Source: an optimization exercise on an open RTL-to-GDS flow (aim: small area). Production flows keep margins and buffers that such runs may drop.
In this exercise RTL edits were held to simulation tests only and were not proved equivalent to the original.
The series may have gaps, and a smaller design here may also do less where the tests do not look.
In runs 10 to 12 the design's own scripts or RTL, not TritonCTS, make the clock network.
The flow treats the clock pin as an ideal source. Dropping or thinning the clock tree relies on that and would not hold on a real chip.

[run.sh]
#!/bin/bash
# synth_recipe.tcl (not shown) runs the flow's synth.tcl, then flattens the netlist and writes it again
# the make line also repeats each setting of config.mk as NAME=value (left out here)
make -C /OpenROAD-flow-scripts/flow DESIGN_CONFIG=/design/flow/config.mk WORK_HOME=/design/flow/orfs CLKGATE_MAP_FILE= SYNTH_SCRIPT=/design/flow/synth_recipe.tcl finish
[config.mk]
export PLATFORM = sky130hd
export DESIGN_NAME = main
export DESIGN_NICKNAME = main
export VERILOG_FILES = /design/flow/design.v
export SDC_FILE = /design/flow/constraint.sdc
export NUM_CORES = 4
export LEC_CHECK = 0
export CAP_MARGIN = 20
export CORE_MARGIN = 2
export CORE_UTILIZATION = 40
export SLEW_MARGIN = 20
[constraint.sdc]
create_clock -name core_clock -period 10.0 [get_ports {clk}]
set_input_delay 2.0000 -clock core_clock [delete_from_list [all_inputs] [get_ports {clk}]]
set_output_delay 2.0000 -clock core_clock [all_outputs]
set_load 0.01 [all_outputs]
[design.v]
`timescale 1ns / 1ps
module Debouncer #(parameter CNT_BITS = 20) (
    input clk,
    input rst,
    input signal,   
    output reg signal_state,   
    output signal_up    
);
reg signal_sync_0;  always @(posedge clk) signal_sync_0 <= rst ? 1'b0 : signal;
reg signal_sync_1;  always @(posedge clk) signal_sync_1 <= rst ? 1'b0 : signal_sync_0;
reg [CNT_BITS-1:0] signal_cnt;
wire signal_idle = (signal_state==signal_sync_1);
wire signal_cnt_max = &signal_cnt;	 
always @(posedge clk)
if(rst)
begin
    signal_cnt <= 0;
    signal_state <= 1'b0;
end
else if(signal_idle)
    signal_cnt <= 0;   
else
begin
    signal_cnt <= signal_cnt + 1'b1;   
    if(signal_cnt_max) signal_state <= ~signal_state;   
end
assign signal_up   = ~signal_idle & signal_cnt_max &  signal_state;
endmodule
`timescale 10s / 1s
module clock_divisor #(parameter DIV_MAX = 50000000, parameter DIV_BITS = 26) (
    input clk_100MHz,
    input rst,
	 input reset,
    output reg clk_1Hz 
    );
reg[DIV_BITS-1:0] contador;
reg reset_last;
always @(posedge clk_100MHz)
begin
	if (rst)
	begin
		contador = 0;
		clk_1Hz <= 0;
		reset_last = 0;
	end
	else if (reset && reset != reset_last)
	begin
		contador = 0;
		clk_1Hz <= 0;
		reset_last = reset;
	end
	else
	begin
		if(contador != DIV_MAX)	
		begin
			contador = contador + 1 ; 
		end
		else
		begin
			contador = 0;
			clk_1Hz <= ~clk_1Hz; 
		end
		reset_last = reset;
	end
end
endmodule
`timescale 1ns / 1ps
module temporizador #(parameter DIV_MAX = 50000000, parameter DIV_BITS = 26) (
	 input clk_100MHz,
	 input rst,
    input[1:0]    value,
	 input   start_timer,
    output reg  t_expired, 
	 output reg reset
    );
reg[1:0] counter;
reg counting;
reg add_one;
reg add_one_last;
reg clk_1Hz_last;
wire clk_1Hz;
clock_divisor #(.DIV_MAX(DIV_MAX), .DIV_BITS(DIV_BITS)) clk_dev(
	.clk_100MHz(clk_100MHz),
	.rst(rst),
	.clk_1Hz(clk_1Hz),
	.reset(reset)
 );
always @(posedge clk_100MHz)
begin
	if(rst)
	begin
		counter = 0;
		counting = 0;
		add_one_last = 0;
		t_expired <= 0;
		reset <= 0;
	end
	else if(counting)
	begin
		if(add_one_last != add_one)
		begin
			add_one_last = add_one;
			counter = counter + 1;
		end
		else
		begin
			counter = counter;
		end
		if(counter >= value)
		begin
			t_expired <= 1;
			counting = 0;
			reset <= 0;
			add_one_last = add_one;
		end
		else
		begin
			reset <= 1;
			counting = 1;
			t_expired <= 0;
		end
	end
	else
	begin
		add_one_last = add_one;
		t_expired <= 0;
		if(start_timer)
		begin
			counting = 1;
			reset <= 1;
			counter = 0;
		end
		else
		begin
			counting =0;
			reset <= 0;
			counter = 0;	
		end
	end	
end
always @(posedge clk_100MHz)
begin
	if(rst)
	begin
		clk_1Hz_last <= 0;
		add_one <= 0;
	end
	else
	begin
		clk_1Hz_last <= clk_1Hz;
		if(clk_1Hz && !clk_1Hz_last)
			add_one <= ~ add_one;
	end
end
endmodule
`timescale 1ns / 1ps
module FSM(
    input clk,
    input rst,
    input ok,
    input t_expired,
	 input reset,
	 input [2:0] c_type,
    output reg [2:0]ing_type,
	 output reg start_timer,
	 output reg[7:3] ingredientes,
	 output reg cobrar,
	 output reg [2:0] c_type_saved
    );
  parameter INICIO  = 4'b0000,AGUA = 4'b0010,CAFE = 4'b0100, MILK  = 4'b0110,CHOCO = 4'b1000,AZUC = 4'b1010, COBRAR_WAIT = 4'b1111;
  parameter LAGUA = 4'b0001,LCAFE = 4'b0011, LMILK  = 4'b0101,LCHOCO = 4'b0111,LAZUC = 4'b1001, COBRAR = 4'b1011;
  reg   [3:0] state;
always @ (posedge clk)
begin  
if(rst)
begin
	state <=  INICIO;
	c_type_saved <= 0;
end
else if(reset == 1'b1)
begin
	state <=  INICIO;
end
else begin	
	case(state)
		  INICIO : if (ok == 1'b1)
					  begin
						  state <= LAGUA;
						  c_type_saved <= c_type;
					  end
					  else 
						  state <= INICIO;
		  LAGUA : state <= AGUA;
		  AGUA : if (t_expired) begin
						  state <= LCAFE; end
					  else 
						  state <= AGUA;
		  LCAFE: state <= CAFE;
		  CAFE :if (t_expired)begin
						  state <= LMILK; end
					  else 
						  state <= CAFE;
		  LMILK: state <= MILK;			  
		  MILK :if (t_expired) begin
						  state <= LCHOCO; end
					  else 
						  state <= MILK;
		  LCHOCO : state <= CHOCO;
		  CHOCO : if (t_expired) begin
						  state <= LAZUC; end
					  else 
						  state <= CHOCO;
		  LAZUC: state <= AZUC;
		  AZUC : if (t_expired) begin
						  state <= COBRAR; end
					  else 
						  state <= AZUC;
		  COBRAR: begin
					c_type_saved <= 0;
					state <= COBRAR_WAIT;
					end
		  COBRAR_WAIT: begin
					c_type_saved <= 0;
					state <= INICIO;
					end
		  default : state <= INICIO;
		 endcase
 end
end
always @(state) 
     begin
	  case(state)
      INICIO : begin
			ing_type =  3'b000;
			start_timer =  1'b0;
			ingredientes =  5'b00000;
			cobrar = 0;
               end
		LAGUA : begin
			 ing_type =  3'b001;
			 start_timer =  1'b0;
			 ingredientes =  5'b10000;
			 cobrar = 0;
             end
      AGUA : begin
			 ing_type =  3'b001;
			 start_timer =  1'b1;
			 ingredientes =  5'b10000;
			 cobrar = 0;
             end
		LCAFE : begin
             ing_type =  3'b010;
	          start_timer =  1'b0;
	          ingredientes =  5'b01000;
		       cobrar = 0;
             end
      CAFE : begin
             ing_type =  3'b010;
	          start_timer =  1'b1;
	          ingredientes =  5'b01000;
			    cobrar = 0;
             end
		LMILK: begin
             ing_type =  3'b011;
	          start_timer =  1'b0;
	          ingredientes =  5'b00100;
			    cobrar = 0;
             end		 
	   MILK: begin
             ing_type =  3'b011;
	          start_timer =  1'b1;
	          ingredientes =  5'b00100;
			    cobrar = 0;
             end
		LCHOCO : begin
				ing_type =  3'b100;
				start_timer =  1'b0;
				ingredientes =  5'b00010;
			   cobrar = 0;
				end
      CHOCO : begin
				ing_type =  3'b100;
				start_timer =  1'b1;
				ingredientes =  5'b00010;
			   cobrar = 0;
				end
		LAZUC : begin
			ing_type =  3'b101;
			start_timer=  1'b0;
			ingredientes=  5'b00001;
			cobrar = 0;
			end
      AZUC : begin
			ing_type =  3'b101;
			start_timer=  1'b1;
			ingredientes=  5'b00001;
			cobrar = 0;
			end
		COBRAR : begin
			ing_type =  3'b000;
			start_timer=  1'b0;
			ingredientes=  5'b00000;
			cobrar = 1;
			end
		COBRAR_WAIT : begin
			ing_type =  3'b000;
			start_timer=  1'b0;
			ingredientes=  5'b00000;
			cobrar = 0;
			end
     default : begin
					ing_type =  3'b000;
					start_timer=  1'b0;
               ingredientes =  5'b00000;
					cobrar = 0;
               end
    endcase
   end
 endmodule  
`timescale 1ns / 1ps
module Comparador(
	 input clk,
	 input rst,
    input [3:0] dinero,
    input [2:0] c_type,
    output reg ok,
    output reg [3:0] cambio
    );
reg [3:0] precio;
always @ (posedge clk)
begin
	case(c_type)
		3'b001: precio = 3;
		3'b010: precio = 4;
		3'b011: precio = 5;
		3'b100: precio = 7;
		default: precio = 0;	
	endcase
	if (rst)
	begin
		ok <= 0;
		cambio <= 0;
	end
	else if (precio !=0)
	begin
		if(dinero >= precio)
		begin
			ok <= 1;
			cambio  <= dinero - precio;
		end
      else
		begin
			ok <= 0;
			cambio <= 0;
		end
	end
	else
	begin
		ok <= 0;
		cambio <= 0;
	end
end
endmodule
`timescale 1ns / 1ps
module Contador(
	 input clk,
	 input rst,
    input one,
    input five,
    input reset,
    output reg [3:0] total
    );
	always @(posedge clk)
		if (rst || reset) total <= 0 ;
		else 
		begin
			if (one) total <= total + 1 ;
			if (five) total <= total + 5 ;
		end
endmodule
`timescale 1ns / 1ps
module SelectBebida(
    input [3:0] switches,
    output reg [2:0] c_type
    );
always @(*)
begin
	case (switches)
			4'b0001 : c_type = 3'b001;
			4'b0010 : c_type = 3'b010;
			4'b0100 : c_type = 3'b011;
			4'b1000 : c_type = 3'b100;
			default : c_type = 3'b000;
	endcase
end
endmodule
`timescale 1ns / 1ps
module TimeSelector(
    input [2:0] c_type,
    input [2:0] ing_type,
    output reg [1:0] t_value
    );
always @(*)
begin
		if (c_type == 3'b001)
			case(ing_type)
				3'b001: t_value = 2;
				3'b010: t_value = 3;
				3'b011: t_value = 0;
				3'b100: t_value = 0;
				3'b101: t_value = 1;
				default: t_value = 0;
			endcase
		else if (c_type == 3'b010)
			case(ing_type)
				3'b001: t_value = 2;
				3'b010: t_value = 2;
				3'b011: t_value = 1;
				3'b100: t_value = 0;
				3'b101: t_value = 1;
				default: t_value = 0;
			endcase
		else if (c_type == 3'b011)
			case(ing_type)
				3'b001: t_value = 2;
				3'b010: t_value = 1;
				3'b011: t_value = 2;
				3'b100: t_value = 0;
				3'b101: t_value = 1;
				default: t_value = 0;
			endcase
		else if (c_type == 3'b100)
			case(ing_type)
				3'b001: t_value = 1;
				3'b010: t_value = 1;
				3'b011: t_value = 1;
				3'b100: t_value = 2;
				3'b101: t_value = 1;
				default: t_value = 0;
			endcase
		else
			t_value = 0;	
end
endmodule
`timescale 1ns / 1ps
module binto7seg(
	 input clk,
	 input rst,
    input  [3:0] binary,
    output reg [6:0] seg
    );
always @(posedge clk)
if (rst)
seg <= 7'b1000000;
else
case (binary)
4'b0000 :       
seg <= 7'b1000000;
4'b0001 :    	 
seg <= 7'b1111001;
4'b0010 :  		 
seg <= 7'b0100100; 
4'b0011 : 		 
seg <= 7'b0110000;
4'b0100 :		 
seg <= 7'b0011001;
4'b0101 :		 
seg <= 7'b0010010;  
4'b0110 :		 
seg <= 7'b0000010;
4'b0111 :		 
seg <= 7'b1111000;
4'b1000 :     	 
seg <= 7'b0000000;
4'b1001 :    	 
seg <= 7'b0010000;
4'b1010 :  		 
seg <= 7'b0001000; 
4'b1011 : 		 
seg <= 7'b0000011;
4'b1100 :		 
seg <= 7'b1000110;
4'b1101 :		 
seg <= 7'b0100001;
4'b1110 :		 
seg <= 7'b0000110;
4'b1111 :		 
seg <= 7'b0001110;
endcase
endmodule
`timescale 1ns / 1ps
module deco(
	 input clk,
	 input rst,
    input [1:0] in,
    output reg [3:0] out
    );
always@(posedge clk)
begin
	if (rst)
	  out <= 4'b1111;
	else
	case (in)
	  2'b00 : out <= 4'b1110;
	  2'b01 : out <= 4'b1101;
	  2'b10 : out <= 4'b1011;
	  2'b11 : out <= 4'b0111;
	  default : out <= 0;
	endcase
end
endmodule
`timescale 1ns / 1ps
module seven_segment #(parameter SEG_BITS = 17) (
	 input clk,
	 input rst,
    input [3:0] in,
    output [6:0] seg,
    output [3:0] an
  );
reg [SEG_BITS-1:0] contador; 
reg [1:0] an_select;
reg [3:0] x;
reg [3:0] unidades;
reg decenas;
binto7seg toseg (
		.clk(clk),
		.rst(rst),
		.binary(x),
		.seg(seg)
);
deco deco (
		.clk(clk),
		.rst(rst),
		.in(an_select),
		.out(an)
);
always @(posedge clk)
if (rst)
begin
contador <= 0;
an_select <= 0;
x <= 0;
unidades <= 0;
decenas <= 0;
end
else
begin
contador <= contador + 1; 
if(&contador)
 begin
	if (in > 9)
	begin
		decenas <= 1;
		unidades <= in - 10;
	end
	else
	begin
		decenas <= 0;
		unidades <= in;
	end
	contador <= 0;
	an_select <= an_select + 1;
	case (an_select)
			2'b01 : x <= unidades;
			2'b10 : x <= decenas;
			2'b11 : x <= 0;
			2'b00 : x <= 0;
			default : x <= 0;
	endcase
 end
end
endmodule
`timescale 1ns / 1ps
module main(
    input clk,
    input rst,
    input btnl,
	 input btnd,
	 input btnr,
	 input btnp,
	 input [3:0] speed,
    output [7:0] led,
	 output [6:0] seg,
	 output [3:0] an
    );
localparam DB_BITS  = 10;    
localparam DIV_MAX  = 2999;  
localparam DIV_BITS = 12;
localparam SEG_BITS = 10;    
wire [3:0] bebida;
wire [3:0] total;
wire [3:0] cambio;
reg [3:0] display;
wire reset_wire; 
wire reset_contador_wire;
wire cobrar_wire;
wire cancel_wire; 
wire hundred_wire; 
wire five_hundred_wire;
wire [2:0] c_type;
wire [2:0] c_type_saved;
wire t_expired;
wire [2:0] ing_type;
wire [1:0] t_value;
wire on_temp;
wire start_timer;
wire ok;
assign led[1:0] = 2'b00;
Debouncer #(.CNT_BITS(DB_BITS)) coffee(
	.clk(clk),
	.rst(rst),
	.signal(speed[0]),
	.signal_state(bebida[0])
);
Debouncer #(.CNT_BITS(DB_BITS)) coffee_milk(
	.clk(clk),
	.rst(rst),
	.signal(speed[1]),
	.signal_state(bebida[1])
);
Debouncer #(.CNT_BITS(DB_BITS)) cappuc(
	.clk(clk),
	.rst(rst),
	.signal(speed[2]),
	.signal_state(bebida[2])
);
Debouncer #(.CNT_BITS(DB_BITS)) mocca(
	.clk(clk),
	.rst(rst),
	.signal(speed[3]),
	.signal_state(bebida[3])
);
Debouncer #(.CNT_BITS(DB_BITS)) cancel(
		.clk(clk),
	.rst(rst),
		.signal(btnd),
		.signal_state(cancel_wire)
);
Debouncer #(.CNT_BITS(DB_BITS)) reset(
		.clk(clk),
	.rst(rst),
		.signal(btnp),
		.signal_state(reset_wire)
);
Debouncer #(.CNT_BITS(DB_BITS)) hundred_coin(
		.clk(clk),
	.rst(rst),
		.signal(btnl),
		.signal_up(hundred_wire)
);
Debouncer #(.CNT_BITS(DB_BITS)) five_hundred_coin(
		.clk(clk),
	.rst(rst),
		.signal(btnr),
		.signal_up(five_hundred_wire)
);
SelectBebida selector(
	.switches(bebida),
	.c_type(c_type)
);
seven_segment #(.SEG_BITS(SEG_BITS)) seven_seg(
		.clk(clk),
	.rst(rst),
		.in(display),
		.seg(seg),
		.an(an)
);
Comparador comparador (
	.clk(clk),
	.rst(rst),
	.dinero(total),
	.c_type(c_type),
	.cambio(cambio),
	.ok(ok)
);
assign reset_contador_wire = cancel_wire||cobrar_wire;
Contador monedero(
		.clk(clk),
	.rst(rst),
		.one(hundred_wire),
		.five(five_hundred_wire),
		.reset(reset_contador_wire),
		.total(total)
);
temporizador #(.DIV_MAX(DIV_MAX), .DIV_BITS(DIV_BITS)) temp(
	.clk_100MHz(clk),
	.rst(rst),
	.value(t_value),
	.start_timer(start_timer),
	.t_expired(t_expired),	
	.reset(on_temp)
);
clock_divisor #(.DIV_MAX(DIV_MAX), .DIV_BITS(DIV_BITS)) clk_1Hz(
	.clk_100MHz(clk),
	.rst(rst),
	.clk_1Hz(led[2]),
	.reset(on_temp)
 );
TimeSelector time_select(
	.c_type(c_type_saved),
	.ing_type(ing_type),
	.t_value(t_value)
 );
FSM fsm(
		.clk(clk),
	.rst(rst),
		.ok(ok),
		.c_type(c_type),
		.t_expired(t_expired),
		.reset(reset_wire),
		.ing_type(ing_type),
		.start_timer(start_timer),
		.ingredientes(led[7:3]),
		.cobrar(cobrar_wire),
		.c_type_saved(c_type_saved)
    );
always@(posedge clk)
begin
	if(rst)
		display <= 0;
	else if(cambio !=0)
		display <= cambio;
	else
		display <= total;
end
endmodule
==> results.json, run 1 <==
{
  "grt_pass1_wl_um": 25010,
  "grt_use_met2_pct": 21.16,
  "register_area_sq_um": 4004,
  "yosysTopAreaCell": "dfxtp_1",
  "crit_path_max_fanout": 81,
  "rsz0062_at_grt": "no",
  "yosys.cell_types.count": 59,
  "status": "finished clean",
  "dp_hpwl_um": 9292,
  "start_util_pct": 40.93,
  "synth_edf_count": 0,
  "drive_above_1_share_pct": 4.680,
  "reg2regPathDepth": 9,
  "clk_latency_ps": 420,
  "wl_met1_um": 7268,
  "cts_setup_buffers": 0,
  "worstPathArrival_ps": 4440,
  "die-height_um": 150.9,
  "cp_top_family": "compound AO/OA/AOI/OAI gates",
  "drt_first_pass_iters": 5,
  "grt_max_degree": 82,
  "clk_pin_slew_ps": 70,
  "crit_buf_inv": 2,
  "grt.overflow.total": 0,
  "final_common_cell": "dfxtp_1",
  "muxShareOfSynthArea_pct": 1.319,
  "synthDominantCellAreaShare_pct": 46.39,
  "seq_cell_count": 200,
  "drv_cap": 0,
  "multi_input_area_sq_um": 4299,
  "fin_area_sq_um": 9664
}
Run 1, the metal 1 layer:
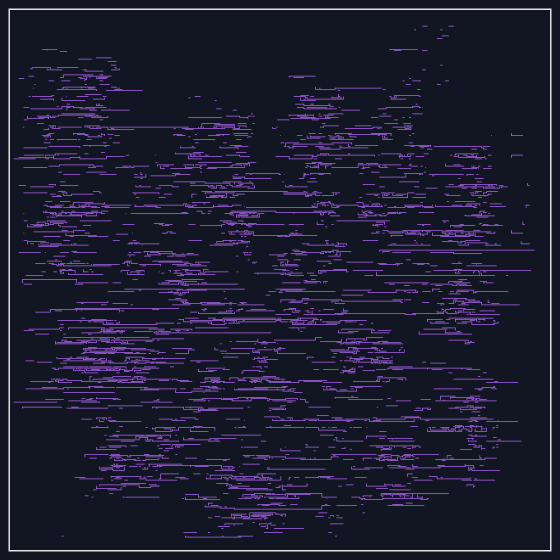
share of all routed wire	52%
nets with wire on the layer	963

Run 1, M2 wires:
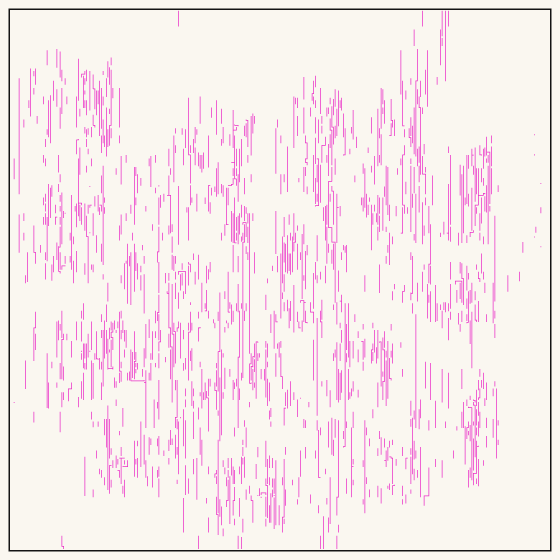
longest straight run	39.9 um
nets with wire on the layer	764
share of all routed wire	44%
main direction	vertical

Run 1, signal wires on met3:
Cells faint in the background.
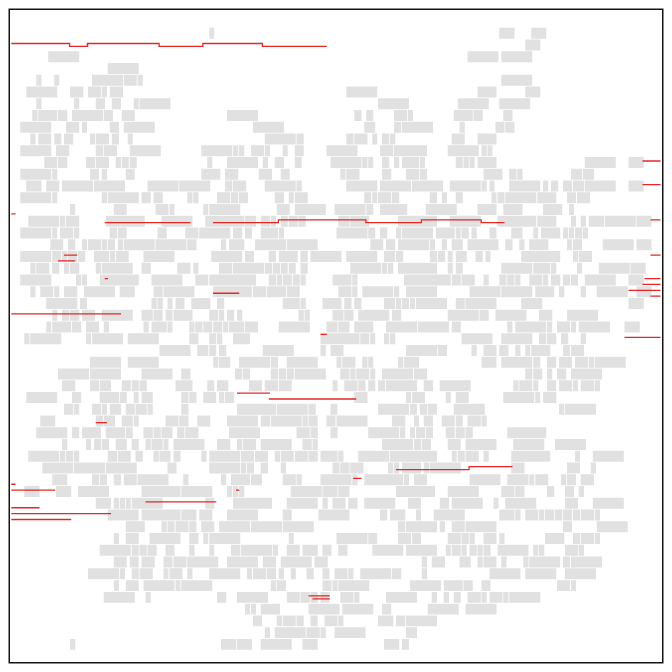
share of all routed wire	2.7%
longest straight run	25.1 um
wire length on this layer	377 um

--- run 2 (changed files replaced; the others as in run 1) ---
==> design.v <==
module Debouncer (
    input  clk,
    input  rst,
    input  signal,
    output reg signal_state,
    output signal_up
);
reg s0, s1;
reg [9:0] cnt;
wire idle = (signal_state == s1);
wire low_zero = ~|cnt[8:0];
wire term = cnt[9] & low_zero;
wire fb = cnt[9] ^ cnt[6] ^ low_zero;
always @(posedge clk) begin
    s0 <= ~rst & signal;
    s1 <= ~rst & s0;
    if (rst | idle) cnt <= 10'd0;
    else cnt <= {cnt[8:0], fb};
    if (rst) signal_state <= 1'b0;
    else if (term) signal_state <= s1;
end
assign signal_up = term & signal_state & ~s1;
endmodule
module clock_divisor (
    input  clk,
    input  rst,
    input  restart,
    output reg out,
    output tick
);
reg [11:0] cnt;
assign tick = (cnt == 12'h742);
wire clr = rst | restart;
always @(posedge clk) begin
    if (clr | tick) cnt <= 12'd0;
    else cnt <= {cnt[10:0], ~(cnt[11] ^ cnt[10])};
    if (clr) out <= 1'b0;
    else if (tick) out <= ~out;
end
endmodule
module temporizador (
    input  clk,
    input  rst,
    input  [1:0] value,
    input  start_timer,
    output led_blink,
    output reg t_expired
);
reg counting;        
reg started;         
reg [1:0] counter;
reg blink_last;
reg pulse;
clock_divisor div (
    .clk(clk),
    .rst(rst),
    .restart(started),
    .out(led_blink),
    .tick()
);
wire [1:0] ctmp = counter + {1'b0, pulse};
wire expire = (ctmp >= value);
always @(posedge clk) begin
    blink_last <= ~rst & led_blink;
    pulse      <= ~rst & led_blink & ~blink_last;
    started    <= ~rst & ~counting & start_timer;
    t_expired  <= ~rst & counting & expire;
    counting   <= ~rst & (counting ? ~expire : start_timer);
    counter    <= counting ? ctmp : 2'd0;
end
endmodule
`timescale 1ns / 1ps
module FSM(
    input clk,
    input rst,
    input ok,
    input t_expired,
	 input reset,
	 input [2:0] c_type,
    output reg [2:0]ing_type,
	 output reg start_timer,
	 output reg[7:3] ingredientes,
	 output reg cobrar,
	 output reg [2:0] c_type_saved
    );
  parameter INICIO  = 4'b0000,AGUA = 4'b0010,CAFE = 4'b0100, MILK  = 4'b0110,CHOCO = 4'b1000,AZUC = 4'b1010, COBRAR_WAIT = 4'b1111;
  parameter LAGUA = 4'b0001,LCAFE = 4'b0011, LMILK  = 4'b0101,LCHOCO = 4'b0111,LAZUC = 4'b1001, COBRAR = 4'b1011;
  reg   [3:0] state;
always @ (posedge clk)
begin  
if(rst)
begin
	state <=  INICIO;
	c_type_saved <= 0;
end
else if(reset == 1'b1)
begin
	state <=  INICIO;
end
else begin	
	case(state)
		  INICIO : if (ok == 1'b1)
					  begin
						  state <= LAGUA;
						  c_type_saved <= c_type;
					  end
					  else 
						  state <= INICIO;
		  LAGUA : state <= AGUA;
		  AGUA : if (t_expired) begin
						  state <= LCAFE; end
					  else 
						  state <= AGUA;
		  LCAFE: state <= CAFE;
		  CAFE :if (t_expired)begin
						  state <= LMILK; end
					  else 
						  state <= CAFE;
		  LMILK: state <= MILK;			  
		  MILK :if (t_expired) begin
						  state <= LCHOCO; end
					  else 
						  state <= MILK;
		  LCHOCO : state <= CHOCO;
		  CHOCO : if (t_expired) begin
						  state <= LAZUC; end
					  else 
						  state <= CHOCO;
		  LAZUC: state <= AZUC;
		  AZUC : if (t_expired) begin
						  state <= COBRAR; end
					  else 
						  state <= AZUC;
		  COBRAR: begin
					c_type_saved <= 0;
					state <= COBRAR_WAIT;
					end
		  COBRAR_WAIT: begin
					c_type_saved <= 0;
					state <= INICIO;
					end
		  default : state <= INICIO;
		 endcase
 end
end
always @(state) 
     begin
	  case(state)
      INICIO : begin
			ing_type =  3'b000;
			start_timer =  1'b0;
			ingredientes =  5'b00000;
			cobrar = 0;
               end
		LAGUA : begin
			 ing_type =  3'b001;
			 start_timer =  1'b0;
			 ingredientes =  5'b10000;
			 cobrar = 0;
             end
      AGUA : begin
			 ing_type =  3'b001;
			 start_timer =  1'b1;
			 ingredientes =  5'b10000;
			 cobrar = 0;
             end
		LCAFE : begin
             ing_type =  3'b010;
	          start_timer =  1'b0;
	          ingredientes =  5'b01000;
		       cobrar = 0;
             end
      CAFE : begin
             ing_type =  3'b010;
	          start_timer =  1'b1;
	          ingredientes =  5'b01000;
			    cobrar = 0;
             end
		LMILK: begin
             ing_type =  3'b011;
	          start_timer =  1'b0;
	          ingredientes =  5'b00100;
			    cobrar = 0;
             end		 
	   MILK: begin
             ing_type =  3'b011;
	          start_timer =  1'b1;
	          ingredientes =  5'b00100;
			    cobrar = 0;
             end
		LCHOCO : begin
				ing_type =  3'b100;
				start_timer =  1'b0;
				ingredientes =  5'b00010;
			   cobrar = 0;
				end
      CHOCO : begin
				ing_type =  3'b100;
				start_timer =  1'b1;
				ingredientes =  5'b00010;
			   cobrar = 0;
				end
		LAZUC : begin
			ing_type =  3'b101;
			start_timer=  1'b0;
			ingredientes=  5'b00001;
			cobrar = 0;
			end
      AZUC : begin
			ing_type =  3'b101;
			start_timer=  1'b1;
			ingredientes=  5'b00001;
			cobrar = 0;
			end
		COBRAR : begin
			ing_type =  3'b000;
			start_timer=  1'b0;
			ingredientes=  5'b00000;
			cobrar = 1;
			end
		COBRAR_WAIT : begin
			ing_type =  3'b000;
			start_timer=  1'b0;
			ingredientes=  5'b00000;
			cobrar = 0;
			end
     default : begin
					ing_type =  3'b000;
					start_timer=  1'b0;
               ingredientes =  5'b00000;
					cobrar = 0;
               end
    endcase
   end
 endmodule  
module Comparador(
    input clk,
    input rst,
    input [3:0] dinero,
    input [2:0] c_type,
    output reg ok,
    output reg [3:0] cambio
    );
reg [3:0] precio;
always @(*)
	case(c_type)
		3'b001: precio = 4'd3;
		3'b010: precio = 4'd4;
		3'b011: precio = 4'd5;
		3'b100: precio = 4'd7;
		default: precio = 4'd0;
	endcase
wire hit = (precio != 4'd0) && (dinero >= precio);
always @(posedge clk) begin
	ok     <= ~rst & hit;
	cambio <= (~rst & hit) ? dinero - precio : 4'd0;
end
endmodule
module Contador(
    input clk,
    input rst,
    input one,
    input five,
    input reset,
    output reg [3:0] total
    );
always @(posedge clk)
	if (rst || reset) total <= 4'd0;
	else if (five) total <= total + 4'd5;
	else if (one) total <= total + 4'd1;
endmodule
module SelectBebida(
    input [3:0] switches,
    output reg [2:0] c_type
    );
always @(*)
begin
	case (switches)
		4'b0001 : c_type = 3'b001;
		4'b0010 : c_type = 3'b010;
		4'b0100 : c_type = 3'b011;
		4'b1000 : c_type = 3'b100;
		default : c_type = 3'b000;
	endcase
end
endmodule
`timescale 1ns / 1ps
module TimeSelector(
    input [2:0] c_type,
    input [2:0] ing_type,
    output reg [1:0] t_value
    );
always @(*)
begin
		if (c_type == 3'b001)
			case(ing_type)
				3'b001: t_value = 2;
				3'b010: t_value = 3;
				3'b011: t_value = 0;
				3'b100: t_value = 0;
				3'b101: t_value = 1;
				default: t_value = 0;
			endcase
		else if (c_type == 3'b010)
			case(ing_type)
				3'b001: t_value = 2;
				3'b010: t_value = 2;
				3'b011: t_value = 1;
				3'b100: t_value = 0;
				3'b101: t_value = 1;
				default: t_value = 0;
			endcase
		else if (c_type == 3'b011)
			case(ing_type)
				3'b001: t_value = 2;
				3'b010: t_value = 1;
				3'b011: t_value = 2;
				3'b100: t_value = 0;
				3'b101: t_value = 1;
				default: t_value = 0;
			endcase
		else if (c_type == 3'b100)
			case(ing_type)
				3'b001: t_value = 1;
				3'b010: t_value = 1;
				3'b011: t_value = 1;
				3'b100: t_value = 2;
				3'b101: t_value = 1;
				default: t_value = 0;
			endcase
		else
			t_value = 0;	
end
endmodule
module binto7seg(
    input  [3:0] binary,
    output reg [6:0] seg
    );
always @(*)
case (binary)
4'd0 : seg = 7'b1000000;
4'd1 : seg = 7'b1111001;
4'd2 : seg = 7'b0100100;
4'd3 : seg = 7'b0110000;
4'd4 : seg = 7'b0011001;
4'd5 : seg = 7'b0010010;
4'd6 : seg = 7'b0000010;
4'd7 : seg = 7'b1111000;
4'd8 : seg = 7'b0000000;
4'd9 : seg = 7'b0010000;
4'd10: seg = 7'b0001000;
4'd11: seg = 7'b0000011;
4'd12: seg = 7'b1000110;
4'd13: seg = 7'b0100001;
4'd14: seg = 7'b0000110;
default: seg = 7'b0001110;
endcase
endmodule
module deco(
    input clk,
    input rst,
    input step,
    output reg [3:0] out
    );
always @(posedge clk)
	if (rst) out <= 4'b1111;
	else if (step) out <= {out[2:0], ~&out[2:0]};
endmodule
module seven_segment (
    input clk,
    input rst,
    input [3:0] in,       
    output [6:0] seg,
    output [3:0] an
  );
reg [9:0] cnt;
reg [3:0] unidades;
reg decenas;
wire low_zero = ~|cnt[7:0];
wire at_zero = low_zero & ~cnt[8] & ~cnt[9];
wire at_load = low_zero & cnt[8] & ~cnt[9];
wire fb = cnt[9] ^ cnt[6] ^ (low_zero & ~cnt[8]);
deco deco (
	.clk(clk),
	.rst(rst),
	.step(at_zero),
	.out(an)
);
always @(posedge clk) begin
	if (rst) cnt <= 10'd0;
	else cnt <= {cnt[8:0], fb};
	if (at_load & ~an[0]) unidades <= (in > 4'd9) ? in - 4'd10 : in;
	if (at_load & ~an[1]) decenas <= (in > 4'd9);
end
wire [3:0] x = ~an[2] ? unidades : {3'b000, ~an[3] & decenas};
binto7seg toseg (
	.binary(x),
	.seg(seg)
);
endmodule
module main(
    input clk,
    input rst,
    input btnl,
    input btnd,
    input btnr,
    input btnp,
    input [3:0] speed,
    output [7:0] led,
    output [6:0] seg,
    output [3:0] an
    );
wire [3:0] bebida;
wire [3:0] total;
wire [3:0] cambio;
wire reset_wire;
wire cobrar_wire;
wire cancel_wire;
wire hundred_wire;
wire five_hundred_wire;
wire [2:0] c_type;
wire [2:0] c_type_saved;
wire t_expired;
wire [2:0] ing_type;
wire [1:0] t_value;
wire start_timer;
wire ok;
assign led[1:0] = 2'b00;
Debouncer coffee      (.clk(clk), .rst(rst), .signal(speed[0]), .signal_state(bebida[0]), .signal_up());
Debouncer coffee_milk (.clk(clk), .rst(rst), .signal(speed[1]), .signal_state(bebida[1]), .signal_up());
Debouncer cappuc      (.clk(clk), .rst(rst), .signal(speed[2]), .signal_state(bebida[2]), .signal_up());
Debouncer mocca       (.clk(clk), .rst(rst), .signal(speed[3]), .signal_state(bebida[3]), .signal_up());
Debouncer cancel      (.clk(clk), .rst(rst), .signal(btnd), .signal_state(cancel_wire), .signal_up());
Debouncer reset       (.clk(clk), .rst(rst), .signal(btnp), .signal_state(reset_wire), .signal_up());
Debouncer hundred_coin      (.clk(clk), .rst(rst), .signal(btnl), .signal_state(), .signal_up(hundred_wire));
Debouncer five_hundred_coin (.clk(clk), .rst(rst), .signal(btnr), .signal_state(), .signal_up(five_hundred_wire));
SelectBebida selector(.switches(bebida), .c_type(c_type));
Comparador comparador (.clk(clk), .rst(rst), .dinero(total), .c_type(c_type), .cambio(cambio), .ok(ok));
Contador monedero(.clk(clk), .rst(rst), .one(hundred_wire), .five(five_hundred_wire),
	.reset(cancel_wire | cobrar_wire), .total(total));
temporizador temp(.clk(clk), .rst(rst), .value(t_value), .start_timer(start_timer),
	.led_blink(led[2]), .t_expired(t_expired));
TimeSelector time_select(.c_type(c_type_saved), .ing_type(ing_type), .t_value(t_value));
FSM fsm(.clk(clk), .rst(rst), .ok(ok), .c_type(c_type), .t_expired(t_expired), .reset(reset_wire),
	.ing_type(ing_type), .start_timer(start_timer), .ingredientes(led[7:3]), .cobrar(cobrar_wire),
	.c_type_saved(c_type_saved));
seven_segment seven_seg(.clk(clk), .rst(rst), .in((cambio != 4'd0) ? cambio : total), .seg(seg), .an(an));
endmodule
Run 2, routing view:
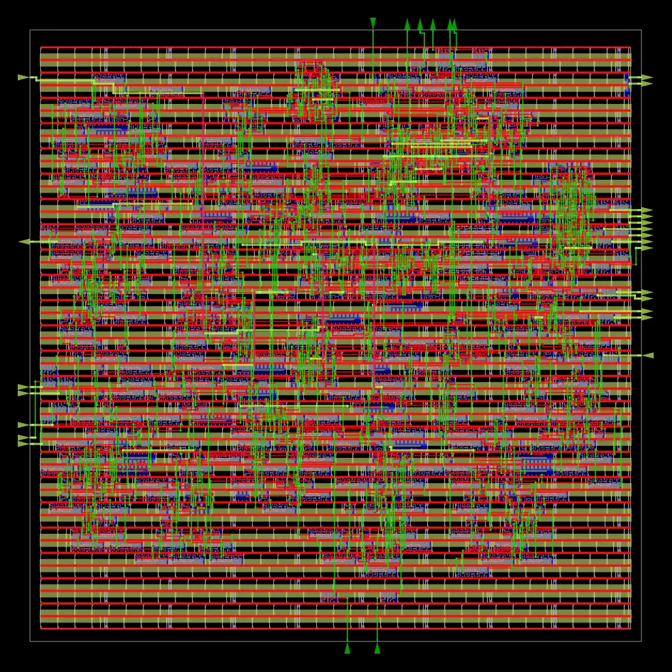
DR WL met3: 413 um
met2 wire len: 4859 um
M1 wire length: 5236 um
WL per Instance: 11.69 um
drt total wl: 10650 um

==> run 2 against run 1 <==
Synthesized cell count is 32% lower. Non-clock buffer count stayed put. Wire length is 24% lower. Final cell count is 28% lower. Core utilization is 1.6 points higher. Via count is 28% lower. Sequential share of layout area is 4.1 points higher. Critical endpoint is now seg[3].
==> results.json, run 2 <==
{
  "layout.nonclk_buf_share_pct": 3.488,
  "dp_hpwl_um": 7367,
  "multi_input_area_sq_um": 2889,
  "reg2regPathDepth": 9,
  "cp.depth": 7,
  "drv_cap": 0,
  "status": "finished clean",
  "clk_pin_slew_ps": 60,
  "hold_end": "temp.pulse",
  "crit_path_max_fanout": 14,
  "seq_cell_count": 169,
  "dr.max_layer_used": "met4",
  "register_area_sq_um": 3433,
  "worstPathArrival_ps": 2890,
  "cts_tree": "done",
  "grt_max_degree": 67,
  "multi_input_cells": 444,
  "syn_area_sq_um": 6510,
  "start_util_pct": 40.98,
  "yosysTopAreaCell": "dfxtp_1",
  "drc_errors": 0,
  "grt_use_met2_pct": 21.44,
  "synthDominantCellAreaShare_pct": 50.43,
  "yosys.cell_types.count": 54,
  "cts_setup_buffers": 0,
  "grt_pass1_wl_um": 19140,
  "crit_buf_inv": 2,
  "dieArea_sq_um": 17310,
  "rsz0062_at_grt": "no",
  "die-height_um": 131.6,
  "muxShareOfSynthArea_pct": 2.210,
  "grtUsageMet3_pct": 4.475,
  "finalSetupViolations": 0,
  "synth_edf_count": 5,
  "cp_top_family": "multiplexers",
  "insertedDiodeCount": 0,
  "final_common_cell": "dfxtp_1",
  "grt.overflow.total": 0,
  "drive_above_1_share_pct": 5.899,
  "clk_latency_ps": 410,
  "fin_area_sq_um": 7533,
  "drt_first_pass_iters": 5
}
Run 2, the metal 1 layer:
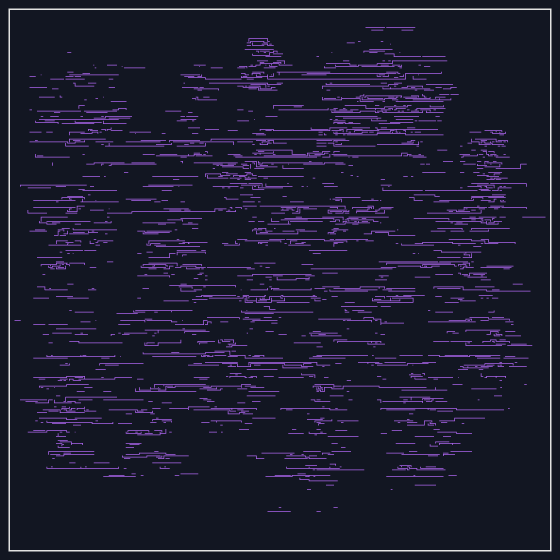
nets with wire on the layer	665
wire length on this layer	5240 um
longest straight run	33.6 um
vias post-DR: 4375
GR met1 Demand/Resource: 16.61%

==> run 3: a larger rewrite; changed files in full <==
==> design.v <==
module Debouncer #(parameter N = 10, parameter K = 6) (
    input  clk,
    input  rst,
    input  signal,
    output reg signal_state,
    output signal_up
);
localparam [N-1:0] P = {(N+1)/2{2'b10}};    
reg s0_n;           
reg s1;
reg [N-1:0] f;
wire [N-1:0] c = f ^ P;
wire idle = ~(signal_state ^ s1);
wire low_zero = (f[N-2:0] == P[N-2:0]);
wire term = c[N-1] & low_zero;
wire fb = c[N-1] ^ c[K] ^ low_zero;
integer i;
always @(posedge clk) begin
    s0_n <= ~(~rst & signal);
    s1   <= ~(rst | s0_n);
    f[0] <= ~idle & fb;
    for (i = 1; i < N; i = i + 1)
        f[i] <= P[i] ? ~(~idle & f[i-1]) : ~(idle | f[i-1]);
    if (rst) signal_state <= 1'b0;
    else if (term) signal_state <= s1;
end
assign signal_up = term & signal_state & ~s1;
endmodule
module clock_divisor #(parameter W = 12, parameter K = 10, parameter [W-1:0] TERM = 12'h742) (
    input  clk,
    input  rst,
    input  restart,
    output reg out
);
localparam [W-1:0] P = {(W+1)/2{2'b10}};
reg [W-1:0] f;
wire [W-1:0] c = f ^ P;
wire tick = (f == (TERM ^ P));
wire clr = rst | restart | tick;
integer i;
always @(posedge clk) begin
    f[0] <= ~clr & ~(c[W-1] ^ c[K]);
    for (i = 1; i < W; i = i + 1)
        f[i] <= P[i] ? ~(~clr & f[i-1]) : ~(clr | f[i-1]);
    if (rst | restart) out <= 1'b0;
    else if (tick) out <= ~out;
end
endmodule
module temporizador #(parameter W = 12, parameter K = 10, parameter [W-1:0] TERM = 12'h742) (
    input  clk,
    input  rst,
    input  [1:0] value,
    input  start_timer,
    output led_blink,
    output reg t_expired
);
reg counting;        
reg started;         
reg [1:0] counter;   
reg blink_last;      
reg pulse;           
clock_divisor #(.W(W), .K(K), .TERM(TERM)) div (
    .clk(clk),
    .rst(rst),
    .restart(started),
    .out(led_blink)
);
wire [1:0] ctmp = counter + {1'b0, pulse};
wire expire = (ctmp >= value);
always @(posedge clk) begin
    blink_last <= led_blink;
    pulse      <= led_blink & ~blink_last;
    started    <= ~rst & ~counting & start_timer;
    t_expired  <= counting & expire;
    counting   <= ~rst & (counting ? ~expire : start_timer);
    counter    <= counting ? ctmp : 2'd0;
end
endmodule
module FSM(
    input clk,
    input rst,
    input ok,
    input t_expired,
    input reset,
    input [2:0] c_type,
    output [2:0] ing_type,
    output start_timer,
    output [7:3] ingredientes,
    output cobrar,
    output reg [2:0] c_type_saved
    );
reg [2:0] ph;
reg l;
always @(posedge clk) begin
	if (rst | reset) begin
		ph <= 3'd0;
		l <= 1'b0;
	end else if (l) begin
		l <= 1'b0;
	end else if (ph == 3'd0) begin
		if (ok) begin
			ph <= 3'd1;
			l <= 1'b1;
		end
	end else if (ph == 3'd6) begin
		ph <= 3'd0;
	end else if (t_expired) begin
		ph <= ph + 3'd1;
		l <= 1'b1;
	end
	if (~rst & ~reset & ~l & (ph == 3'd0) & ok)
		c_type_saved <= c_type;
end
assign ing_type = ph;
assign ingredientes = {ph == 3'd1, ph == 3'd2, ph == 3'd3, ph == 3'd4, ph == 3'd5};
assign start_timer = ~l & (ph != 3'd0) & (ph != 3'd6);
assign cobrar = l & (ph == 3'd6);
endmodule
module Comparador(
    input clk,
    input rst,
    input [3:0] dinero,
    input [2:0] c_type,
    output reg ok,
    output reg [3:0] cambio
    );
reg [3:0] precio;
always @(*)
	case(c_type)
		3'b001: precio = 4'd3;
		3'b010: precio = 4'd4;
		3'b011: precio = 4'd5;
		3'b100: precio = 4'd7;
		default: precio = 4'd0;
	endcase
wire hit = (precio != 4'd0) && (dinero >= precio);
always @(posedge clk) begin
	ok     <= ~rst & hit;
	cambio <= hit ? dinero - precio : 4'd0;
end
endmodule
module Contador(
    input clk,
    input rst,
    input one,
    input five,
    input reset,
    output reg [3:0] total
    );
always @(posedge clk)
	if (rst || reset) total <= 4'd0;
	else if (five) total <= total + 4'd5;
	else if (one) total <= total + 4'd1;
endmodule
module SelectBebida(
    input [3:0] switches,
    output reg [2:0] c_type
    );
always @(*)
begin
	case (switches)
		4'b0001 : c_type = 3'b001;
		4'b0010 : c_type = 3'b010;
		4'b0100 : c_type = 3'b011;
		4'b1000 : c_type = 3'b100;
		default : c_type = 3'b000;
	endcase
end
endmodule
`timescale 1ns / 1ps
module TimeSelector(
    input [2:0] c_type,
    input [2:0] ing_type,
    output reg [1:0] t_value
    );
always @(*)
begin
		if (c_type == 3'b001)
			case(ing_type)
				3'b001: t_value = 2;
				3'b010: t_value = 3;
				3'b011: t_value = 0;
				3'b100: t_value = 0;
				3'b101: t_value = 1;
				default: t_value = 0;
			endcase
		else if (c_type == 3'b010)
			case(ing_type)
				3'b001: t_value = 2;
				3'b010: t_value = 2;
				3'b011: t_value = 1;
				3'b100: t_value = 0;
				3'b101: t_value = 1;
				default: t_value = 0;
			endcase
		else if (c_type == 3'b011)
			case(ing_type)
				3'b001: t_value = 2;
				3'b010: t_value = 1;
				3'b011: t_value = 2;
				3'b100: t_value = 0;
				3'b101: t_value = 1;
				default: t_value = 0;
			endcase
		else if (c_type == 3'b100)
			case(ing_type)
				3'b001: t_value = 1;
				3'b010: t_value = 1;
				3'b011: t_value = 1;
				3'b100: t_value = 2;
				3'b101: t_value = 1;
				default: t_value = 0;
			endcase
		else
			t_value = 0;	
end
endmodule
module binto7seg(
    input  [3:0] binary,
    output [6:0] seg
    );
wire x3 = binary[3], x2 = binary[2], x1 = binary[1], x0 = binary[0];
wire a = x3 | x1 | ~(x2 ^ x0);
wire b = ~x2 | ~(x1 ^ x0);
wire c = x2 | ~x1 | x0;
wire d = x3 | (~x2 & ~x0) | (x1 & ~x0) | (~x2 & x1) | (x2 & ~x1 & x0);
wire e = (~x2 & ~x0) | (x1 & ~x0);
wire f = x3 | (~x1 & ~x0) | (x2 & ~x1) | (x2 & ~x0);
wire g = x3 | (x2 ^ x1) | (x1 & ~x0);
assign seg = ~{g, f, e, d, c, b, a};
endmodule
module deco(
    input clk,
    input rst,
    input step,
    output reg [3:0] out
    );
always @(posedge clk)
	if (rst) out <= 4'b1111;
	else if (step) out <= {out[2:0], ~&out[2:0]};
endmodule
module seven_segment #(parameter N = 10, parameter K = 6) (
    input clk,
    input rst,
    input [3:0] in,       
    output [6:0] seg,
    output [3:0] an
  );
localparam [N-1:0] P = {(N+1)/2{2'b10}};
reg [N-1:0] f;
wire [N-1:0] c = f ^ P;
reg [3:0] unidades;
reg decenas;
wire low_zero = (f[N-3:0] == P[N-3:0]);
wire at_zero = low_zero & ~c[N-2] & ~c[N-1];
wire at_load = low_zero & c[N-2] & ~c[N-1];
wire fb = c[N-1] ^ c[K] ^ (low_zero & ~c[N-2]);
deco deco (
	.clk(clk),
	.rst(rst),
	.step(at_zero),
	.out(an)
);
integer i;
always @(posedge clk) begin
	f[0] <= ~rst & fb;
	for (i = 1; i < N; i = i + 1)
		f[i] <= P[i] ? ~(~rst & f[i-1]) : ~(rst | f[i-1]);
	if (at_load & ~an[0]) unidades <= (in > 4'd9) ? in - 4'd10 : in;
	if (at_load & ~an[1]) decenas <= (in > 4'd9);
end
wire [3:0] x = ~an[2] ? unidades : {3'b000, ~an[3] & decenas};
binto7seg toseg (
	.binary(x),
	.seg(seg)
);
endmodule
module main(
    input clk,
    input rst,
    input btnl,
    input btnd,
    input btnr,
    input btnp,
    input [3:0] speed,
    output [7:0] led,
    output [6:0] seg,
    output [3:0] an
    );
wire [3:0] bebida;
wire [3:0] total;
wire [3:0] cambio;
wire reset_wire;
wire cobrar_wire;
wire cancel_wire;
wire hundred_wire;
wire five_hundred_wire;
wire [2:0] c_type;
wire [2:0] c_type_saved;
wire t_expired;
wire [2:0] ing_type;
wire [1:0] t_value;
wire start_timer;
wire ok;
localparam DB_N = 10, DB_K = 6;
localparam DIV_W = 12, DIV_K = 10;
localparam [DIV_W-1:0] DIV_TERM = 12'h742;
localparam SEG_N = 10, SEG_K = 6;
assign led[1:0] = 2'b00;
Debouncer #(.N(DB_N), .K(DB_K)) coffee      (.clk(clk), .rst(rst), .signal(speed[0]), .signal_state(bebida[0]), .signal_up());
Debouncer #(.N(DB_N), .K(DB_K)) coffee_milk (.clk(clk), .rst(rst), .signal(speed[1]), .signal_state(bebida[1]), .signal_up());
Debouncer #(.N(DB_N), .K(DB_K)) cappuc      (.clk(clk), .rst(rst), .signal(speed[2]), .signal_state(bebida[2]), .signal_up());
Debouncer #(.N(DB_N), .K(DB_K)) mocca       (.clk(clk), .rst(rst), .signal(speed[3]), .signal_state(bebida[3]), .signal_up());
Debouncer #(.N(DB_N), .K(DB_K)) cancel      (.clk(clk), .rst(rst), .signal(btnd), .signal_state(cancel_wire), .signal_up());
Debouncer #(.N(DB_N), .K(DB_K)) reset       (.clk(clk), .rst(rst), .signal(btnp), .signal_state(reset_wire), .signal_up());
Debouncer #(.N(DB_N), .K(DB_K)) hundred_coin      (.clk(clk), .rst(rst), .signal(btnl), .signal_state(), .signal_up(hundred_wire));
Debouncer #(.N(DB_N), .K(DB_K)) five_hundred_coin (.clk(clk), .rst(rst), .signal(btnr), .signal_state(), .signal_up(five_hundred_wire));
SelectBebida selector(.switches(bebida), .c_type(c_type));
Comparador comparador (.clk(clk), .rst(rst), .dinero(total), .c_type(c_type), .cambio(cambio), .ok(ok));
Contador monedero(.clk(clk), .rst(rst), .one(hundred_wire), .five(five_hundred_wire),
	.reset(cancel_wire | cobrar_wire), .total(total));
temporizador #(.W(DIV_W), .K(DIV_K), .TERM(DIV_TERM)) temp(.clk(clk), .rst(rst), .value(t_value), .start_timer(start_timer),
	.led_blink(led[2]), .t_expired(t_expired));
TimeSelector time_select(.c_type(c_type_saved), .ing_type(ing_type), .t_value(t_value));
FSM fsm(.clk(clk), .rst(rst), .ok(ok), .c_type(c_type), .t_expired(t_expired), .reset(reset_wire),
	.ing_type(ing_type), .start_timer(start_timer), .ingredientes(led[7:3]), .cobrar(cobrar_wire),
	.c_type_saved(c_type_saved));
seven_segment #(.N(SEG_N), .K(SEG_K)) seven_seg(.clk(clk), .rst(rst), .in((cambio != 4'd0) ? cambio : total), .seg(seg), .an(an));
endmodule
==> config.mk <==
export PLATFORM = sky130hd
export DESIGN_NAME = main
export DESIGN_NICKNAME = main
export VERILOG_FILES = /design/flow/design.v
export SDC_FILE = /design/flow/constraint.sdc
export NUM_CORES = 4
export LEC_CHECK = 0
export CAP_MARGIN = 20
export CORE_MARGIN = 2
export CORE_UTILIZATION = 40
export CTS_BUF_LIST = sky130_fd_sc_hd__clkbuf_4
export SLEW_MARGIN = 20
Run 3, M2 wires:
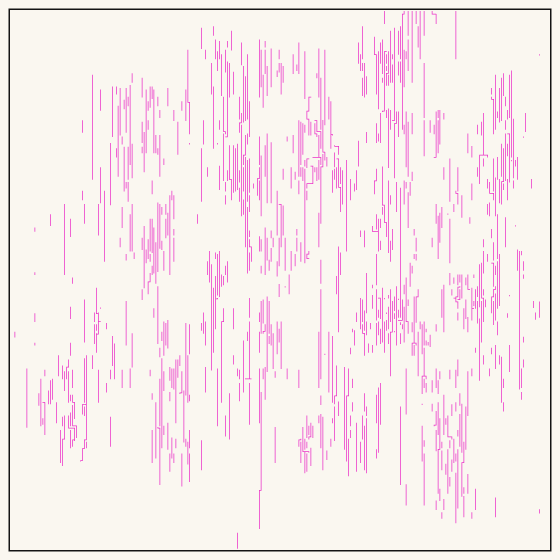
share of all routed wire	47%
longest straight run	32.0 um

==> run 3 against run 2 <==
Worst hold slack lost 11 ps. Non-clock buffer count down 1. First-iteration DRC count grew 1.3%. Sequential cell count fell by 10. Synthesized area shrank 9.9%. Critical path depth is 1 lower. Clock skew increased by 5.0 ps. Fmax increased by 8.4%. Final cell count down 11%. Critical endpoint unchanged. Highest routed layer unchanged.
==> results.json, run 3 <==
{
  "grtUsageMet3_pct": 3.979,
  "finalSetupViolations": 0,
  "drive_above_1_share_pct": 6.752,
  "clk_pin_slew_ps": 120,
  "vias": 3866,
  "drc_errors": 0,
  "reg2regPathDepth": 9,
  "grt_pass1_wl_um": 17260,
  "grt_max_degree": 47,
  "cp.depth": 6,
  "cts_tree": "done",
  "yosys.cell_types.count": 55,
  "routed_wirelength_um": 9463,
  "setup_tns_ps": 0,
  "die-height_um": 125.1,
  "rsz0062_at_grt": "no",
  "syn_area_sq_um": 5863,
  "crit_path_max_fanout": 9,
  "whs_ps": 376.2,
  "clk_latency_ps": 530,
  "status": "finished clean",
  "register_area_sq_um": 3263,
  "cts_setup_buffers": 0,
  "wire_per_inst_um": 11.73,
  "seq_cell_count": 159,
  "synth_edf_count": 8,
  "layout.nonclk_buf_share_pct": 3.869,
  "multi_input_cells": 389,
  "dp_hpwl_um": 6841,
  "start_util_pct": 40.65,
  "wl_met2_um": 4447,
  "crit_buf_inv": 2,
  "synthDominantCellAreaShare_pct": 51.56,
  "dieArea_sq_um": 15640,
  "muxShareOfSynthArea_pct": 1.878,
  "wl_met3_um": 356,
  "grt_use_met2_pct": 21.93,
  "grtUsageMet1_pct": 15.88,
  "worstPathArrival_ps": 2520,
  "cp_top_family": "buffers and inverters"
}
Run 3, signal wires on met3:
Cells faint in the background.
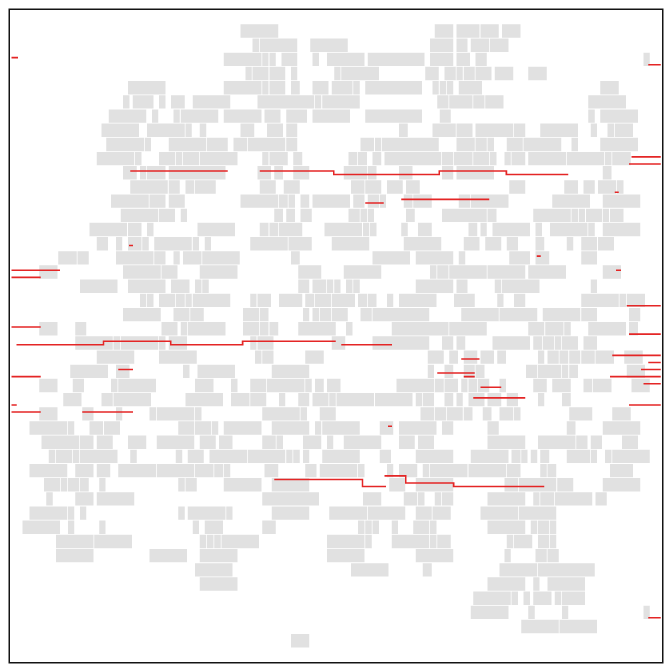
main direction	horizontal
share of all routed wire	3.8%
wire length on this layer	357 um
nets with wire on the layer	28

==> run 4: changes to the inputs <==
--- a/config.mk
+++ b/config.mk
@@ -8,5 +8,6 @@
 export CAP_MARGIN = 20
 export CORE_MARGIN = 2
-export CORE_UTILIZATION = 40
-export CTS_BUF_LIST = sky130_fd_sc_hd__clkbuf_4
+export CORE_UTILIZATION = 70
+export CTS_BUF_LIST = sky130_fd_sc_hd__clkbuf_8
+export CTS_CLUSTER_SIZE = 30
 export SLEW_MARGIN = 20
Run 4, M2 wires:
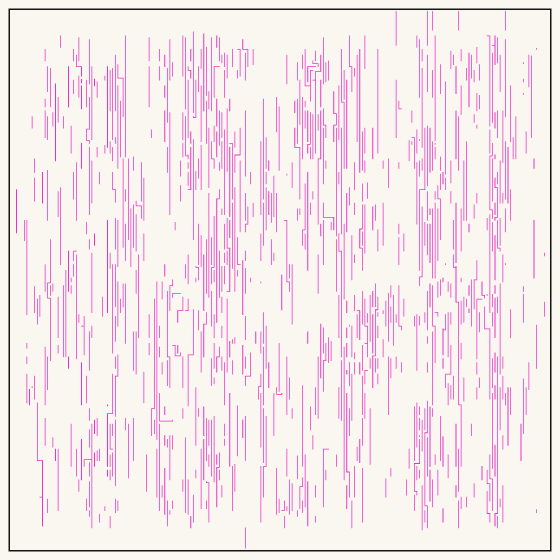
main direction	vertical
wire length on this layer	4630 um
longest straight run	27.9 um
share of all routed wire	49%
drt total wl: 9355 um
met2 usage: 38.58%
vias post-DR: 3963

==> run 4 against run 3 <==
Still clean. Final area down 0.40%. Clock-buffer cell count is 2 lower. Sequential share of layout area increased by 0.20 points. Synthesized area did not move. Largest cell class unchanged. Highest routed layer unchanged.
==> results.json, run 4 <==
{
  "status": "finished clean",
  "register_area_sq_um": 3263,
  "worstPathArrival_ps": 2380,
  "crit_buf_inv": 1,
  "setup_tns_ps": 0,
  "layout.nonclk_buf_share_pct": 4.075,
  "rsz0062_at_grt": "no",
  "dp_hpwl_um": 6652,
  "cp_top_family": "buffers and inverters",
  "clk_latency_ps": 430,
  "wl_met2_um": 4630,
  "clk_pin_slew_ps": 80,
  "finalSetupViolations": 0,
  "synthDominantCellAreaShare_pct": 51.56,
  "start_util_pct": 71.72,
  "cts_tree": "done",
  "grt_max_degree": 47,
  "drive_above_1_share_pct": 6.902,
  "yosys.cell_types.count": 55,
  "multi_input_cells": 389,
  "wire_per_inst_um": 12.85,
  "cp.depth": 5,
  "grtUsageMet1_pct": 27.61,
  "dieArea_sq_um": 9124,
  "wl_met3_um": 320,
  "synth_edf_count": 8
}
Run 4, signal wires on met3:
Cells faint in the background.
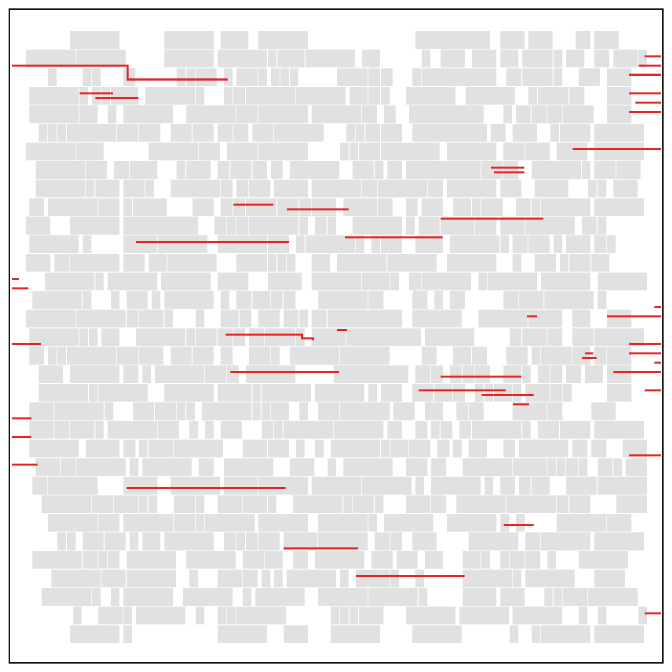
wire length on this layer	321 um
main direction	horizontal
grt met3 use: 6.719%

==> run 5: changes to the inputs <==
==> flow/run.sh (new file) <==
#!/bin/bash
# Own flow: the standard flow, with three changes to how the layout is made:
#  1. after the standard synthesis, the combinational gates are re-mapped by
#     ABC for area (flip-flops untouched, see remap.tcl); the result is used
#     only if Yosys proves it equivalent to the standard netlist (equiv.tcl);
#  2. port buffers are the smallest buffer (buf_1) instead of the default;
#  3. clock tree synthesis uses clkbuf_4 buffers and inserts no dummy loads.
# Each tool's full output goes to a log file in the work folder.
set -euo pipefail
WORK=$(pwd)
FLOWDIR=$WORK/flow
export RES=$WORK/orfs/results/${FLOW_PLATFORM}/main/base
export ABC_SCRIPT=$FLOWDIR/area.abc

bash standard.sh synth > $WORK/log_synth.txt 2>&1
cp $RES/1_2_yosys.v $RES/1_2_yosys_std.v
if yosys -c $FLOWDIR/remap.tcl > $WORK/log_remap.txt 2>&1 &&
   yosys -c $FLOWDIR/equiv.tcl > $WORK/log_equiv.txt 2>&1; then
  cp $RES/1_2_yosys_remap.v $RES/1_2_yosys.v
  rm -f $RES/1_synth.odb $RES/1_synth.sdc
  echo "using re-mapped netlist"
else
  echo "re-map not proven; using the standard netlist"
fi

export BUFFER_PORTS_ARGS="-buffer_cell sky130_fd_sc_hd__buf_1"
export CTS_ARGS="-sink_clustering_enable -repair_clock_nets -buf_list sky130_fd_sc_hd__clkbuf_4 -dont_use_dummy_load"
bash standard.sh finish > $WORK/log_finish.txt 2>&1
==> flow/area.abc (new file) <==
strash; dch -f; map -a; strash; dch -f; map -a; strash; dch -f; map -a; topo
==> flow/equiv.tcl (new file) <==
# Prove the re-mapped netlist equivalent to the standard one (same flip-flops,
# paired by name; the gates between them must compute the same functions).
yosys -import
set lib $::env(FLOW_HOME)/platforms/sky130hd/lib/sky130_fd_sc_hd__tt_025C_1v80.lib
set res $::env(RES)
read_liberty -ignore_miss_func $lib
read_verilog $res/1_2_yosys_std.v
rename $::env(FLOW_TOP) gold
read_verilog $res/1_2_yosys_remap.v
rename $::env(FLOW_TOP) gate
hierarchy -check
flatten gold gate
opt_clean
rename -hide w:_*
equiv_make gold gate equiv
equiv_simple -seq 2
equiv_induct
equiv_status -assert
==> flow/remap.tcl (new file) <==
# Re-map the combinational logic of the standard synthesis for area. Every
# flip-flop instance of the standard netlist is kept as it is (same name, same
# cell); only the gates between them are re-optimised and re-mapped by ABC.
yosys -import
set lib $::env(FLOW_HOME)/platforms/sky130hd/lib/sky130_fd_sc_hd__tt_025C_1v80.lib
set res $::env(RES)
set seq {sky130_fd_sc_hd__dfbbn_1 sky130_fd_sc_hd__dfbbn_2 sky130_fd_sc_hd__dfbbp_1 sky130_fd_sc_hd__dfrbp_1 sky130_fd_sc_hd__dfrbp_2 sky130_fd_sc_hd__dfrtn_1 sky130_fd_sc_hd__dfrtp_1 sky130_fd_sc_hd__dfrtp_2 sky130_fd_sc_hd__dfrtp_4 sky130_fd_sc_hd__dfsbp_1 sky130_fd_sc_hd__dfsbp_2 sky130_fd_sc_hd__dfstp_1 sky130_fd_sc_hd__dfstp_2 sky130_fd_sc_hd__dfstp_4 sky130_fd_sc_hd__dfxbp_1 sky130_fd_sc_hd__dfxbp_2 sky130_fd_sc_hd__dfxtp_1 sky130_fd_sc_hd__dfxtp_2 sky130_fd_sc_hd__dfxtp_4 sky130_fd_sc_hd__dlclkp_1 sky130_fd_sc_hd__dlclkp_2 sky130_fd_sc_hd__dlclkp_4 sky130_fd_sc_hd__dlrbn_1 sky130_fd_sc_hd__dlrbn_2 sky130_fd_sc_hd__dlrbp_1 sky130_fd_sc_hd__dlrbp_2 sky130_fd_sc_hd__dlrtn_1 sky130_fd_sc_hd__dlrtn_2 sky130_fd_sc_hd__dlrtn_4 sky130_fd_sc_hd__dlrtp_1 sky130_fd_sc_hd__dlrtp_2 sky130_fd_sc_hd__dlrtp_4 sky130_fd_sc_hd__dlxbn_1 sky130_fd_sc_hd__dlxbn_2 sky130_fd_sc_hd__dlxbp_1 sky130_fd_sc_hd__dlxtn_1 sky130_fd_sc_hd__dlxtn_2 sky130_fd_sc_hd__dlxtn_4 sky130_fd_sc_hd__dlxtp_1 sky130_fd_sc_hd__edfxbp_1 sky130_fd_sc_hd__edfxtp_1 sky130_fd_sc_hd__lpflow_inputisolatch_1 sky130_fd_sc_hd__sdfbbn_1 sky130_fd_sc_hd__sdfbbn_2 sky130_fd_sc_hd__sdfbbp_1 sky130_fd_sc_hd__sdfrbp_1 sky130_fd_sc_hd__sdfrbp_2 sky130_fd_sc_hd__sdfrtn_1 sky130_fd_sc_hd__sdfrtp_1 sky130_fd_sc_hd__sdfrtp_2 sky130_fd_sc_hd__sdfrtp_4 sky130_fd_sc_hd__sdfsbp_1 sky130_fd_sc_hd__sdfsbp_2 sky130_fd_sc_hd__sdfstp_1 sky130_fd_sc_hd__sdfstp_2 sky130_fd_sc_hd__sdfstp_4 sky130_fd_sc_hd__sdfxbp_1 sky130_fd_sc_hd__sdfxbp_2 sky130_fd_sc_hd__sdfxtp_1 sky130_fd_sc_hd__sdfxtp_2 sky130_fd_sc_hd__sdfxtp_4 sky130_fd_sc_hd__sdlclkp_1 sky130_fd_sc_hd__sdlclkp_2 sky130_fd_sc_hd__sdlclkp_4 sky130_fd_sc_hd__sedfxbp_1 sky130_fd_sc_hd__sedfxbp_2 sky130_fd_sc_hd__sedfxtp_1 sky130_fd_sc_hd__sedfxtp_2 sky130_fd_sc_hd__sedfxtp_4}
set dont_use {sky130_fd_sc_hd__lpflow_bleeder_1 sky130_fd_sc_hd__lpflow_clkbufkapwr_1 sky130_fd_sc_hd__lpflow_clkbufkapwr_16 sky130_fd_sc_hd__lpflow_clkbufkapwr_2 sky130_fd_sc_hd__lpflow_clkbufkapwr_4 sky130_fd_sc_hd__lpflow_clkbufkapwr_8 sky130_fd_sc_hd__lpflow_clkinvkapwr_1 sky130_fd_sc_hd__lpflow_clkinvkapwr_16 sky130_fd_sc_hd__lpflow_clkinvkapwr_2 sky130_fd_sc_hd__lpflow_clkinvkapwr_4 sky130_fd_sc_hd__lpflow_clkinvkapwr_8 sky130_fd_sc_hd__lpflow_decapkapwr_12 sky130_fd_sc_hd__lpflow_decapkapwr_3 sky130_fd_sc_hd__lpflow_decapkapwr_4 sky130_fd_sc_hd__lpflow_decapkapwr_6 sky130_fd_sc_hd__lpflow_decapkapwr_8 sky130_fd_sc_hd__lpflow_inputiso0n_1 sky130_fd_sc_hd__lpflow_inputiso0p_1 sky130_fd_sc_hd__lpflow_inputiso1n_1 sky130_fd_sc_hd__lpflow_inputiso1p_1 sky130_fd_sc_hd__lpflow_inputisolatch_1 sky130_fd_sc_hd__lpflow_isobufsrc_1 sky130_fd_sc_hd__lpflow_isobufsrc_16 sky130_fd_sc_hd__lpflow_isobufsrc_2 sky130_fd_sc_hd__lpflow_isobufsrc_4 sky130_fd_sc_hd__lpflow_isobufsrc_8 sky130_fd_sc_hd__lpflow_isobufsrckapwr_16 sky130_fd_sc_hd__lpflow_lsbuf_lh_hl_isowell_tap_1 sky130_fd_sc_hd__lpflow_lsbuf_lh_hl_isowell_tap_2 sky130_fd_sc_hd__lpflow_lsbuf_lh_hl_isowell_tap_4 sky130_fd_sc_hd__lpflow_lsbuf_lh_isowell_4 sky130_fd_sc_hd__lpflow_lsbuf_lh_isowell_tap_1 sky130_fd_sc_hd__lpflow_lsbuf_lh_isowell_tap_2 sky130_fd_sc_hd__lpflow_lsbuf_lh_isowell_tap_4 sky130_fd_sc_hd__probe_p_8 sky130_fd_sc_hd__probec_p_8 }
set du_args {}
foreach c $dont_use { lappend du_args -dont_use $c }
read_liberty -ignore_miss_func $lib
foreach c $seq { catch { setattr -mod -set blackbox 1 $c } }
read_verilog $res/1_2_yosys_std.v
hierarchy -top $::env(FLOW_TOP)
flatten
opt_clean
abc -script $::env(ABC_SCRIPT) -liberty $lib {*}$du_args
opt_clean -purge
# the cell modules read above were pruned by hierarchy; re-read them as blackboxes
read_liberty -lib -overwrite $lib
hilomap -singleton -hicell sky130_fd_sc_hd__conb_1 HI -locell sky130_fd_sc_hd__conb_1 LO
splitnets
opt_clean -purge
tee -o $res/remap_stat.txt stat -liberty $lib
check -assert
write_verilog -noattr -nohex -nodec $res/1_2_yosys_remap.v
==> standard.sh (new file) <==
#!/bin/bash
# synth_recipe.tcl (not shown) runs the flow's synth.tcl, then flattens the netlist and writes it again
# the make line also repeats each setting of config.mk as NAME=value (left out here)
make -C /OpenROAD-flow-scripts/flow DESIGN_CONFIG=/design/flow/config.mk WORK_HOME=/design/flow/orfs CLKGATE_MAP_FILE= SYNTH_SCRIPT=/design/flow/synth_recipe.tcl "${@:-finish}"
--- a/config.mk
+++ b/config.mk
@@ -8,6 +8,4 @@
 export CAP_MARGIN = 20
 export CORE_MARGIN = 2
-export CORE_UTILIZATION = 70
-export CTS_BUF_LIST = sky130_fd_sc_hd__clkbuf_8
-export CTS_CLUSTER_SIZE = 30
+export CORE_UTILIZATION = 40
 export SLEW_MARGIN = 20
removed: run.sh
Run 5, signal wires on met3:
Cells faint in the background.
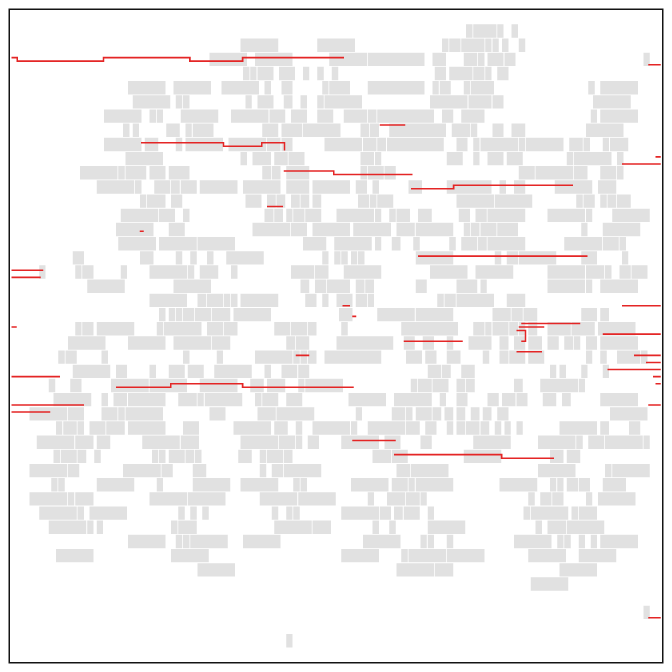
share of all routed wire	4.4%
longest straight run	32.2 um
wire length on this layer	410 um

==> run 5 against run 4 <==
Still clean. Critical path type unchanged. Critical endpoint unchanged. Die area increased by 71%. Final cell count grew 8.7%.
==> results.json, run 5 <==
{
  "status": "finished clean",
  "grtUsageMet1_pct": 15.45,
  "grt_max_degree": 47,
  "wire_per_inst_um": 11.93,
  "yosys.cell_types.count": 55,
  "vias": 3847,
  "area_growth_syn_to_layout_pct": 6.594,
  "clk_pin_slew_ps": 110,
  "first_global_vias": 3818,
  "layout.nonclk_buf_share_pct": 1.582,
  "clock_area_share_pct": 2.042,
  "dp_hpwl_um": 6743,
  "dieArea_sq_um": 15640,
  "clk_latency_ps": 520,
  "reg2reg_from": "coffee.signal_state",
  "muxShareOfSynthArea_pct": 1.878,
  "fin_cells": 791,
  "fin_crit_sh_pct": 40.82,
  "cts_resized": 0,
  "worstPathRequired_ps": 8000,
  "register_area_sq_um": 3263,
  "cp.depth": 5,
  "synth_edf_count": 8,
  "synthDominantCellAreaShare_pct": 51.56,
  "crit_buf_inv": 1,
  "grt_use_met2_pct": 20.94,
  "rsz0062_at_grt": "no",
  "worstPathArrival_ps": 2080,
  "async_flop_share_pct": 0,
  "yosysWarnings": 10,
  "multi_input_cells": 389,
  "wl_met2_um": 4366,
  "regToRegSetupSlack_ps": 7370,
  "routed_wirelength_um": 9434,
  "final_nets": 637,
  "setup_tns_ps": 0,
  "start_util_pct": 40.65,
  "grtUsageMet3_pct": 4.621
}
Run 5, the metal 1 layer:
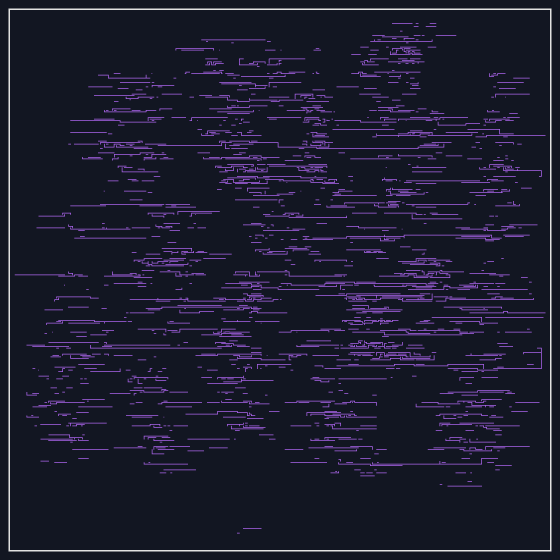
main direction	horizontal
nets with wire on the layer	602

==> run 6: changes to the inputs <==
--- a/flow/run.sh
+++ b/flow/run.sh
@@ -25,4 +25,4 @@
 
 export BUFFER_PORTS_ARGS="-buffer_cell sky130_fd_sc_hd__buf_1"
-export CTS_ARGS="-sink_clustering_enable -repair_clock_nets -buf_list sky130_fd_sc_hd__clkbuf_4 -dont_use_dummy_load"
+export CTS_ARGS="-sink_clustering_enable -repair_clock_nets -buf_list sky130_fd_sc_hd__clkbuf_8 -dont_use_dummy_load"
 bash standard.sh finish > $WORK/log_finish.txt 2>&1
--- a/flow/equiv.tcl
+++ b/flow/equiv.tcl
@@ -6,11 +6,11 @@
 read_liberty -ignore_miss_func $lib
 read_verilog $res/1_2_yosys_std.v
-rename $::env(FLOW_TOP) gold
+yosys rename $::env(FLOW_TOP) gold
 read_verilog $res/1_2_yosys_remap.v
-rename $::env(FLOW_TOP) gate
+yosys rename $::env(FLOW_TOP) gate
 hierarchy -check
 flatten gold gate
 opt_clean
-rename -hide w:_*
+yosys rename -hide w:_*
 equiv_make gold gate equiv
 equiv_simple -seq 2
--- a/config.mk
+++ b/config.mk
@@ -8,4 +8,4 @@
 export CAP_MARGIN = 20
 export CORE_MARGIN = 2
-export CORE_UTILIZATION = 40
+export CORE_UTILIZATION = 60
 export SLEW_MARGIN = 20
Run 6, routing view:
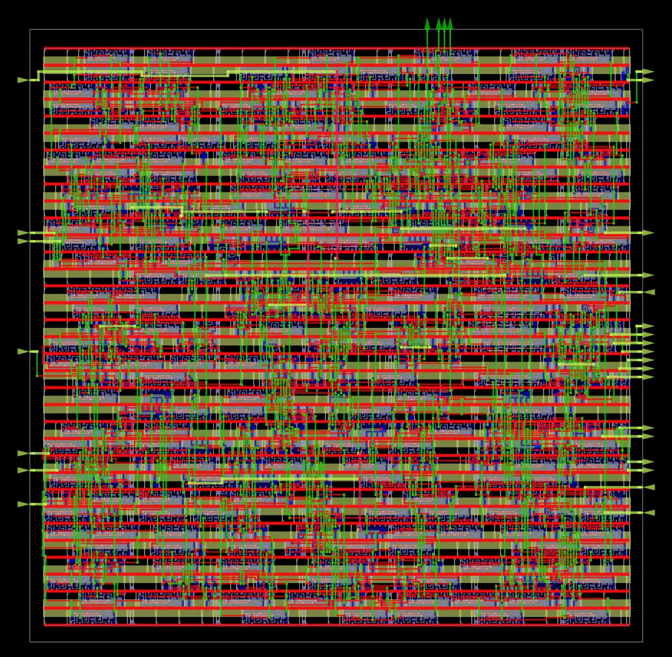
highest routed layer: met4
WL per Instance: 11.14 um

==> run 6 against run 5 <==
First-iteration DRC count down 32%. Sequential share of layout area grew 4.0 points. Fmax grew 6.8%. Critical path type unchanged. Highest routed layer unchanged.
==> results.json, run 6 <==
{
  "grtUsageMet1_pct": 24.02,
  "grt_max_degree": 24,
  "register_area_sq_um": 3263,
  "yosysWarnings": 10,
  "first_global_vias": 3757,
  "cp.depth": 8,
  "clk_pin_slew_ps": 90,
  "dieArea_sq_um": 9651,
  "dp_hpwl_um": 6184,
  "fin_crit_sh_pct": 38.21,
  "reg2reg_from": "coffee_milk.signal_state",
  "syn_inst": 623,
  "rsz0062_at_grt": "no",
  "worstPathArrival_ps": 1820,
  "fin_cells": 776,
  "clk_latency_ps": 420,
  "setup_tns_ps": 0,
  "worstPathRequired_ps": 8000,
  "final_nets": 680,
  "cts_resized": 0,
  "vias": 3914,
  "status": "finished clean",
  "clock_area_share_pct": 4.029,
  "grt_use_met2_pct": 32.98,
  "multi_input_cells": 386,
  "wl_met2_um": 3974,
  "regToRegSetupSlack_ps": 7770,
  "area_growth_syn_to_layout_pct": 8.969,
  "start_util_pct": 61.40
}
Run 6, signal wires on met3:
Cells faint in the background.
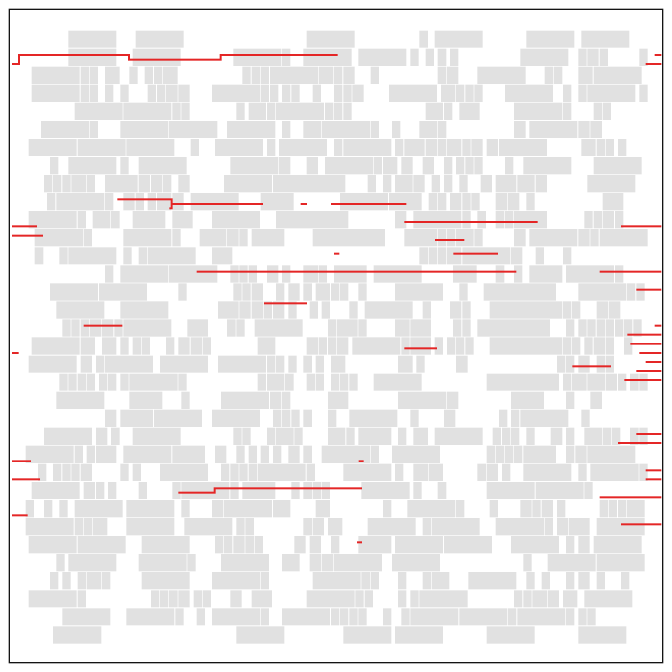
longest straight run	47.8 um
main direction	horizontal

==> run 7: changes to the inputs <==
--- a/flow/run.sh
+++ b/flow/run.sh
@@ -25,4 +25,4 @@
 
 export BUFFER_PORTS_ARGS="-buffer_cell sky130_fd_sc_hd__buf_1"
-export CTS_ARGS="-sink_clustering_enable -repair_clock_nets -buf_list sky130_fd_sc_hd__clkbuf_8 -dont_use_dummy_load"
+export CTS_ARGS="-sink_clustering_enable -repair_clock_nets -buf_list {sky130_fd_sc_hd__clkbuf_4 sky130_fd_sc_hd__clkbuf_8} -dont_use_dummy_load"
 bash standard.sh finish > $WORK/log_finish.txt 2>&1
Run 7, the metal 1 layer:
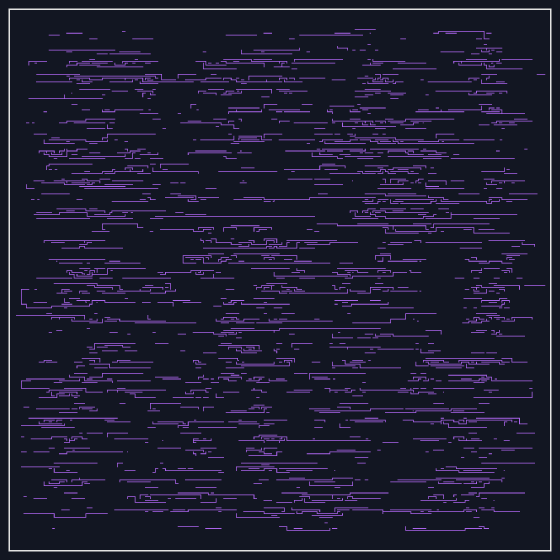
share of all routed wire	50%
nets with wire on the layer	647
GR met1 Demand/Resource: 24.02%
drt total wl: 8642 um
vias post-DR: 3914

==> run 7 against run 6 <==
Clock skew unchanged. Global-route usage stayed put. Fmax is the same. Critical endpoint unchanged. Via count unchanged. Synthesized area is the same. Largest cell class unchanged. Non-clock buffer count unchanged. Wire length unchanged.
==> results.json, run 7 <==
{
  "status": "finished clean",
  "io_pins": 29,
  "register_area_sq_um": 3263,
  "fin_cells": 776,
  "worstPathRequired_ps": 8000,
  "ant_nets": 0,
  "grt_max_degree": 24,
  "dr.max_layer_used": "met4",
  "htree_levels": 4,
  "start_util_pct": 61.40,
  "final_nets": 680,
  "rsz0062_at_grt": "no",
  "wl_met2_um": 3974,
  "gp_congestion": 0.9037,
  "fin_crit_sh_pct": 38.21,
  "wire_per_inst_um": 11.14,
  "fin_ws_ps": 6179,
  "worstHoldPathCells": 1,
  "clock_area_share_pct": 4.029,
  "wl_met3_um": 305,
  "multi_input_cells": 386,
  "regToRegSetupSlack_ps": 7770,
  "reg2reg_from": "coffee_milk.signal_state",
  "dp_hpwl_um": 6184,
  "clk_latency_ps": 420,
  "dieArea_sq_um": 9651,
  "yosysWarnings": 10,
  "syn_inst": 623,
  "cts_resized": 0,
  "fin_util_pct": 66.91,
  "worstPathArrival_ps": 1820,
  "clk_pin_slew_ps": 90,
  "r2r-end": "comparador.cambio[1]",
  "first_global_vias": 3757,
  "setup_tns_ps": 0,
  "dp_cells": 759,
  "cp.depth": 8
}
Run 7, M2 wires:
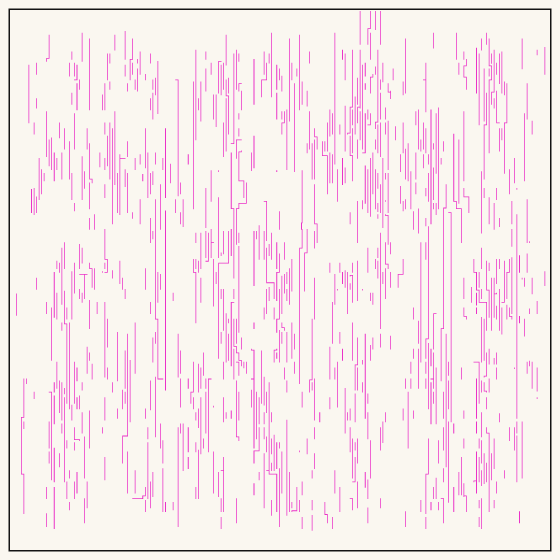
share of all routed wire	46%
nets with wire on the layer	566
main direction	vertical
wire length on this layer	3980 um
longest straight run	38.1 um
met2 usage: 32.98%

==> run 8: changes to the inputs <==
--- a/flow/run.sh
+++ b/flow/run.sh
@@ -25,4 +25,4 @@
 
 export BUFFER_PORTS_ARGS="-buffer_cell sky130_fd_sc_hd__buf_1"
-export CTS_ARGS="-sink_clustering_enable -repair_clock_nets -buf_list {sky130_fd_sc_hd__clkbuf_4 sky130_fd_sc_hd__clkbuf_8} -dont_use_dummy_load"
+export CTS_ARGS="-sink_clustering_enable -repair_clock_nets -buf_list sky130_fd_sc_hd__clkbuf_8 -sink_clustering_size 40 -sink_clustering_max_diameter 100 -dont_use_dummy_load"
 bash standard.sh finish > $WORK/log_finish.txt 2>&1
Run 8, nets reached from selected ports:
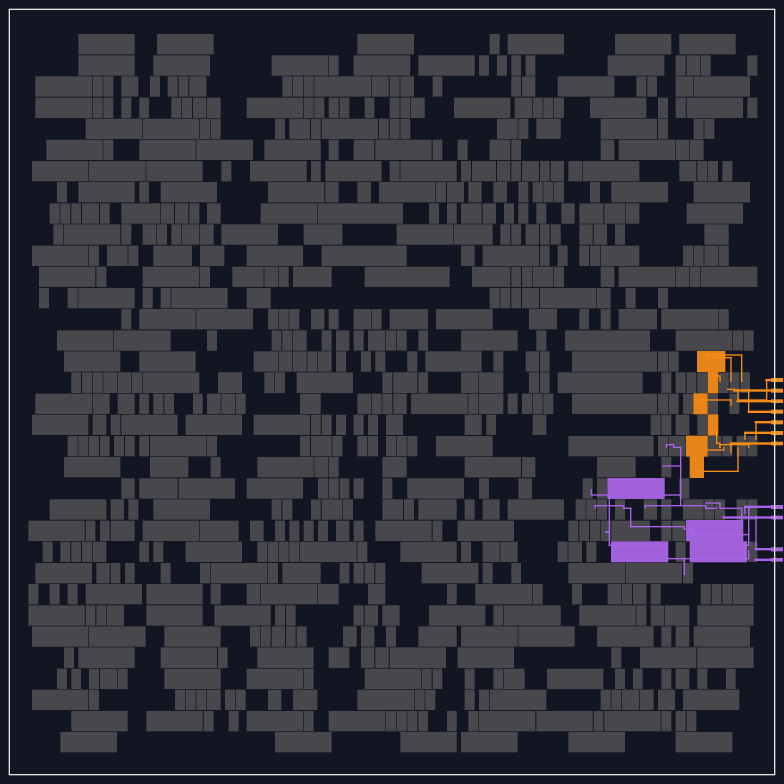
colour	port	bits	direction	end cells	buffers	wire
orange	seg	7	output	7	7	78.5 um
purple	an	4	output	4	4	112 um
IO Port Bufs: 26
I/O Pins: 29

==> run 8 against run 7 <==
Still clean. Sequential share of layout area unchanged. Core utilization did not move. Fmax unchanged. Wire length unchanged. Non-clock buffer count unchanged. Synthesized cell count did not move. Worst setup slack unchanged. Final cell count did not move. Largest cell class unchanged. Highest routed layer unchanged.
==> results.json, run 8 <==
{
  "status": "finished clean",
  "dieArea_sq_um": 9651,
  "setup_tns_ps": 0,
  "worstPathRequired_ps": 8000,
  "grt_max_degree": 24,
  "final_nets": 680,
  "syn_inst": 623,
  "reg2reg_from": "coffee_milk.signal_state",
  "r2r-end": "comparador.cambio[1]",
  "cts_resized": 0,
  "fin_cells": 776,
  "clock_area_share_pct": 4.029,
  "cts-root-buf": "clkbuf_8",
  "first_global_vias": 3757,
  "fin_crit_sh_pct": 38.21,
  "gp_congestion": 0.9037,
  "vias": 3914,
  "htree_levels": 4,
  "clk_latency_ps": 420,
  "start_util_pct": 61.40,
  "rsz0062_at_grt": "no",
  "multi_input_cells": 386,
  "dp_hpwl_um": 6184,
  "ant_nets": 0,
  "wl_met2_um": 3974,
  "yosysWarnings": 10,
  "clk_pin_slew_ps": 90,
  "worstHoldPathCells": 1,
  "grtUsageMet1_pct": 24.02,
  "dr.max_layer_used": "met4",
  "final_common_cell": "dfxtp_1",
  "worstPathArrival_ps": 1820,
  "grt_use_met2_pct": 32.98,
  "regToRegSetupSlack_ps": 7770,
  "wl_met3_um": 305,
  "dp_cells": 759,
  "fin_ws_ps": 6179,
  "wire_per_inst_um": 11.14,
  "routed_wirelength_um": 8642
}
==> run 9: changes to the inputs <==
--- a/design.v
+++ b/design.v
@@ -84,5 +84,5 @@
     input reset,
     input [2:0] c_type,
-    output [2:0] ing_type,
+    output reg [2:0] ing_type,
     output start_timer,
     output [7:3] ingredientes,
@@ -90,30 +90,49 @@
     output reg [2:0] c_type_saved
     );
+localparam [2:0] IDLE = 3'b000, WATER = 3'b001, COFFEE = 3'b011, MILK = 3'b010,
+                 CHOCO = 3'b110, SUGAR = 3'b111, CHARGE = 3'b101;
 reg [2:0] ph;
 reg l;
+reg [2:0] ph_next;
+always @(*)
+	case (ph)
+		WATER:   ph_next = COFFEE;
+		COFFEE:  ph_next = MILK;
+		MILK:    ph_next = CHOCO;
+		CHOCO:   ph_next = SUGAR;
+		default: ph_next = CHARGE;    
+	endcase
 always @(posedge clk) begin
 	if (rst | reset) begin
-		ph <= 3'd0;
+		ph <= IDLE;
 		l <= 1'b0;
 	end else if (l) begin
 		l <= 1'b0;
-	end else if (ph == 3'd0) begin
+	end else if (ph == IDLE) begin
 		if (ok) begin
-			ph <= 3'd1;
+			ph <= WATER;
 			l <= 1'b1;
 		end
-	end else if (ph == 3'd6) begin
-		ph <= 3'd0;
+	end else if (ph == CHARGE) begin
+		ph <= IDLE;
 	end else if (t_expired) begin
-		ph <= ph + 3'd1;
+		ph <= ph_next;
 		l <= 1'b1;
 	end
-	if (~rst & ~reset & ~l & (ph == 3'd0) & ok)
+	if (ph == IDLE)
 		c_type_saved <= c_type;
 end
-assign ing_type = ph;
-assign ingredientes = {ph == 3'd1, ph == 3'd2, ph == 3'd3, ph == 3'd4, ph == 3'd5};
-assign start_timer = ~l & (ph != 3'd0) & (ph != 3'd6);
-assign cobrar = l & (ph == 3'd6);
+always @(*)
+	case (ph)
+		WATER:   ing_type = 3'd1;
+		COFFEE:  ing_type = 3'd2;
+		MILK:    ing_type = 3'd3;
+		CHOCO:   ing_type = 3'd4;
+		SUGAR:   ing_type = 3'd5;
+		default: ing_type = 3'd0;
+	endcase
+assign ingredientes = {ph == WATER, ph == COFFEE, ph == MILK, ph == CHOCO, ph == SUGAR};
+assign start_timer = ~l & (ph != IDLE) & (ph != CHARGE);
+assign cobrar = l & (ph == CHARGE);
 endmodule
 module Comparador(
--- a/flow/run.sh
+++ b/flow/run.sh
@@ -25,4 +25,4 @@
 
 export BUFFER_PORTS_ARGS="-buffer_cell sky130_fd_sc_hd__buf_1"
-export CTS_ARGS="-sink_clustering_enable -repair_clock_nets -buf_list sky130_fd_sc_hd__clkbuf_8 -sink_clustering_size 40 -sink_clustering_max_diameter 100 -dont_use_dummy_load"
+export CTS_ARGS="-sink_clustering_enable -repair_clock_nets -buf_list sky130_fd_sc_hd__clkbuf_8 -dont_use_dummy_load"
 bash standard.sh finish > $WORK/log_finish.txt 2>&1
Run 9, nets reached from selected ports:
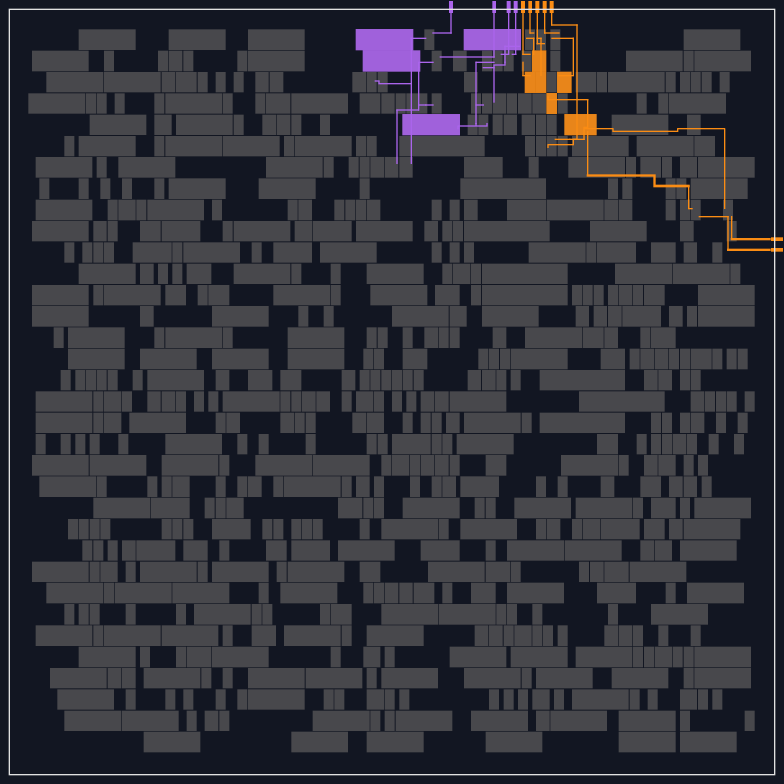
colour	port	bits	direction	end cells	buffers	wire
purple	an	4	output	4	4	99.5 um
orange	seg	7	output	7	7	151 um

==> run 9 against run 8 <==
First-iteration DRC count increased by 23%. Final cell count decreased by 2.3%. Largest cell class unchanged. Worst hold slack improved by 4.4 ps. Non-clock buffer count unchanged. Still clean on timing, DRC and antenna. Register-to-register slack got worse by 60 ps. Core utilization decreased by 0.14 points. Die area decreased by 1.2%.
==> results.json, run 9 <==
{
  "status": "finished clean",
  "grt_use_met2_pct": 32.31,
  "htree_levels": 4,
  "fin_crit_sh_pct": 38.78,
  "final_common_cell": "dfxtp_1",
  "worstPathRequired_ps": 8000,
  "reg2reg_from": "mocca.signal_state",
  "cts-root-buf": "clkbuf_8",
  "regToRegSetupSlack_ps": 7710,
  "dr.max_layer_used": "met4",
  "routed_wirelength_um": 8770,
  "setup_tns_ps": 0,
  "r2r-end": "comparador.cambio[3]",
  "cts_resized": 0,
  "fin_ws_ps": 6122,
  "clock_area_share_pct": 4.078,
  "wl_met2_um": 4092,
  "gp_congestion": 0.8246,
  "yosysWarnings": 10,
  "final_nets": 662,
  "multi_input_cells": 382,
  "dp_hpwl_um": 6258,
  "syn_inst": 605,
  "io_pins": 29,
  "grtUsageMet1_pct": 25.89,
  "clk_pin_slew_ps": 60,
  "dieArea_sq_um": 9532,
  "grt_max_degree": 25,
  "worstHoldPathCells": 0
}
Run 9, routing view:
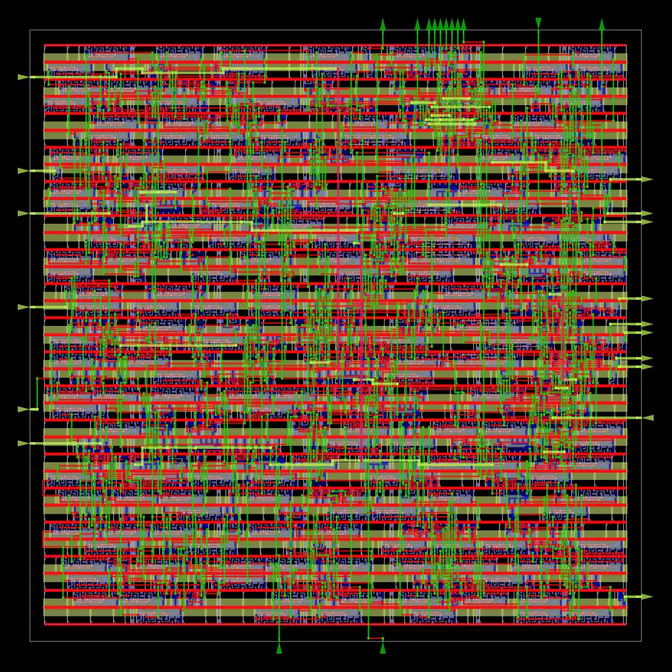
GRT Util Overall: 19.97%
DR WL met3: 342 um
M1 wire length: 4238 um
WL per Instance: 11.57 um

==> run 10: changes to the inputs <==
==> flow/run.sh (replaced) <==
#!/bin/bash
# Own flow: the standard flow, with three changes to how the layout is made:
#  1. after the standard synthesis (standard.sh synth, unchanged), the gates
#     between the flip-flops are re-mapped by ABC for area with a few scripts
#     (remap.tcl; every flip-flop instance is kept as it is, same name and
#     cell); the smallest result that Yosys proves equivalent to the standard
#     netlist (equiv.tcl) replaces it; if none is proven, the standard one stays;
#  2. port buffers are the smallest buffer (buf_1) instead of the default;
#  3. the clock tree is built by cts.tcl instead of ORFS's CTS: the clock
#     port drives one root buffer, which drives a few leaf buffers, each at
#     the centre of a cluster of flip-flops and driving that cluster.
# Each tool's full output goes to a log file in the work folder.
set -euo pipefail
WORK=$(pwd)
FLOWDIR=$WORK/flow
export RES=$WORK/orfs/results/${FLOW_PLATFORM}/main/base

bash standard.sh synth > $WORK/log_synth.txt 2>&1
cp $RES/1_2_yosys.v $RES/1_2_yosys_std.v

cands=""
for s in $FLOWDIR/m*.abc; do
  t=$(basename $s .abc)
  if TAG=$t ABC_SCRIPT=$s yosys -c $FLOWDIR/remap.tcl > $WORK/log_remap_$t.txt 2>&1; then
    a=$(awk '/Chip area/ {print $NF}' $RES/remap_$t.txt)
    cands="$cands$a $t"$'\n'
  fi
done
echo "$cands" > $WORK/log_remap_areas.txt
chosen=""
for t in $(echo "$cands" | sort -g | awk 'NF==2 {print $2}'); do
  if CAND=$RES/remap_$t.v yosys -c $FLOWDIR/equiv.tcl > $WORK/log_equiv_$t.txt 2>&1; then
    chosen=$t
    break
  fi
done
if [[ -n "$chosen" ]]; then
  cp $RES/remap_$chosen.v $RES/1_2_yosys.v
  rm -f $RES/1_synth.odb $RES/1_synth.sdc
  echo "using re-mapped netlist $chosen"
else
  echo "no re-map proven; using the standard netlist"
fi

export BUFFER_PORTS_ARGS="-buffer_cell sky130_fd_sc_hd__buf_1"
bash standard.sh place > $WORK/log_place.txt 2>&1
FLOWDIR=$FLOWDIR CLK_LEAVES=8 CLK_LEAF_BUF=sky130_fd_sc_hd__clkbuf_16 CLK_ROOT_BUF=sky130_fd_sc_hd__clkbuf_8 \
  openroad -no_init -exit $FLOWDIR/cts.tcl > $WORK/log_cts.txt 2>&1
bash standard.sh finish > $WORK/log_finish.txt 2>&1
==> flow/clocktree.tcl (new file) <==
# Build a two-level clock tree by hand: the clock port drives one root buffer,
# which drives K leaf buffers, each placed at the centre of a k-means cluster
# of flip-flop clock pins and driving that cluster.
proc build_clock_tree { K leaf_master root_master } {
  set db [ord::get_db]
  set block [ord::get_db_block]
  set clk_net [$block findNet clk]
  set sinks {}
  foreach it [$clk_net getITerms] {
    set inst [$it getInst]
    set bb [$inst getBBox]
    set x [expr {([$bb xMin] + [$bb xMax]) / 2.0}]
    set y [expr {([$bb yMin] + [$bb yMax]) / 2.0}]
    lappend sinks [list $it $x $y]
  }
  set n [llength $sinks]
  # k-means, centres seeded along the sorted x+y diagonal
  set sorted [lsort -real -index 1 [lmap s $sinks {list $s [expr {[lindex $s 1] + [lindex $s 2]}]}]]
  set cx {}; set cy {}
  for {set k 0} {$k < $K} {incr k} {
    set s [lindex [lindex $sorted [expr {int(($k + 0.5) * $n / $K)}]] 0]
    lappend cx [lindex $s 1]; lappend cy [lindex $s 2]
  }
  for {set iter 0} {$iter < 50} {incr iter} {
    set sx [lrepeat $K 0.0]; set sy [lrepeat $K 0.0]; set cnt [lrepeat $K 0]
    set assign {}
    foreach s $sinks {
      set best 0; set bd 1e30
      for {set k 0} {$k < $K} {incr k} {
        set d [expr {abs([lindex $s 1] - [lindex $cx $k]) + abs([lindex $s 2] - [lindex $cy $k])}]
        if {$d < $bd} { set bd $d; set best $k }
      }
      lappend assign $best
      lset sx $best [expr {[lindex $sx $best] + [lindex $s 1]}]
      lset sy $best [expr {[lindex $sy $best] + [lindex $s 2]}]
      lset cnt $best [expr {[lindex $cnt $best] + 1}]
    }
    for {set k 0} {$k < $K} {incr k} {
      if {[lindex $cnt $k] > 0} {
        lset cx $k [expr {[lindex $sx $k] / [lindex $cnt $k]}]
        lset cy $k [expr {[lindex $sy $k] / [lindex $cnt $k]}]
      }
    }
  }
  puts "clock tree: $n sinks, cluster sizes $cnt"
  set lm [$db findMaster $leaf_master]
  set rm [$db findMaster $root_master]
  # root buffer at the centre of the leaf buffers
  set rx 0.0; set ry 0.0
  for {set k 0} {$k < $K} {incr k} { set rx [expr {$rx + [lindex $cx $k] / $K}]; set ry [expr {$ry + [lindex $cy $k] / $K}] }
  set root [odb::dbInst_create $block $rm "clkroot_buf"]
  $root setLocation [expr {int($rx)}] [expr {int($ry)}]
  $root setPlacementStatus PLACED
  set root_net [odb::dbNet_create $block "clknet_root"]
  $root_net setSigType CLOCK
  [$root findITerm A] connect $clk_net
  [$root findITerm X] connect $root_net
  set leaf_nets {}
  for {set k 0} {$k < $K} {incr k} {
    set b [odb::dbInst_create $block $lm "clkleaf_buf_$k"]
    $b setLocation [expr {int([lindex $cx $k])}] [expr {int([lindex $cy $k])}]
    $b setPlacementStatus PLACED
    set net [odb::dbNet_create $block "clknet_leaf_$k"]
    $net setSigType CLOCK
    [$b findITerm A] connect $root_net
    [$b findITerm X] connect $net
    lappend leaf_nets $net
  }
  set i 0
  foreach s $sinks {
    set it [lindex $s 0]
    $it disconnect
    $it connect [lindex $leaf_nets [lindex $assign $i]]
    incr i
  }
}
==> flow/cts.tcl (new file) <==
# Clock tree step, in place of ORFS's CTS: reads the placed design, builds a
# two-level clock tree by hand (clocktree.tcl), legalises it, repairs hold and
# writes the results under the names ORFS's later steps read.
set plat $::env(FLOW_HOME)/platforms/sky130hd
set res $::env(RES)
read_lef $plat/lef/sky130_fd_sc_hd.tlef
read_lef $plat/lef/sky130_fd_sc_hd_merged.lef
read_liberty $plat/lib/sky130_fd_sc_hd__tt_025C_1v80.lib
read_db $res/3_place.odb
read_sdc $res/3_place.sdc
source $plat/setRC.tcl
set_dont_use {sky130_fd_sc_hd__lpflow_bleeder_1 sky130_fd_sc_hd__lpflow_clkbufkapwr_1 sky130_fd_sc_hd__lpflow_clkbufkapwr_16 sky130_fd_sc_hd__lpflow_clkbufkapwr_2 sky130_fd_sc_hd__lpflow_clkbufkapwr_4 sky130_fd_sc_hd__lpflow_clkbufkapwr_8 sky130_fd_sc_hd__lpflow_clkinvkapwr_1 sky130_fd_sc_hd__lpflow_clkinvkapwr_16 sky130_fd_sc_hd__lpflow_clkinvkapwr_2 sky130_fd_sc_hd__lpflow_clkinvkapwr_4 sky130_fd_sc_hd__lpflow_clkinvkapwr_8 sky130_fd_sc_hd__lpflow_decapkapwr_12 sky130_fd_sc_hd__lpflow_decapkapwr_3 sky130_fd_sc_hd__lpflow_decapkapwr_4 sky130_fd_sc_hd__lpflow_decapkapwr_6 sky130_fd_sc_hd__lpflow_decapkapwr_8 sky130_fd_sc_hd__lpflow_inputiso0n_1 sky130_fd_sc_hd__lpflow_inputiso0p_1 sky130_fd_sc_hd__lpflow_inputiso1n_1 sky130_fd_sc_hd__lpflow_inputiso1p_1 sky130_fd_sc_hd__lpflow_inputisolatch_1 sky130_fd_sc_hd__lpflow_isobufsrc_1 sky130_fd_sc_hd__lpflow_isobufsrc_16 sky130_fd_sc_hd__lpflow_isobufsrc_2 sky130_fd_sc_hd__lpflow_isobufsrc_4 sky130_fd_sc_hd__lpflow_isobufsrc_8 sky130_fd_sc_hd__lpflow_isobufsrckapwr_16 sky130_fd_sc_hd__lpflow_lsbuf_lh_hl_isowell_tap_1 sky130_fd_sc_hd__lpflow_lsbuf_lh_hl_isowell_tap_2 sky130_fd_sc_hd__lpflow_lsbuf_lh_hl_isowell_tap_4 sky130_fd_sc_hd__lpflow_lsbuf_lh_isowell_4 sky130_fd_sc_hd__lpflow_lsbuf_lh_isowell_tap_1 sky130_fd_sc_hd__lpflow_lsbuf_lh_isowell_tap_2 sky130_fd_sc_hd__lpflow_lsbuf_lh_isowell_tap_4 sky130_fd_sc_hd__probe_p_8 sky130_fd_sc_hd__probec_p_8 }
source $::env(FLOWDIR)/clocktree.tcl
build_clock_tree $::env(CLK_LEAVES) $::env(CLK_LEAF_BUF) $::env(CLK_ROOT_BUF)
detailed_placement
set_propagated_clock [all_clocks]
estimate_parasitics -placement
report_clock_skew
report_worst_slack -max
report_worst_slack -min
repair_timing -hold
detailed_placement
check_placement -verbose
estimate_parasitics -placement
report_worst_slack -max
report_worst_slack -min
set worst 0
foreach pin [get_pins -hierarchical */CLK] {
  set s [get_property $pin slew_max]
  if {$s > $worst} {set worst $s}
}
puts "worst flip-flop clock pin slew (estimate): $worst"
write_db $res/4_1_cts.odb
write_sdc -no_timestamp $res/4_cts.sdc
--- a/flow/equiv.tcl
+++ b/flow/equiv.tcl
@@ -7,5 +7,5 @@
 read_verilog $res/1_2_yosys_std.v
 yosys rename $::env(FLOW_TOP) gold
-read_verilog $res/1_2_yosys_remap.v
+read_verilog $::env(CAND)
 yosys rename $::env(FLOW_TOP) gate
 hierarchy -check
@@ -16,3 +16,3 @@
 equiv_simple -seq 2
 equiv_induct
-equiv_status -assert
+equiv_status -assert equiv
==> flow/m1.abc (new file) <==
strash; dch -f; map -a; strash; dch -f; map -a; strash; dch -f; map -a; topo
==> flow/m2.abc (new file) <==
strash; dc2; dch -f; map -a; strash; dc2; dch -f; map -a; strash; dc2; dch -f; map -a; topo
==> flow/m3.abc (new file) <==
strash; dch -f; amap; strash; dch -f; amap; topo
==> flow/m4.abc (new file) <==
strash; dc2; dc2; dch -f; map -a; strash; dch -f; map -a; strash; dch -f; map -a; topo
==> flow/m5.abc (new file) <==
strash; dch -f -r; map -a; strash; dch -f -r; map -a; strash; dch -f; map -a; topo
==> flow/m6.abc (new file) <==
strash; dch -f; map -a; strash; dch -f; map -a; strash; dch -f; map -a; strash; dch -f; map -a; strash; dch -f; map -a; strash; dch -f; map -a; topo
==> flow/m7.abc (new file) <==
strash; ifraig; dc2; strash; dch -f; map -a; topo
--- a/flow/remap.tcl
+++ b/flow/remap.tcl
@@ -22,5 +22,5 @@
 splitnets
 opt_clean -purge
-tee -o $res/remap_stat.txt stat -liberty $lib
+tee -o $res/remap_$::env(TAG).txt stat -liberty $lib
 check -assert
-write_verilog -noattr -nohex -nodec $res/1_2_yosys_remap.v
+write_verilog -noattr -nohex -nodec $res/remap_$::env(TAG).v
removed: flow/area.abc
Run 10, signal wires on met3:
Cells faint in the background.
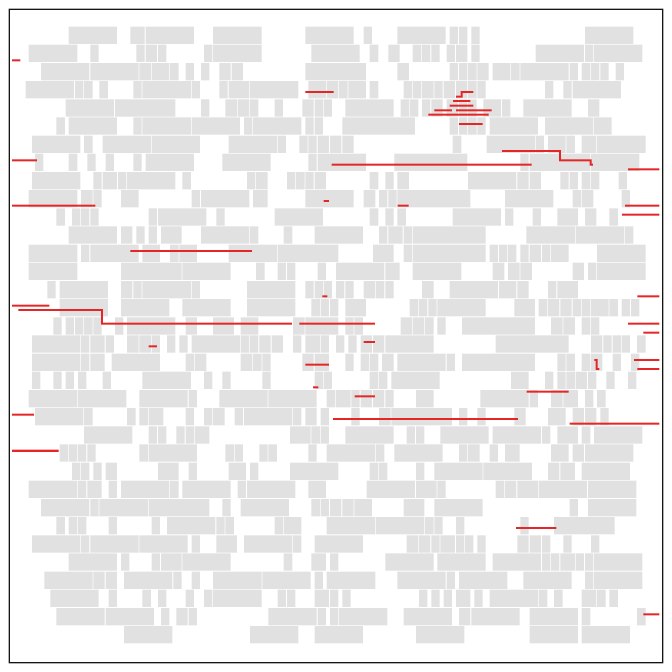
share of all routed wire	3.2%
longest straight run	29.7 um
wire length on this layer	277 um

==> run 10 against run 9 <==
Worst setup slack improved by 35 ps. Still clean on timing, DRC and antenna. Critical endpoint unchanged. Fmax rose by 0.92%. Largest cell class unchanged. Final area shrank 0.35%. First-iteration DRC count shrank 7.9%. Critical path type unchanged. Via count shrank 0.80%. Sequential share of layout area is 0.20 points higher. Critical path depth did not move. Synthesized area unchanged.
==> results.json, run 10 <==
{
  "fin_crit_sh_pct": 38.43,
  "final_nets": 654,
  "wl_met2_um": 4048,
  "reg2reg_from": "mocca.signal_state",
  "grt_max_degree": 28,
  "well_tap_count": 108,
  "worstPathRequired_ps": 8000,
  "worstHoldPathCells": 1,
  "setup_tns_ps": 0,
  "syn_inst": 605,
  "rsz0062_at_grt": "no",
  "status": "finished clean",
  "io_pins": 29,
  "area_growth_syn_to_layout_pct": 8.706,
  "dp_hpwl_um": 6258,
  "final_common_cell": "dfxtp_1",
  "grtUsageMet3_pct": 2.446,
  "largest_register_ffs": 12,
  "startpoint_type": "register",
  "final_cell_mix": "dfxtp_1 (151), nor2_1 (126), nand2_1 (109)",
  "slew_headroom_pct": 59.49,
  "dieArea_sq_um": 9532,
  "crit_path_max_fanout": 5,
  "fin_ws_ps": 6157,
  "clk_latency_ps": 420,
  "gp_congestion": 0.8246,
  "wl_met1_um": 4317,
  "worst_pin_slew_ps": 604.0,
  "yosysWarnings": 10,
  "max_stage_delay_ps": 400,
  "path_class": "reg2out",
  "hold_end": "coffee_milk.s1",
  "grt_usage_pct": 18.69,
  "fin_area_sq_um": 5718,
  "multi_input_cells": 382,
  "wl_met3_um": 276,
  "dr.max_layer_used": "met4",
  "dr.first_iter.drc_count": 128,
  "vias": 3825,
  "clk_pin_slew_ps": 70,
  "cp.depth": 5,
  "slowest_stage": "o21ai_0",
  "grtUsageMet1_pct": 25.82,
  "vias_per_cell": 5.100,
  "wire_per_inst_um": 11.64,
  "routed_wirelength_um": 8731,
  "r2r-end": "comparador.cambio[2]",
  "grt_use_met2_pct": 31.94,
  "regToRegSetupSlack_ps": 7660
}
Run 10, the metal 1 layer:
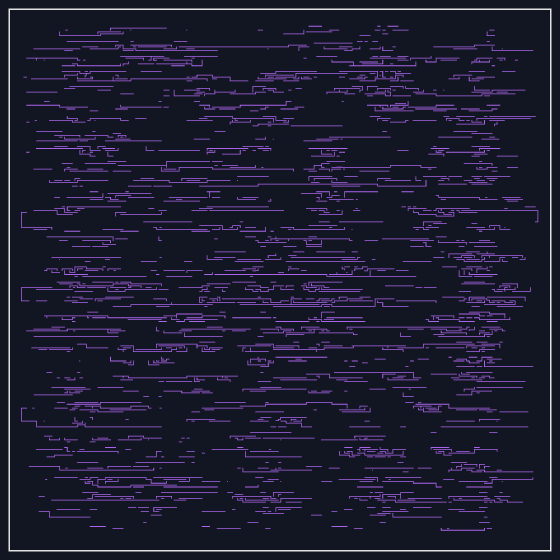
longest straight run	21.6 um
nets with wire on the layer	624
share of all routed wire	49%

==> run 11: changes to the inputs <==
--- a/flow/run.sh
+++ b/flow/run.sh
@@ -9,5 +9,6 @@
 #  3. the clock tree is built by cts.tcl instead of ORFS's CTS: the clock
 #     port drives one root buffer, which drives a few leaf buffers, each at
-#     the centre of a cluster of flip-flops and driving that cluster.
+#     the centre of a cluster of flip-flops and driving that cluster, each
+#     sized to the smallest that keeps its flip-flops' clock slew in bounds.
 # Each tool's full output goes to a log file in the work folder.
 set -euo pipefail
@@ -45,5 +46,5 @@
 export BUFFER_PORTS_ARGS="-buffer_cell sky130_fd_sc_hd__buf_1"
 bash standard.sh place > $WORK/log_place.txt 2>&1
-FLOWDIR=$FLOWDIR CLK_LEAVES=8 CLK_LEAF_BUF=sky130_fd_sc_hd__clkbuf_16 CLK_ROOT_BUF=sky130_fd_sc_hd__clkbuf_8 \
+FLOWDIR=$FLOWDIR CLK_LEAVES=12 CLK_LEAF_BUF=sky130_fd_sc_hd__clkbuf_8 CLK_ROOT_BUF=sky130_fd_sc_hd__clkbuf_8 CLK_SLEW_TARGET=0.105 \
   openroad -no_init -exit $FLOWDIR/cts.tcl > $WORK/log_cts.txt 2>&1
 bash standard.sh finish > $WORK/log_finish.txt 2>&1
--- a/flow/clocktree.tcl
+++ b/flow/clocktree.tcl
@@ -75,2 +75,29 @@
   }
 }
+# Size each leaf buffer to the smallest that keeps its flip-flops' clock pin
+# slew (estimated) under a target; buffers tried smallest first.
+proc leaf_worst_slew { leaf } {
+  set block [ord::get_db_block]
+  set net [[[$block findInst $leaf] findITerm X] getNet]
+  set worst 0
+  foreach it [$net getITerms] {
+    if {[$it isInputSignal]} {
+      set pin [get_pins [[$it getInst] getName]/[[$it getMTerm] getName]]
+      set s [get_property $pin slew_max]
+      if {$s > $worst} { set worst $s }
+    }
+  }
+  return $worst
+}
+proc size_leaves { K target masters } {
+  for {set k 0} {$k < $K} {incr k} {
+    set leaf "clkleaf_buf_$k"
+    foreach m $masters {
+      replace_cell $leaf $m
+      estimate_parasitics -placement
+      set s [leaf_worst_slew $leaf]
+      if {$s <= $target} { break }
+    }
+    puts "leaf $k: $m slew $s"
+  }
+}
--- a/flow/cts.tcl
+++ b/flow/cts.tcl
@@ -15,4 +15,7 @@
 detailed_placement
 set_propagated_clock [all_clocks]
+estimate_parasitics -placement
+size_leaves $::env(CLK_LEAVES) $::env(CLK_SLEW_TARGET) {sky130_fd_sc_hd__clkbuf_2 sky130_fd_sc_hd__clkbuf_4 sky130_fd_sc_hd__clkbuf_8 sky130_fd_sc_hd__clkbuf_16}
+detailed_placement
 estimate_parasitics -placement
 report_clock_skew
Run 11, the metal 1 layer:
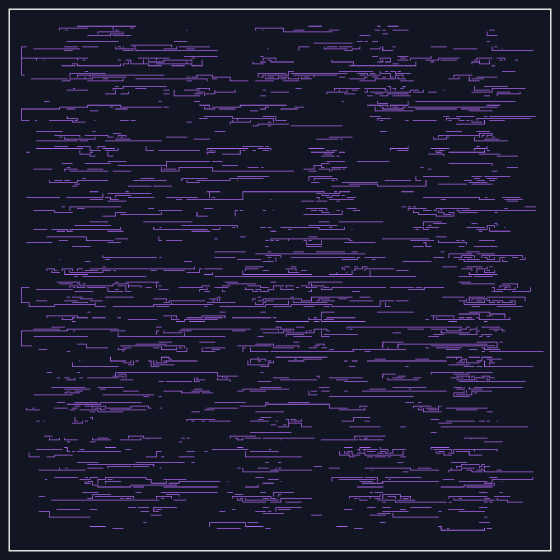
nets with wire on the layer	626
main direction	horizontal
wire length on this layer	4270 um
longest straight run	36.3 um
share of all routed wire	49%
vias post-DR: 3823
drt total wl: 8700 um
GR met1 Demand/Resource: 26.02%

==> run 11 against run 10 <==
Still clean on timing, DRC and antenna. Core utilization fell by 0.50 points. Die area stayed put.
==> results.json, run 11 <==
{
  "status": "finished clean",
  "dr.max_layer_used": "met4",
  "dr.first_iter.drc_count": 143,
  "wire_per_inst_um": 11.54,
  "hold_end": "cappuc.s1",
  "wl_met3_um": 331,
  "endpoint_kind": "output port",
  "wl_met2_um": 3954,
  "slowest_stage": "dfxtp_1",
  "dieArea_sq_um": 9532,
  "min_period_ps": 3875,
  "gp_congestion": 0.8246,
  "setup_tns_ps": 0,
  "worstHoldPathCells": 1,
  "reg2reg_from": "mocca.signal_state",
  "dp_hpwl_um": 6258,
  "final_nets": 658,
  "slew_headroom_pct": 58.73,
  "worstPathRequired_ps": 8000,
  "fin_area_sq_um": 5675,
  "regToRegSetupSlack_ps": 7710,
  "final_common_cell": "dfxtp_1",
  "clk_latency_ps": 420,
  "final_cell_mix": "dfxtp_1 (151), nor2_1 (126), nand2_1 (109)",
  "worst_pin_slew_ps": 615.3,
  "yosysWarnings": 10,
  "multi_input_cells": 382,
  "startpoint_type": "register",
  "rsz0062_at_grt": "no",
  "well_tap_count": 108,
  "grt_use_met2_pct": 31.83,
  "vias_per_cell": 5.070,
  "cp.depth": 5,
  "fin_ws_ps": 6125,
  "syn_inst": 605,
  "largest_register_ffs": 12,
  "grt_max_degree": 25,
  "seq_cell_count": 159,
  "path_class": "reg2out"
}
Run 11, routing view:
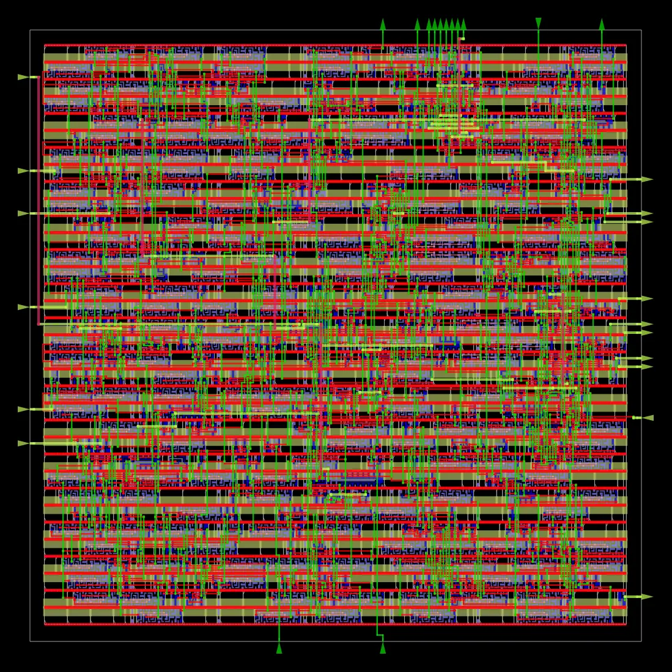
M1 wire length: 4273 um
GRT Util Overall: 18.71%

==> run 12: changes to the inputs <==
--- a/design.v
+++ b/design.v
@@ -53,8 +53,10 @@
     input  start_timer,
     output led_blink,
-    output reg t_expired
+    output t_expired
 );
 reg counting;        
-reg started;         
+reg counting_last;
+wire started = counting & ~counting_last;      
+assign t_expired = ~counting & counting_last;  
 reg [1:0] counter;   
 reg blink_last;      
@@ -71,6 +73,5 @@
     blink_last <= led_blink;
     pulse      <= led_blink & ~blink_last;
-    started    <= ~rst & ~counting & start_timer;
-    t_expired  <= counting & expire;
+    counting_last <= ~rst & counting;
     counting   <= ~rst & (counting ? ~expire : start_timer);
     counter    <= counting ? ctmp : 2'd0;
@@ -169,6 +170,5 @@
 always @(posedge clk)
 	if (rst || reset) total <= 4'd0;
-	else if (five) total <= total + 4'd5;
-	else if (one) total <= total + 4'd1;
+	else total <= total + {1'b0, five, 1'b0, one | five};
 endmodule
 module SelectBebida(
@@ -253,9 +253,22 @@
     input rst,
     input step,
-    output reg [3:0] out
+    output [3:0] out,
+    output [1:0] phase,
+    output valid
     );
-always @(posedge clk)
-	if (rst) out <= 4'b1111;
-	else if (step) out <= {out[2:0], ~&out[2:0]};
+reg [1:0] p;
+reg v;
+always @(posedge clk) begin
+	if (rst) begin
+		p <= 2'd0;
+		v <= 1'b0;
+	end else if (step) begin
+		if (v) p <= p + 2'd1;
+		v <= 1'b1;
+	end
+end
+assign out = ~({4{v}} & (4'b0001 << p));
+assign phase = p;
+assign valid = v;
 endmodule
 module seven_segment #(parameter N = 10, parameter K = 6) (
@@ -275,9 +288,13 @@
 wire at_load = low_zero & c[N-2] & ~c[N-1];
 wire fb = c[N-1] ^ c[K] ^ (low_zero & ~c[N-2]);
+wire [1:0] ph;
+wire v;
 deco deco (
 	.clk(clk),
 	.rst(rst),
 	.step(at_zero),
-	.out(an)
+	.out(an),
+	.phase(ph),
+	.valid(v)
 );
 integer i;
@@ -286,8 +303,8 @@
 	for (i = 1; i < N; i = i + 1)
 		f[i] <= P[i] ? ~(~rst & f[i-1]) : ~(rst | f[i-1]);
-	if (at_load & ~an[0]) unidades <= (in > 4'd9) ? in - 4'd10 : in;
-	if (at_load & ~an[1]) decenas <= (in > 4'd9);
+	if (at_load & (ph == 2'd0)) unidades <= (in > 4'd9) ? in - 4'd10 : in;
+	if (at_load & (ph == 2'd1)) decenas <= (in > 4'd9);
 end
-wire [3:0] x = ~an[2] ? unidades : {3'b000, ~an[3] & decenas};
+wire [3:0] x = (v & (ph == 2'd2)) ? unidades : {3'b000, v & (ph == 2'd3) & decenas};
 binto7seg toseg (
 	.binary(x),
--- a/flow/run.sh
+++ b/flow/run.sh
@@ -46,5 +46,5 @@
 export BUFFER_PORTS_ARGS="-buffer_cell sky130_fd_sc_hd__buf_1"
 bash standard.sh place > $WORK/log_place.txt 2>&1
-FLOWDIR=$FLOWDIR CLK_LEAVES=12 CLK_LEAF_BUF=sky130_fd_sc_hd__clkbuf_8 CLK_ROOT_BUF=sky130_fd_sc_hd__clkbuf_8 CLK_SLEW_TARGET=0.105 \
+FLOWDIR=$FLOWDIR CLK_LEAVES=12 CLK_LEAF_BUF=sky130_fd_sc_hd__clkbuf_8 CLK_ROOT_BUF=sky130_fd_sc_hd__clkbuf_8 CLK_SLEW_TARGET=0.115 \
   openroad -no_init -exit $FLOWDIR/cts.tcl > $WORK/log_cts.txt 2>&1
 bash standard.sh finish > $WORK/log_finish.txt 2>&1
Run 12, signal wires on met3:
Cells faint in the background.
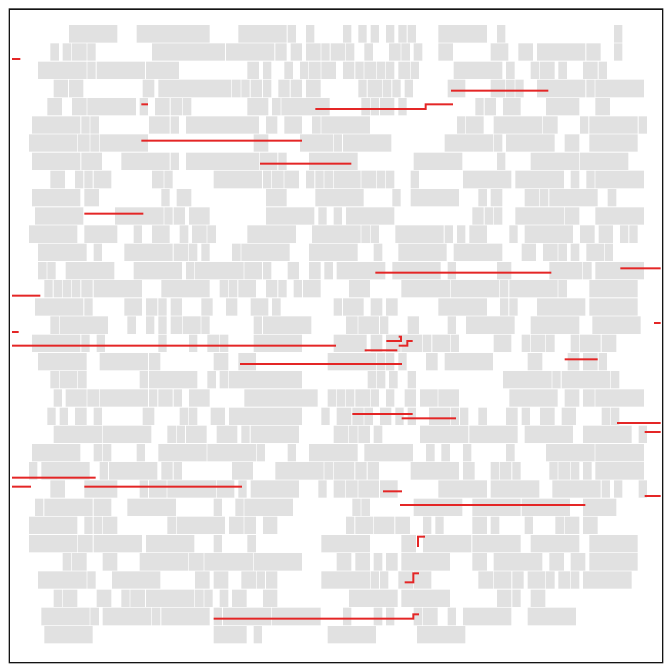
wire length on this layer	337 um
share of all routed wire	3.9%
nets with wire on the layer	19
longest straight run	48.1 um

==> run 12 against run 11 <==
Critical endpoint unchanged. Die area fell by 0.46%. Synthesized area fell by 0.48%. Sequential cell count fell by 2. Register-to-register slack got worse by 80 ps.
==> results.json, run 12 <==
{
  "status": "finished clean",
  "rsz0062_at_grt": "no",
  "wl_met2_um": 4078,
  "regToRegSetupSlack_ps": 7630,
  "startpoint_type": "register",
  "yosysWarnings": 10,
  "vias": 3772,
  "fin_area_sq_um": 5633,
  "slowest_stage": "dfxtp_1",
  "wl_met3_um": 337,
  "reg2reg_from": "cappuc.signal_state",
  "cp.depth": 7,
  "worstHoldPathCells": 0,
  "well_tap_count": 108,
  "dr.max_layer_used": "met4",
  "path_class": "reg2out",
  "vias_per_cell": 5.276,
  "seq_cell_count": 157,
  "final_nets": 619,
  "largest_register_ffs": 12,
  "hold_end": "temp.blink_last",
  "endpoint_kind": "output port",
  "clk_latency_ps": 430,
  "multi_input_cells": 350,
  "gp_congestion": 0.8421,
  "final_common_cell": "dfxtp_1"
}
Run 12, M2 wires:
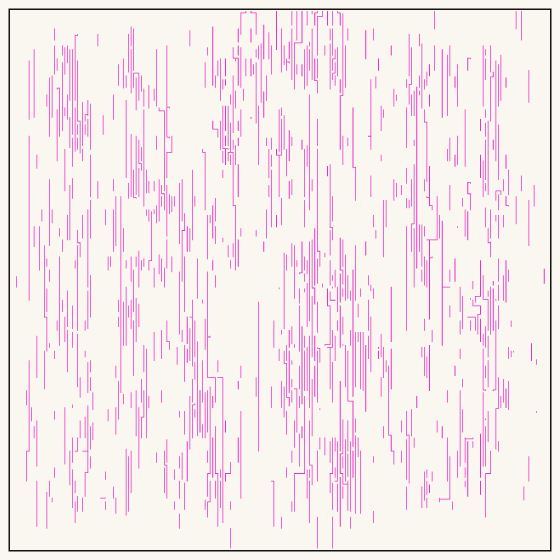
wire length on this layer	4080 um
main direction	vertical
share of all routed wire	47%
longest straight run	35.4 um
nets with wire on the layer	537


==> layout pictures side by side <==
The metal 1 layer.
Plate I
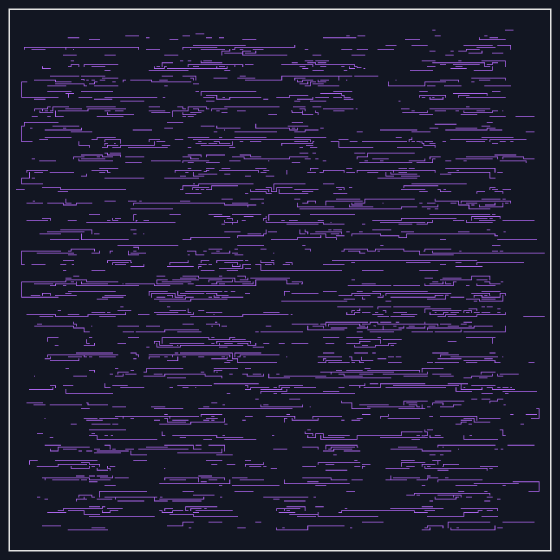
Plate II
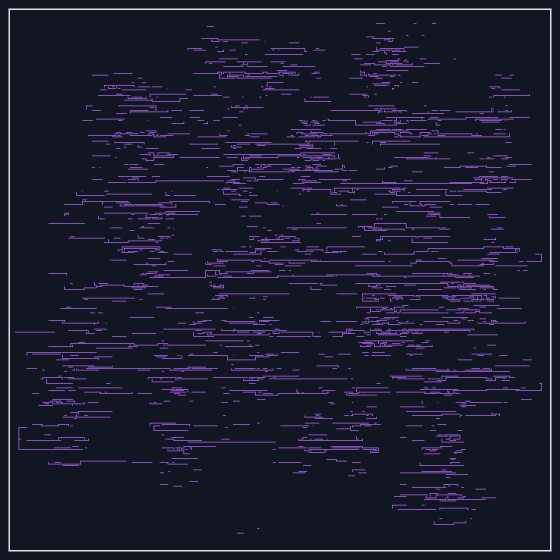
Plate III
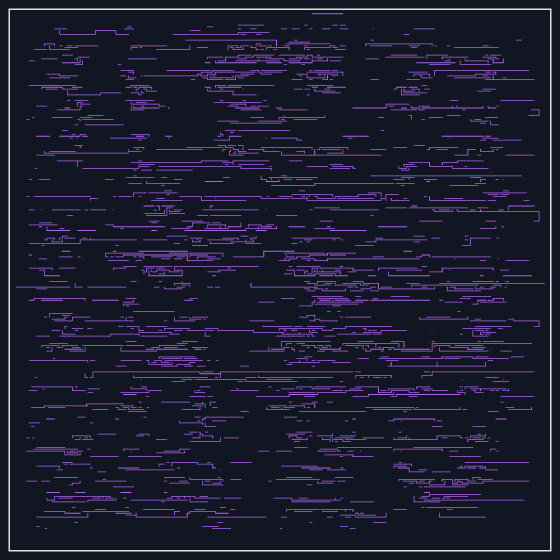
Plate IV
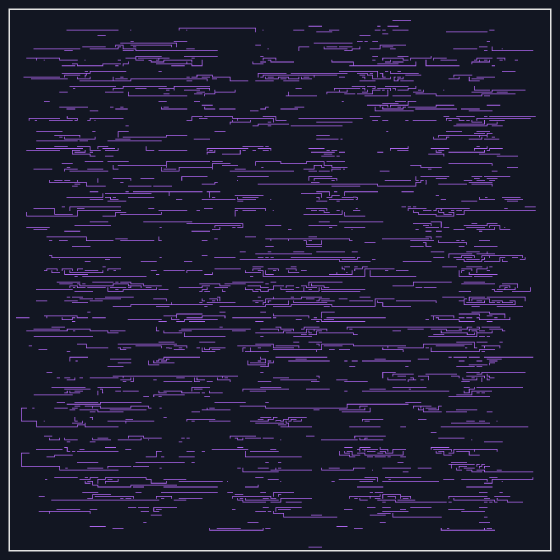
Plate II is run 3.
Plate III is run 12.
Plate IV is run 9.
Plate I is run 4.

Key to Plate I:
main direction	horizontal
longest straight run	25.5 um


==> screenshots <==
Nets reached from selected ports.
(a)
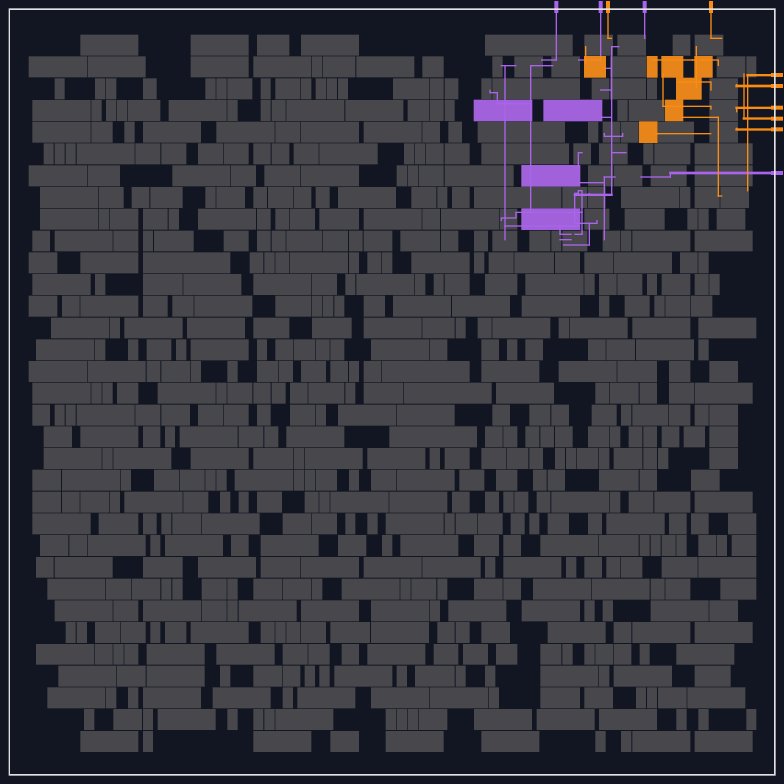
(b)
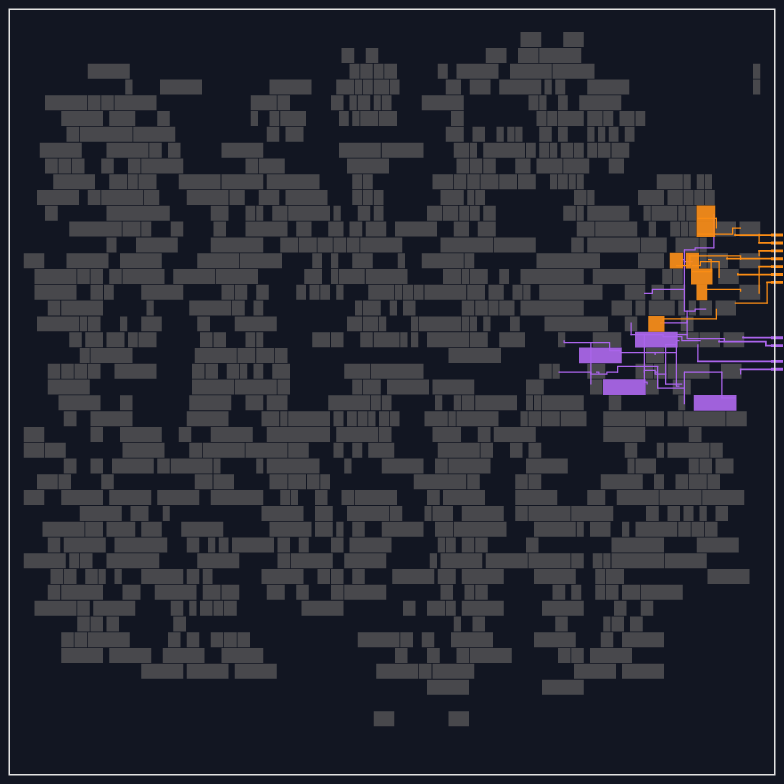
(c)
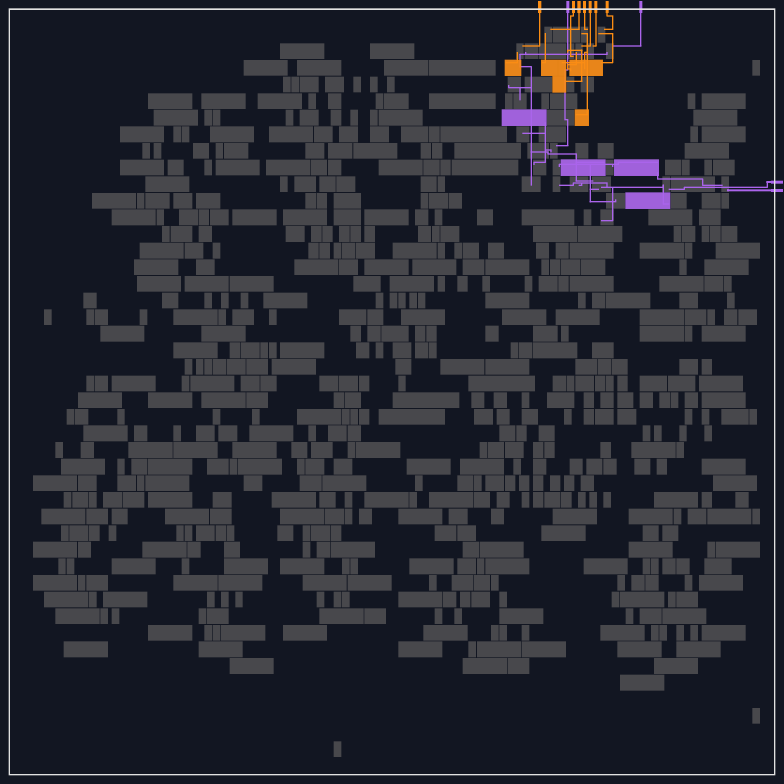
(d)
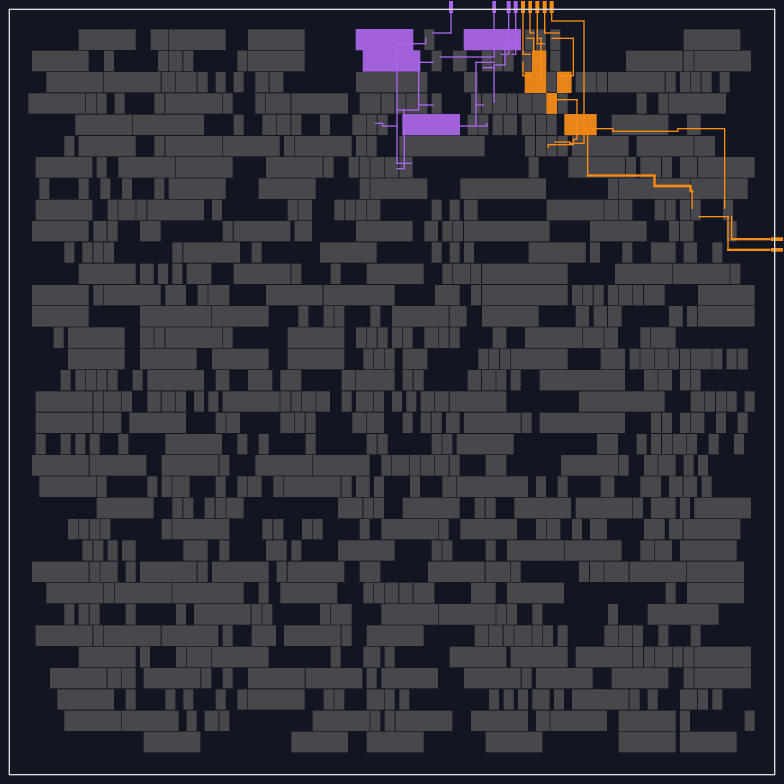
Run 5 is (c).
Run 4 is (a).
Run 10 is (d).
Run 2 is (b).
The one with the most cells is (b).

Key to (d):
colour	port	bits	direction	end cells	buffers	wire
orange	seg	7	output	7	7	151 um
purple	an	4	output	4	4	103 um

-- separate check: timing with driven ports --
How much do the figures lean on ideal ports? The routed layouts below were timed once more, with nothing changed but the port constraints. Step 1 assumes that a clkbuf_16 drives the clock port and a buf_2 every other input. Step 2 moves the port delays by t, midway between the first and last clock arrival at a register: inputs arrive t later, outputs are due t later. That takes back most of the time a late clock gives input paths. a / b / c = ideal ports / drivers / drivers and shift; a / b = the first two.
| run | shift t [ns] | setup WS [ns] | worst setup path at the end | worst data-port slew with drivers (ns) |
|---|---|---|---|---|
| run 1 | 0.463 | 5.916 / 5.941 / 5.478 | input to register | 0.04 |
| run 2 | 0.448 | 5.105 / 5.065 / 5.513 | register to output | 0.03 |
| run 3 | 0.554 | 5.484 / 5.452 / 6.006 | register to output | 0.03 |
| run 4 | 0.459 | 5.622 / 5.588 / 6.011 | input to register | 0.04 |
| run 5 | 0.535 | 5.918 / 5.885 / 5.973 | input to register | 0.03 |
| run 6 | 0.433 | 6.179 / 6.149 / 6.521 | input to register | 0.03 |
| run 7 | 0.433 | 6.179 / 6.149 / 6.521 | input to register | 0.03 |
| run 8 | 0.433 | 6.179 / 6.149 / 6.521 | input to register | 0.03 |
| run 9 | 0.445 | 6.122 / 6.088 / 6.304 | input to register | 0.04 |
| run 10 | 0.435 | 6.157 / 6.128 / 6.330 | input to register | 0.04 |
| run 11 | 0.438 | 6.125 / 6.095 / 6.297 | input to register | 0.05 |
| run 12 | 0.446 | 5.886 / 5.856 / 6.024 | input to register | 0.04 |
After both steps every run listed still meets setup and hold. For run 1, which loses most, drivers alone change the setup slack by +0.025 ns; drivers and shift together by -0.438 ns.
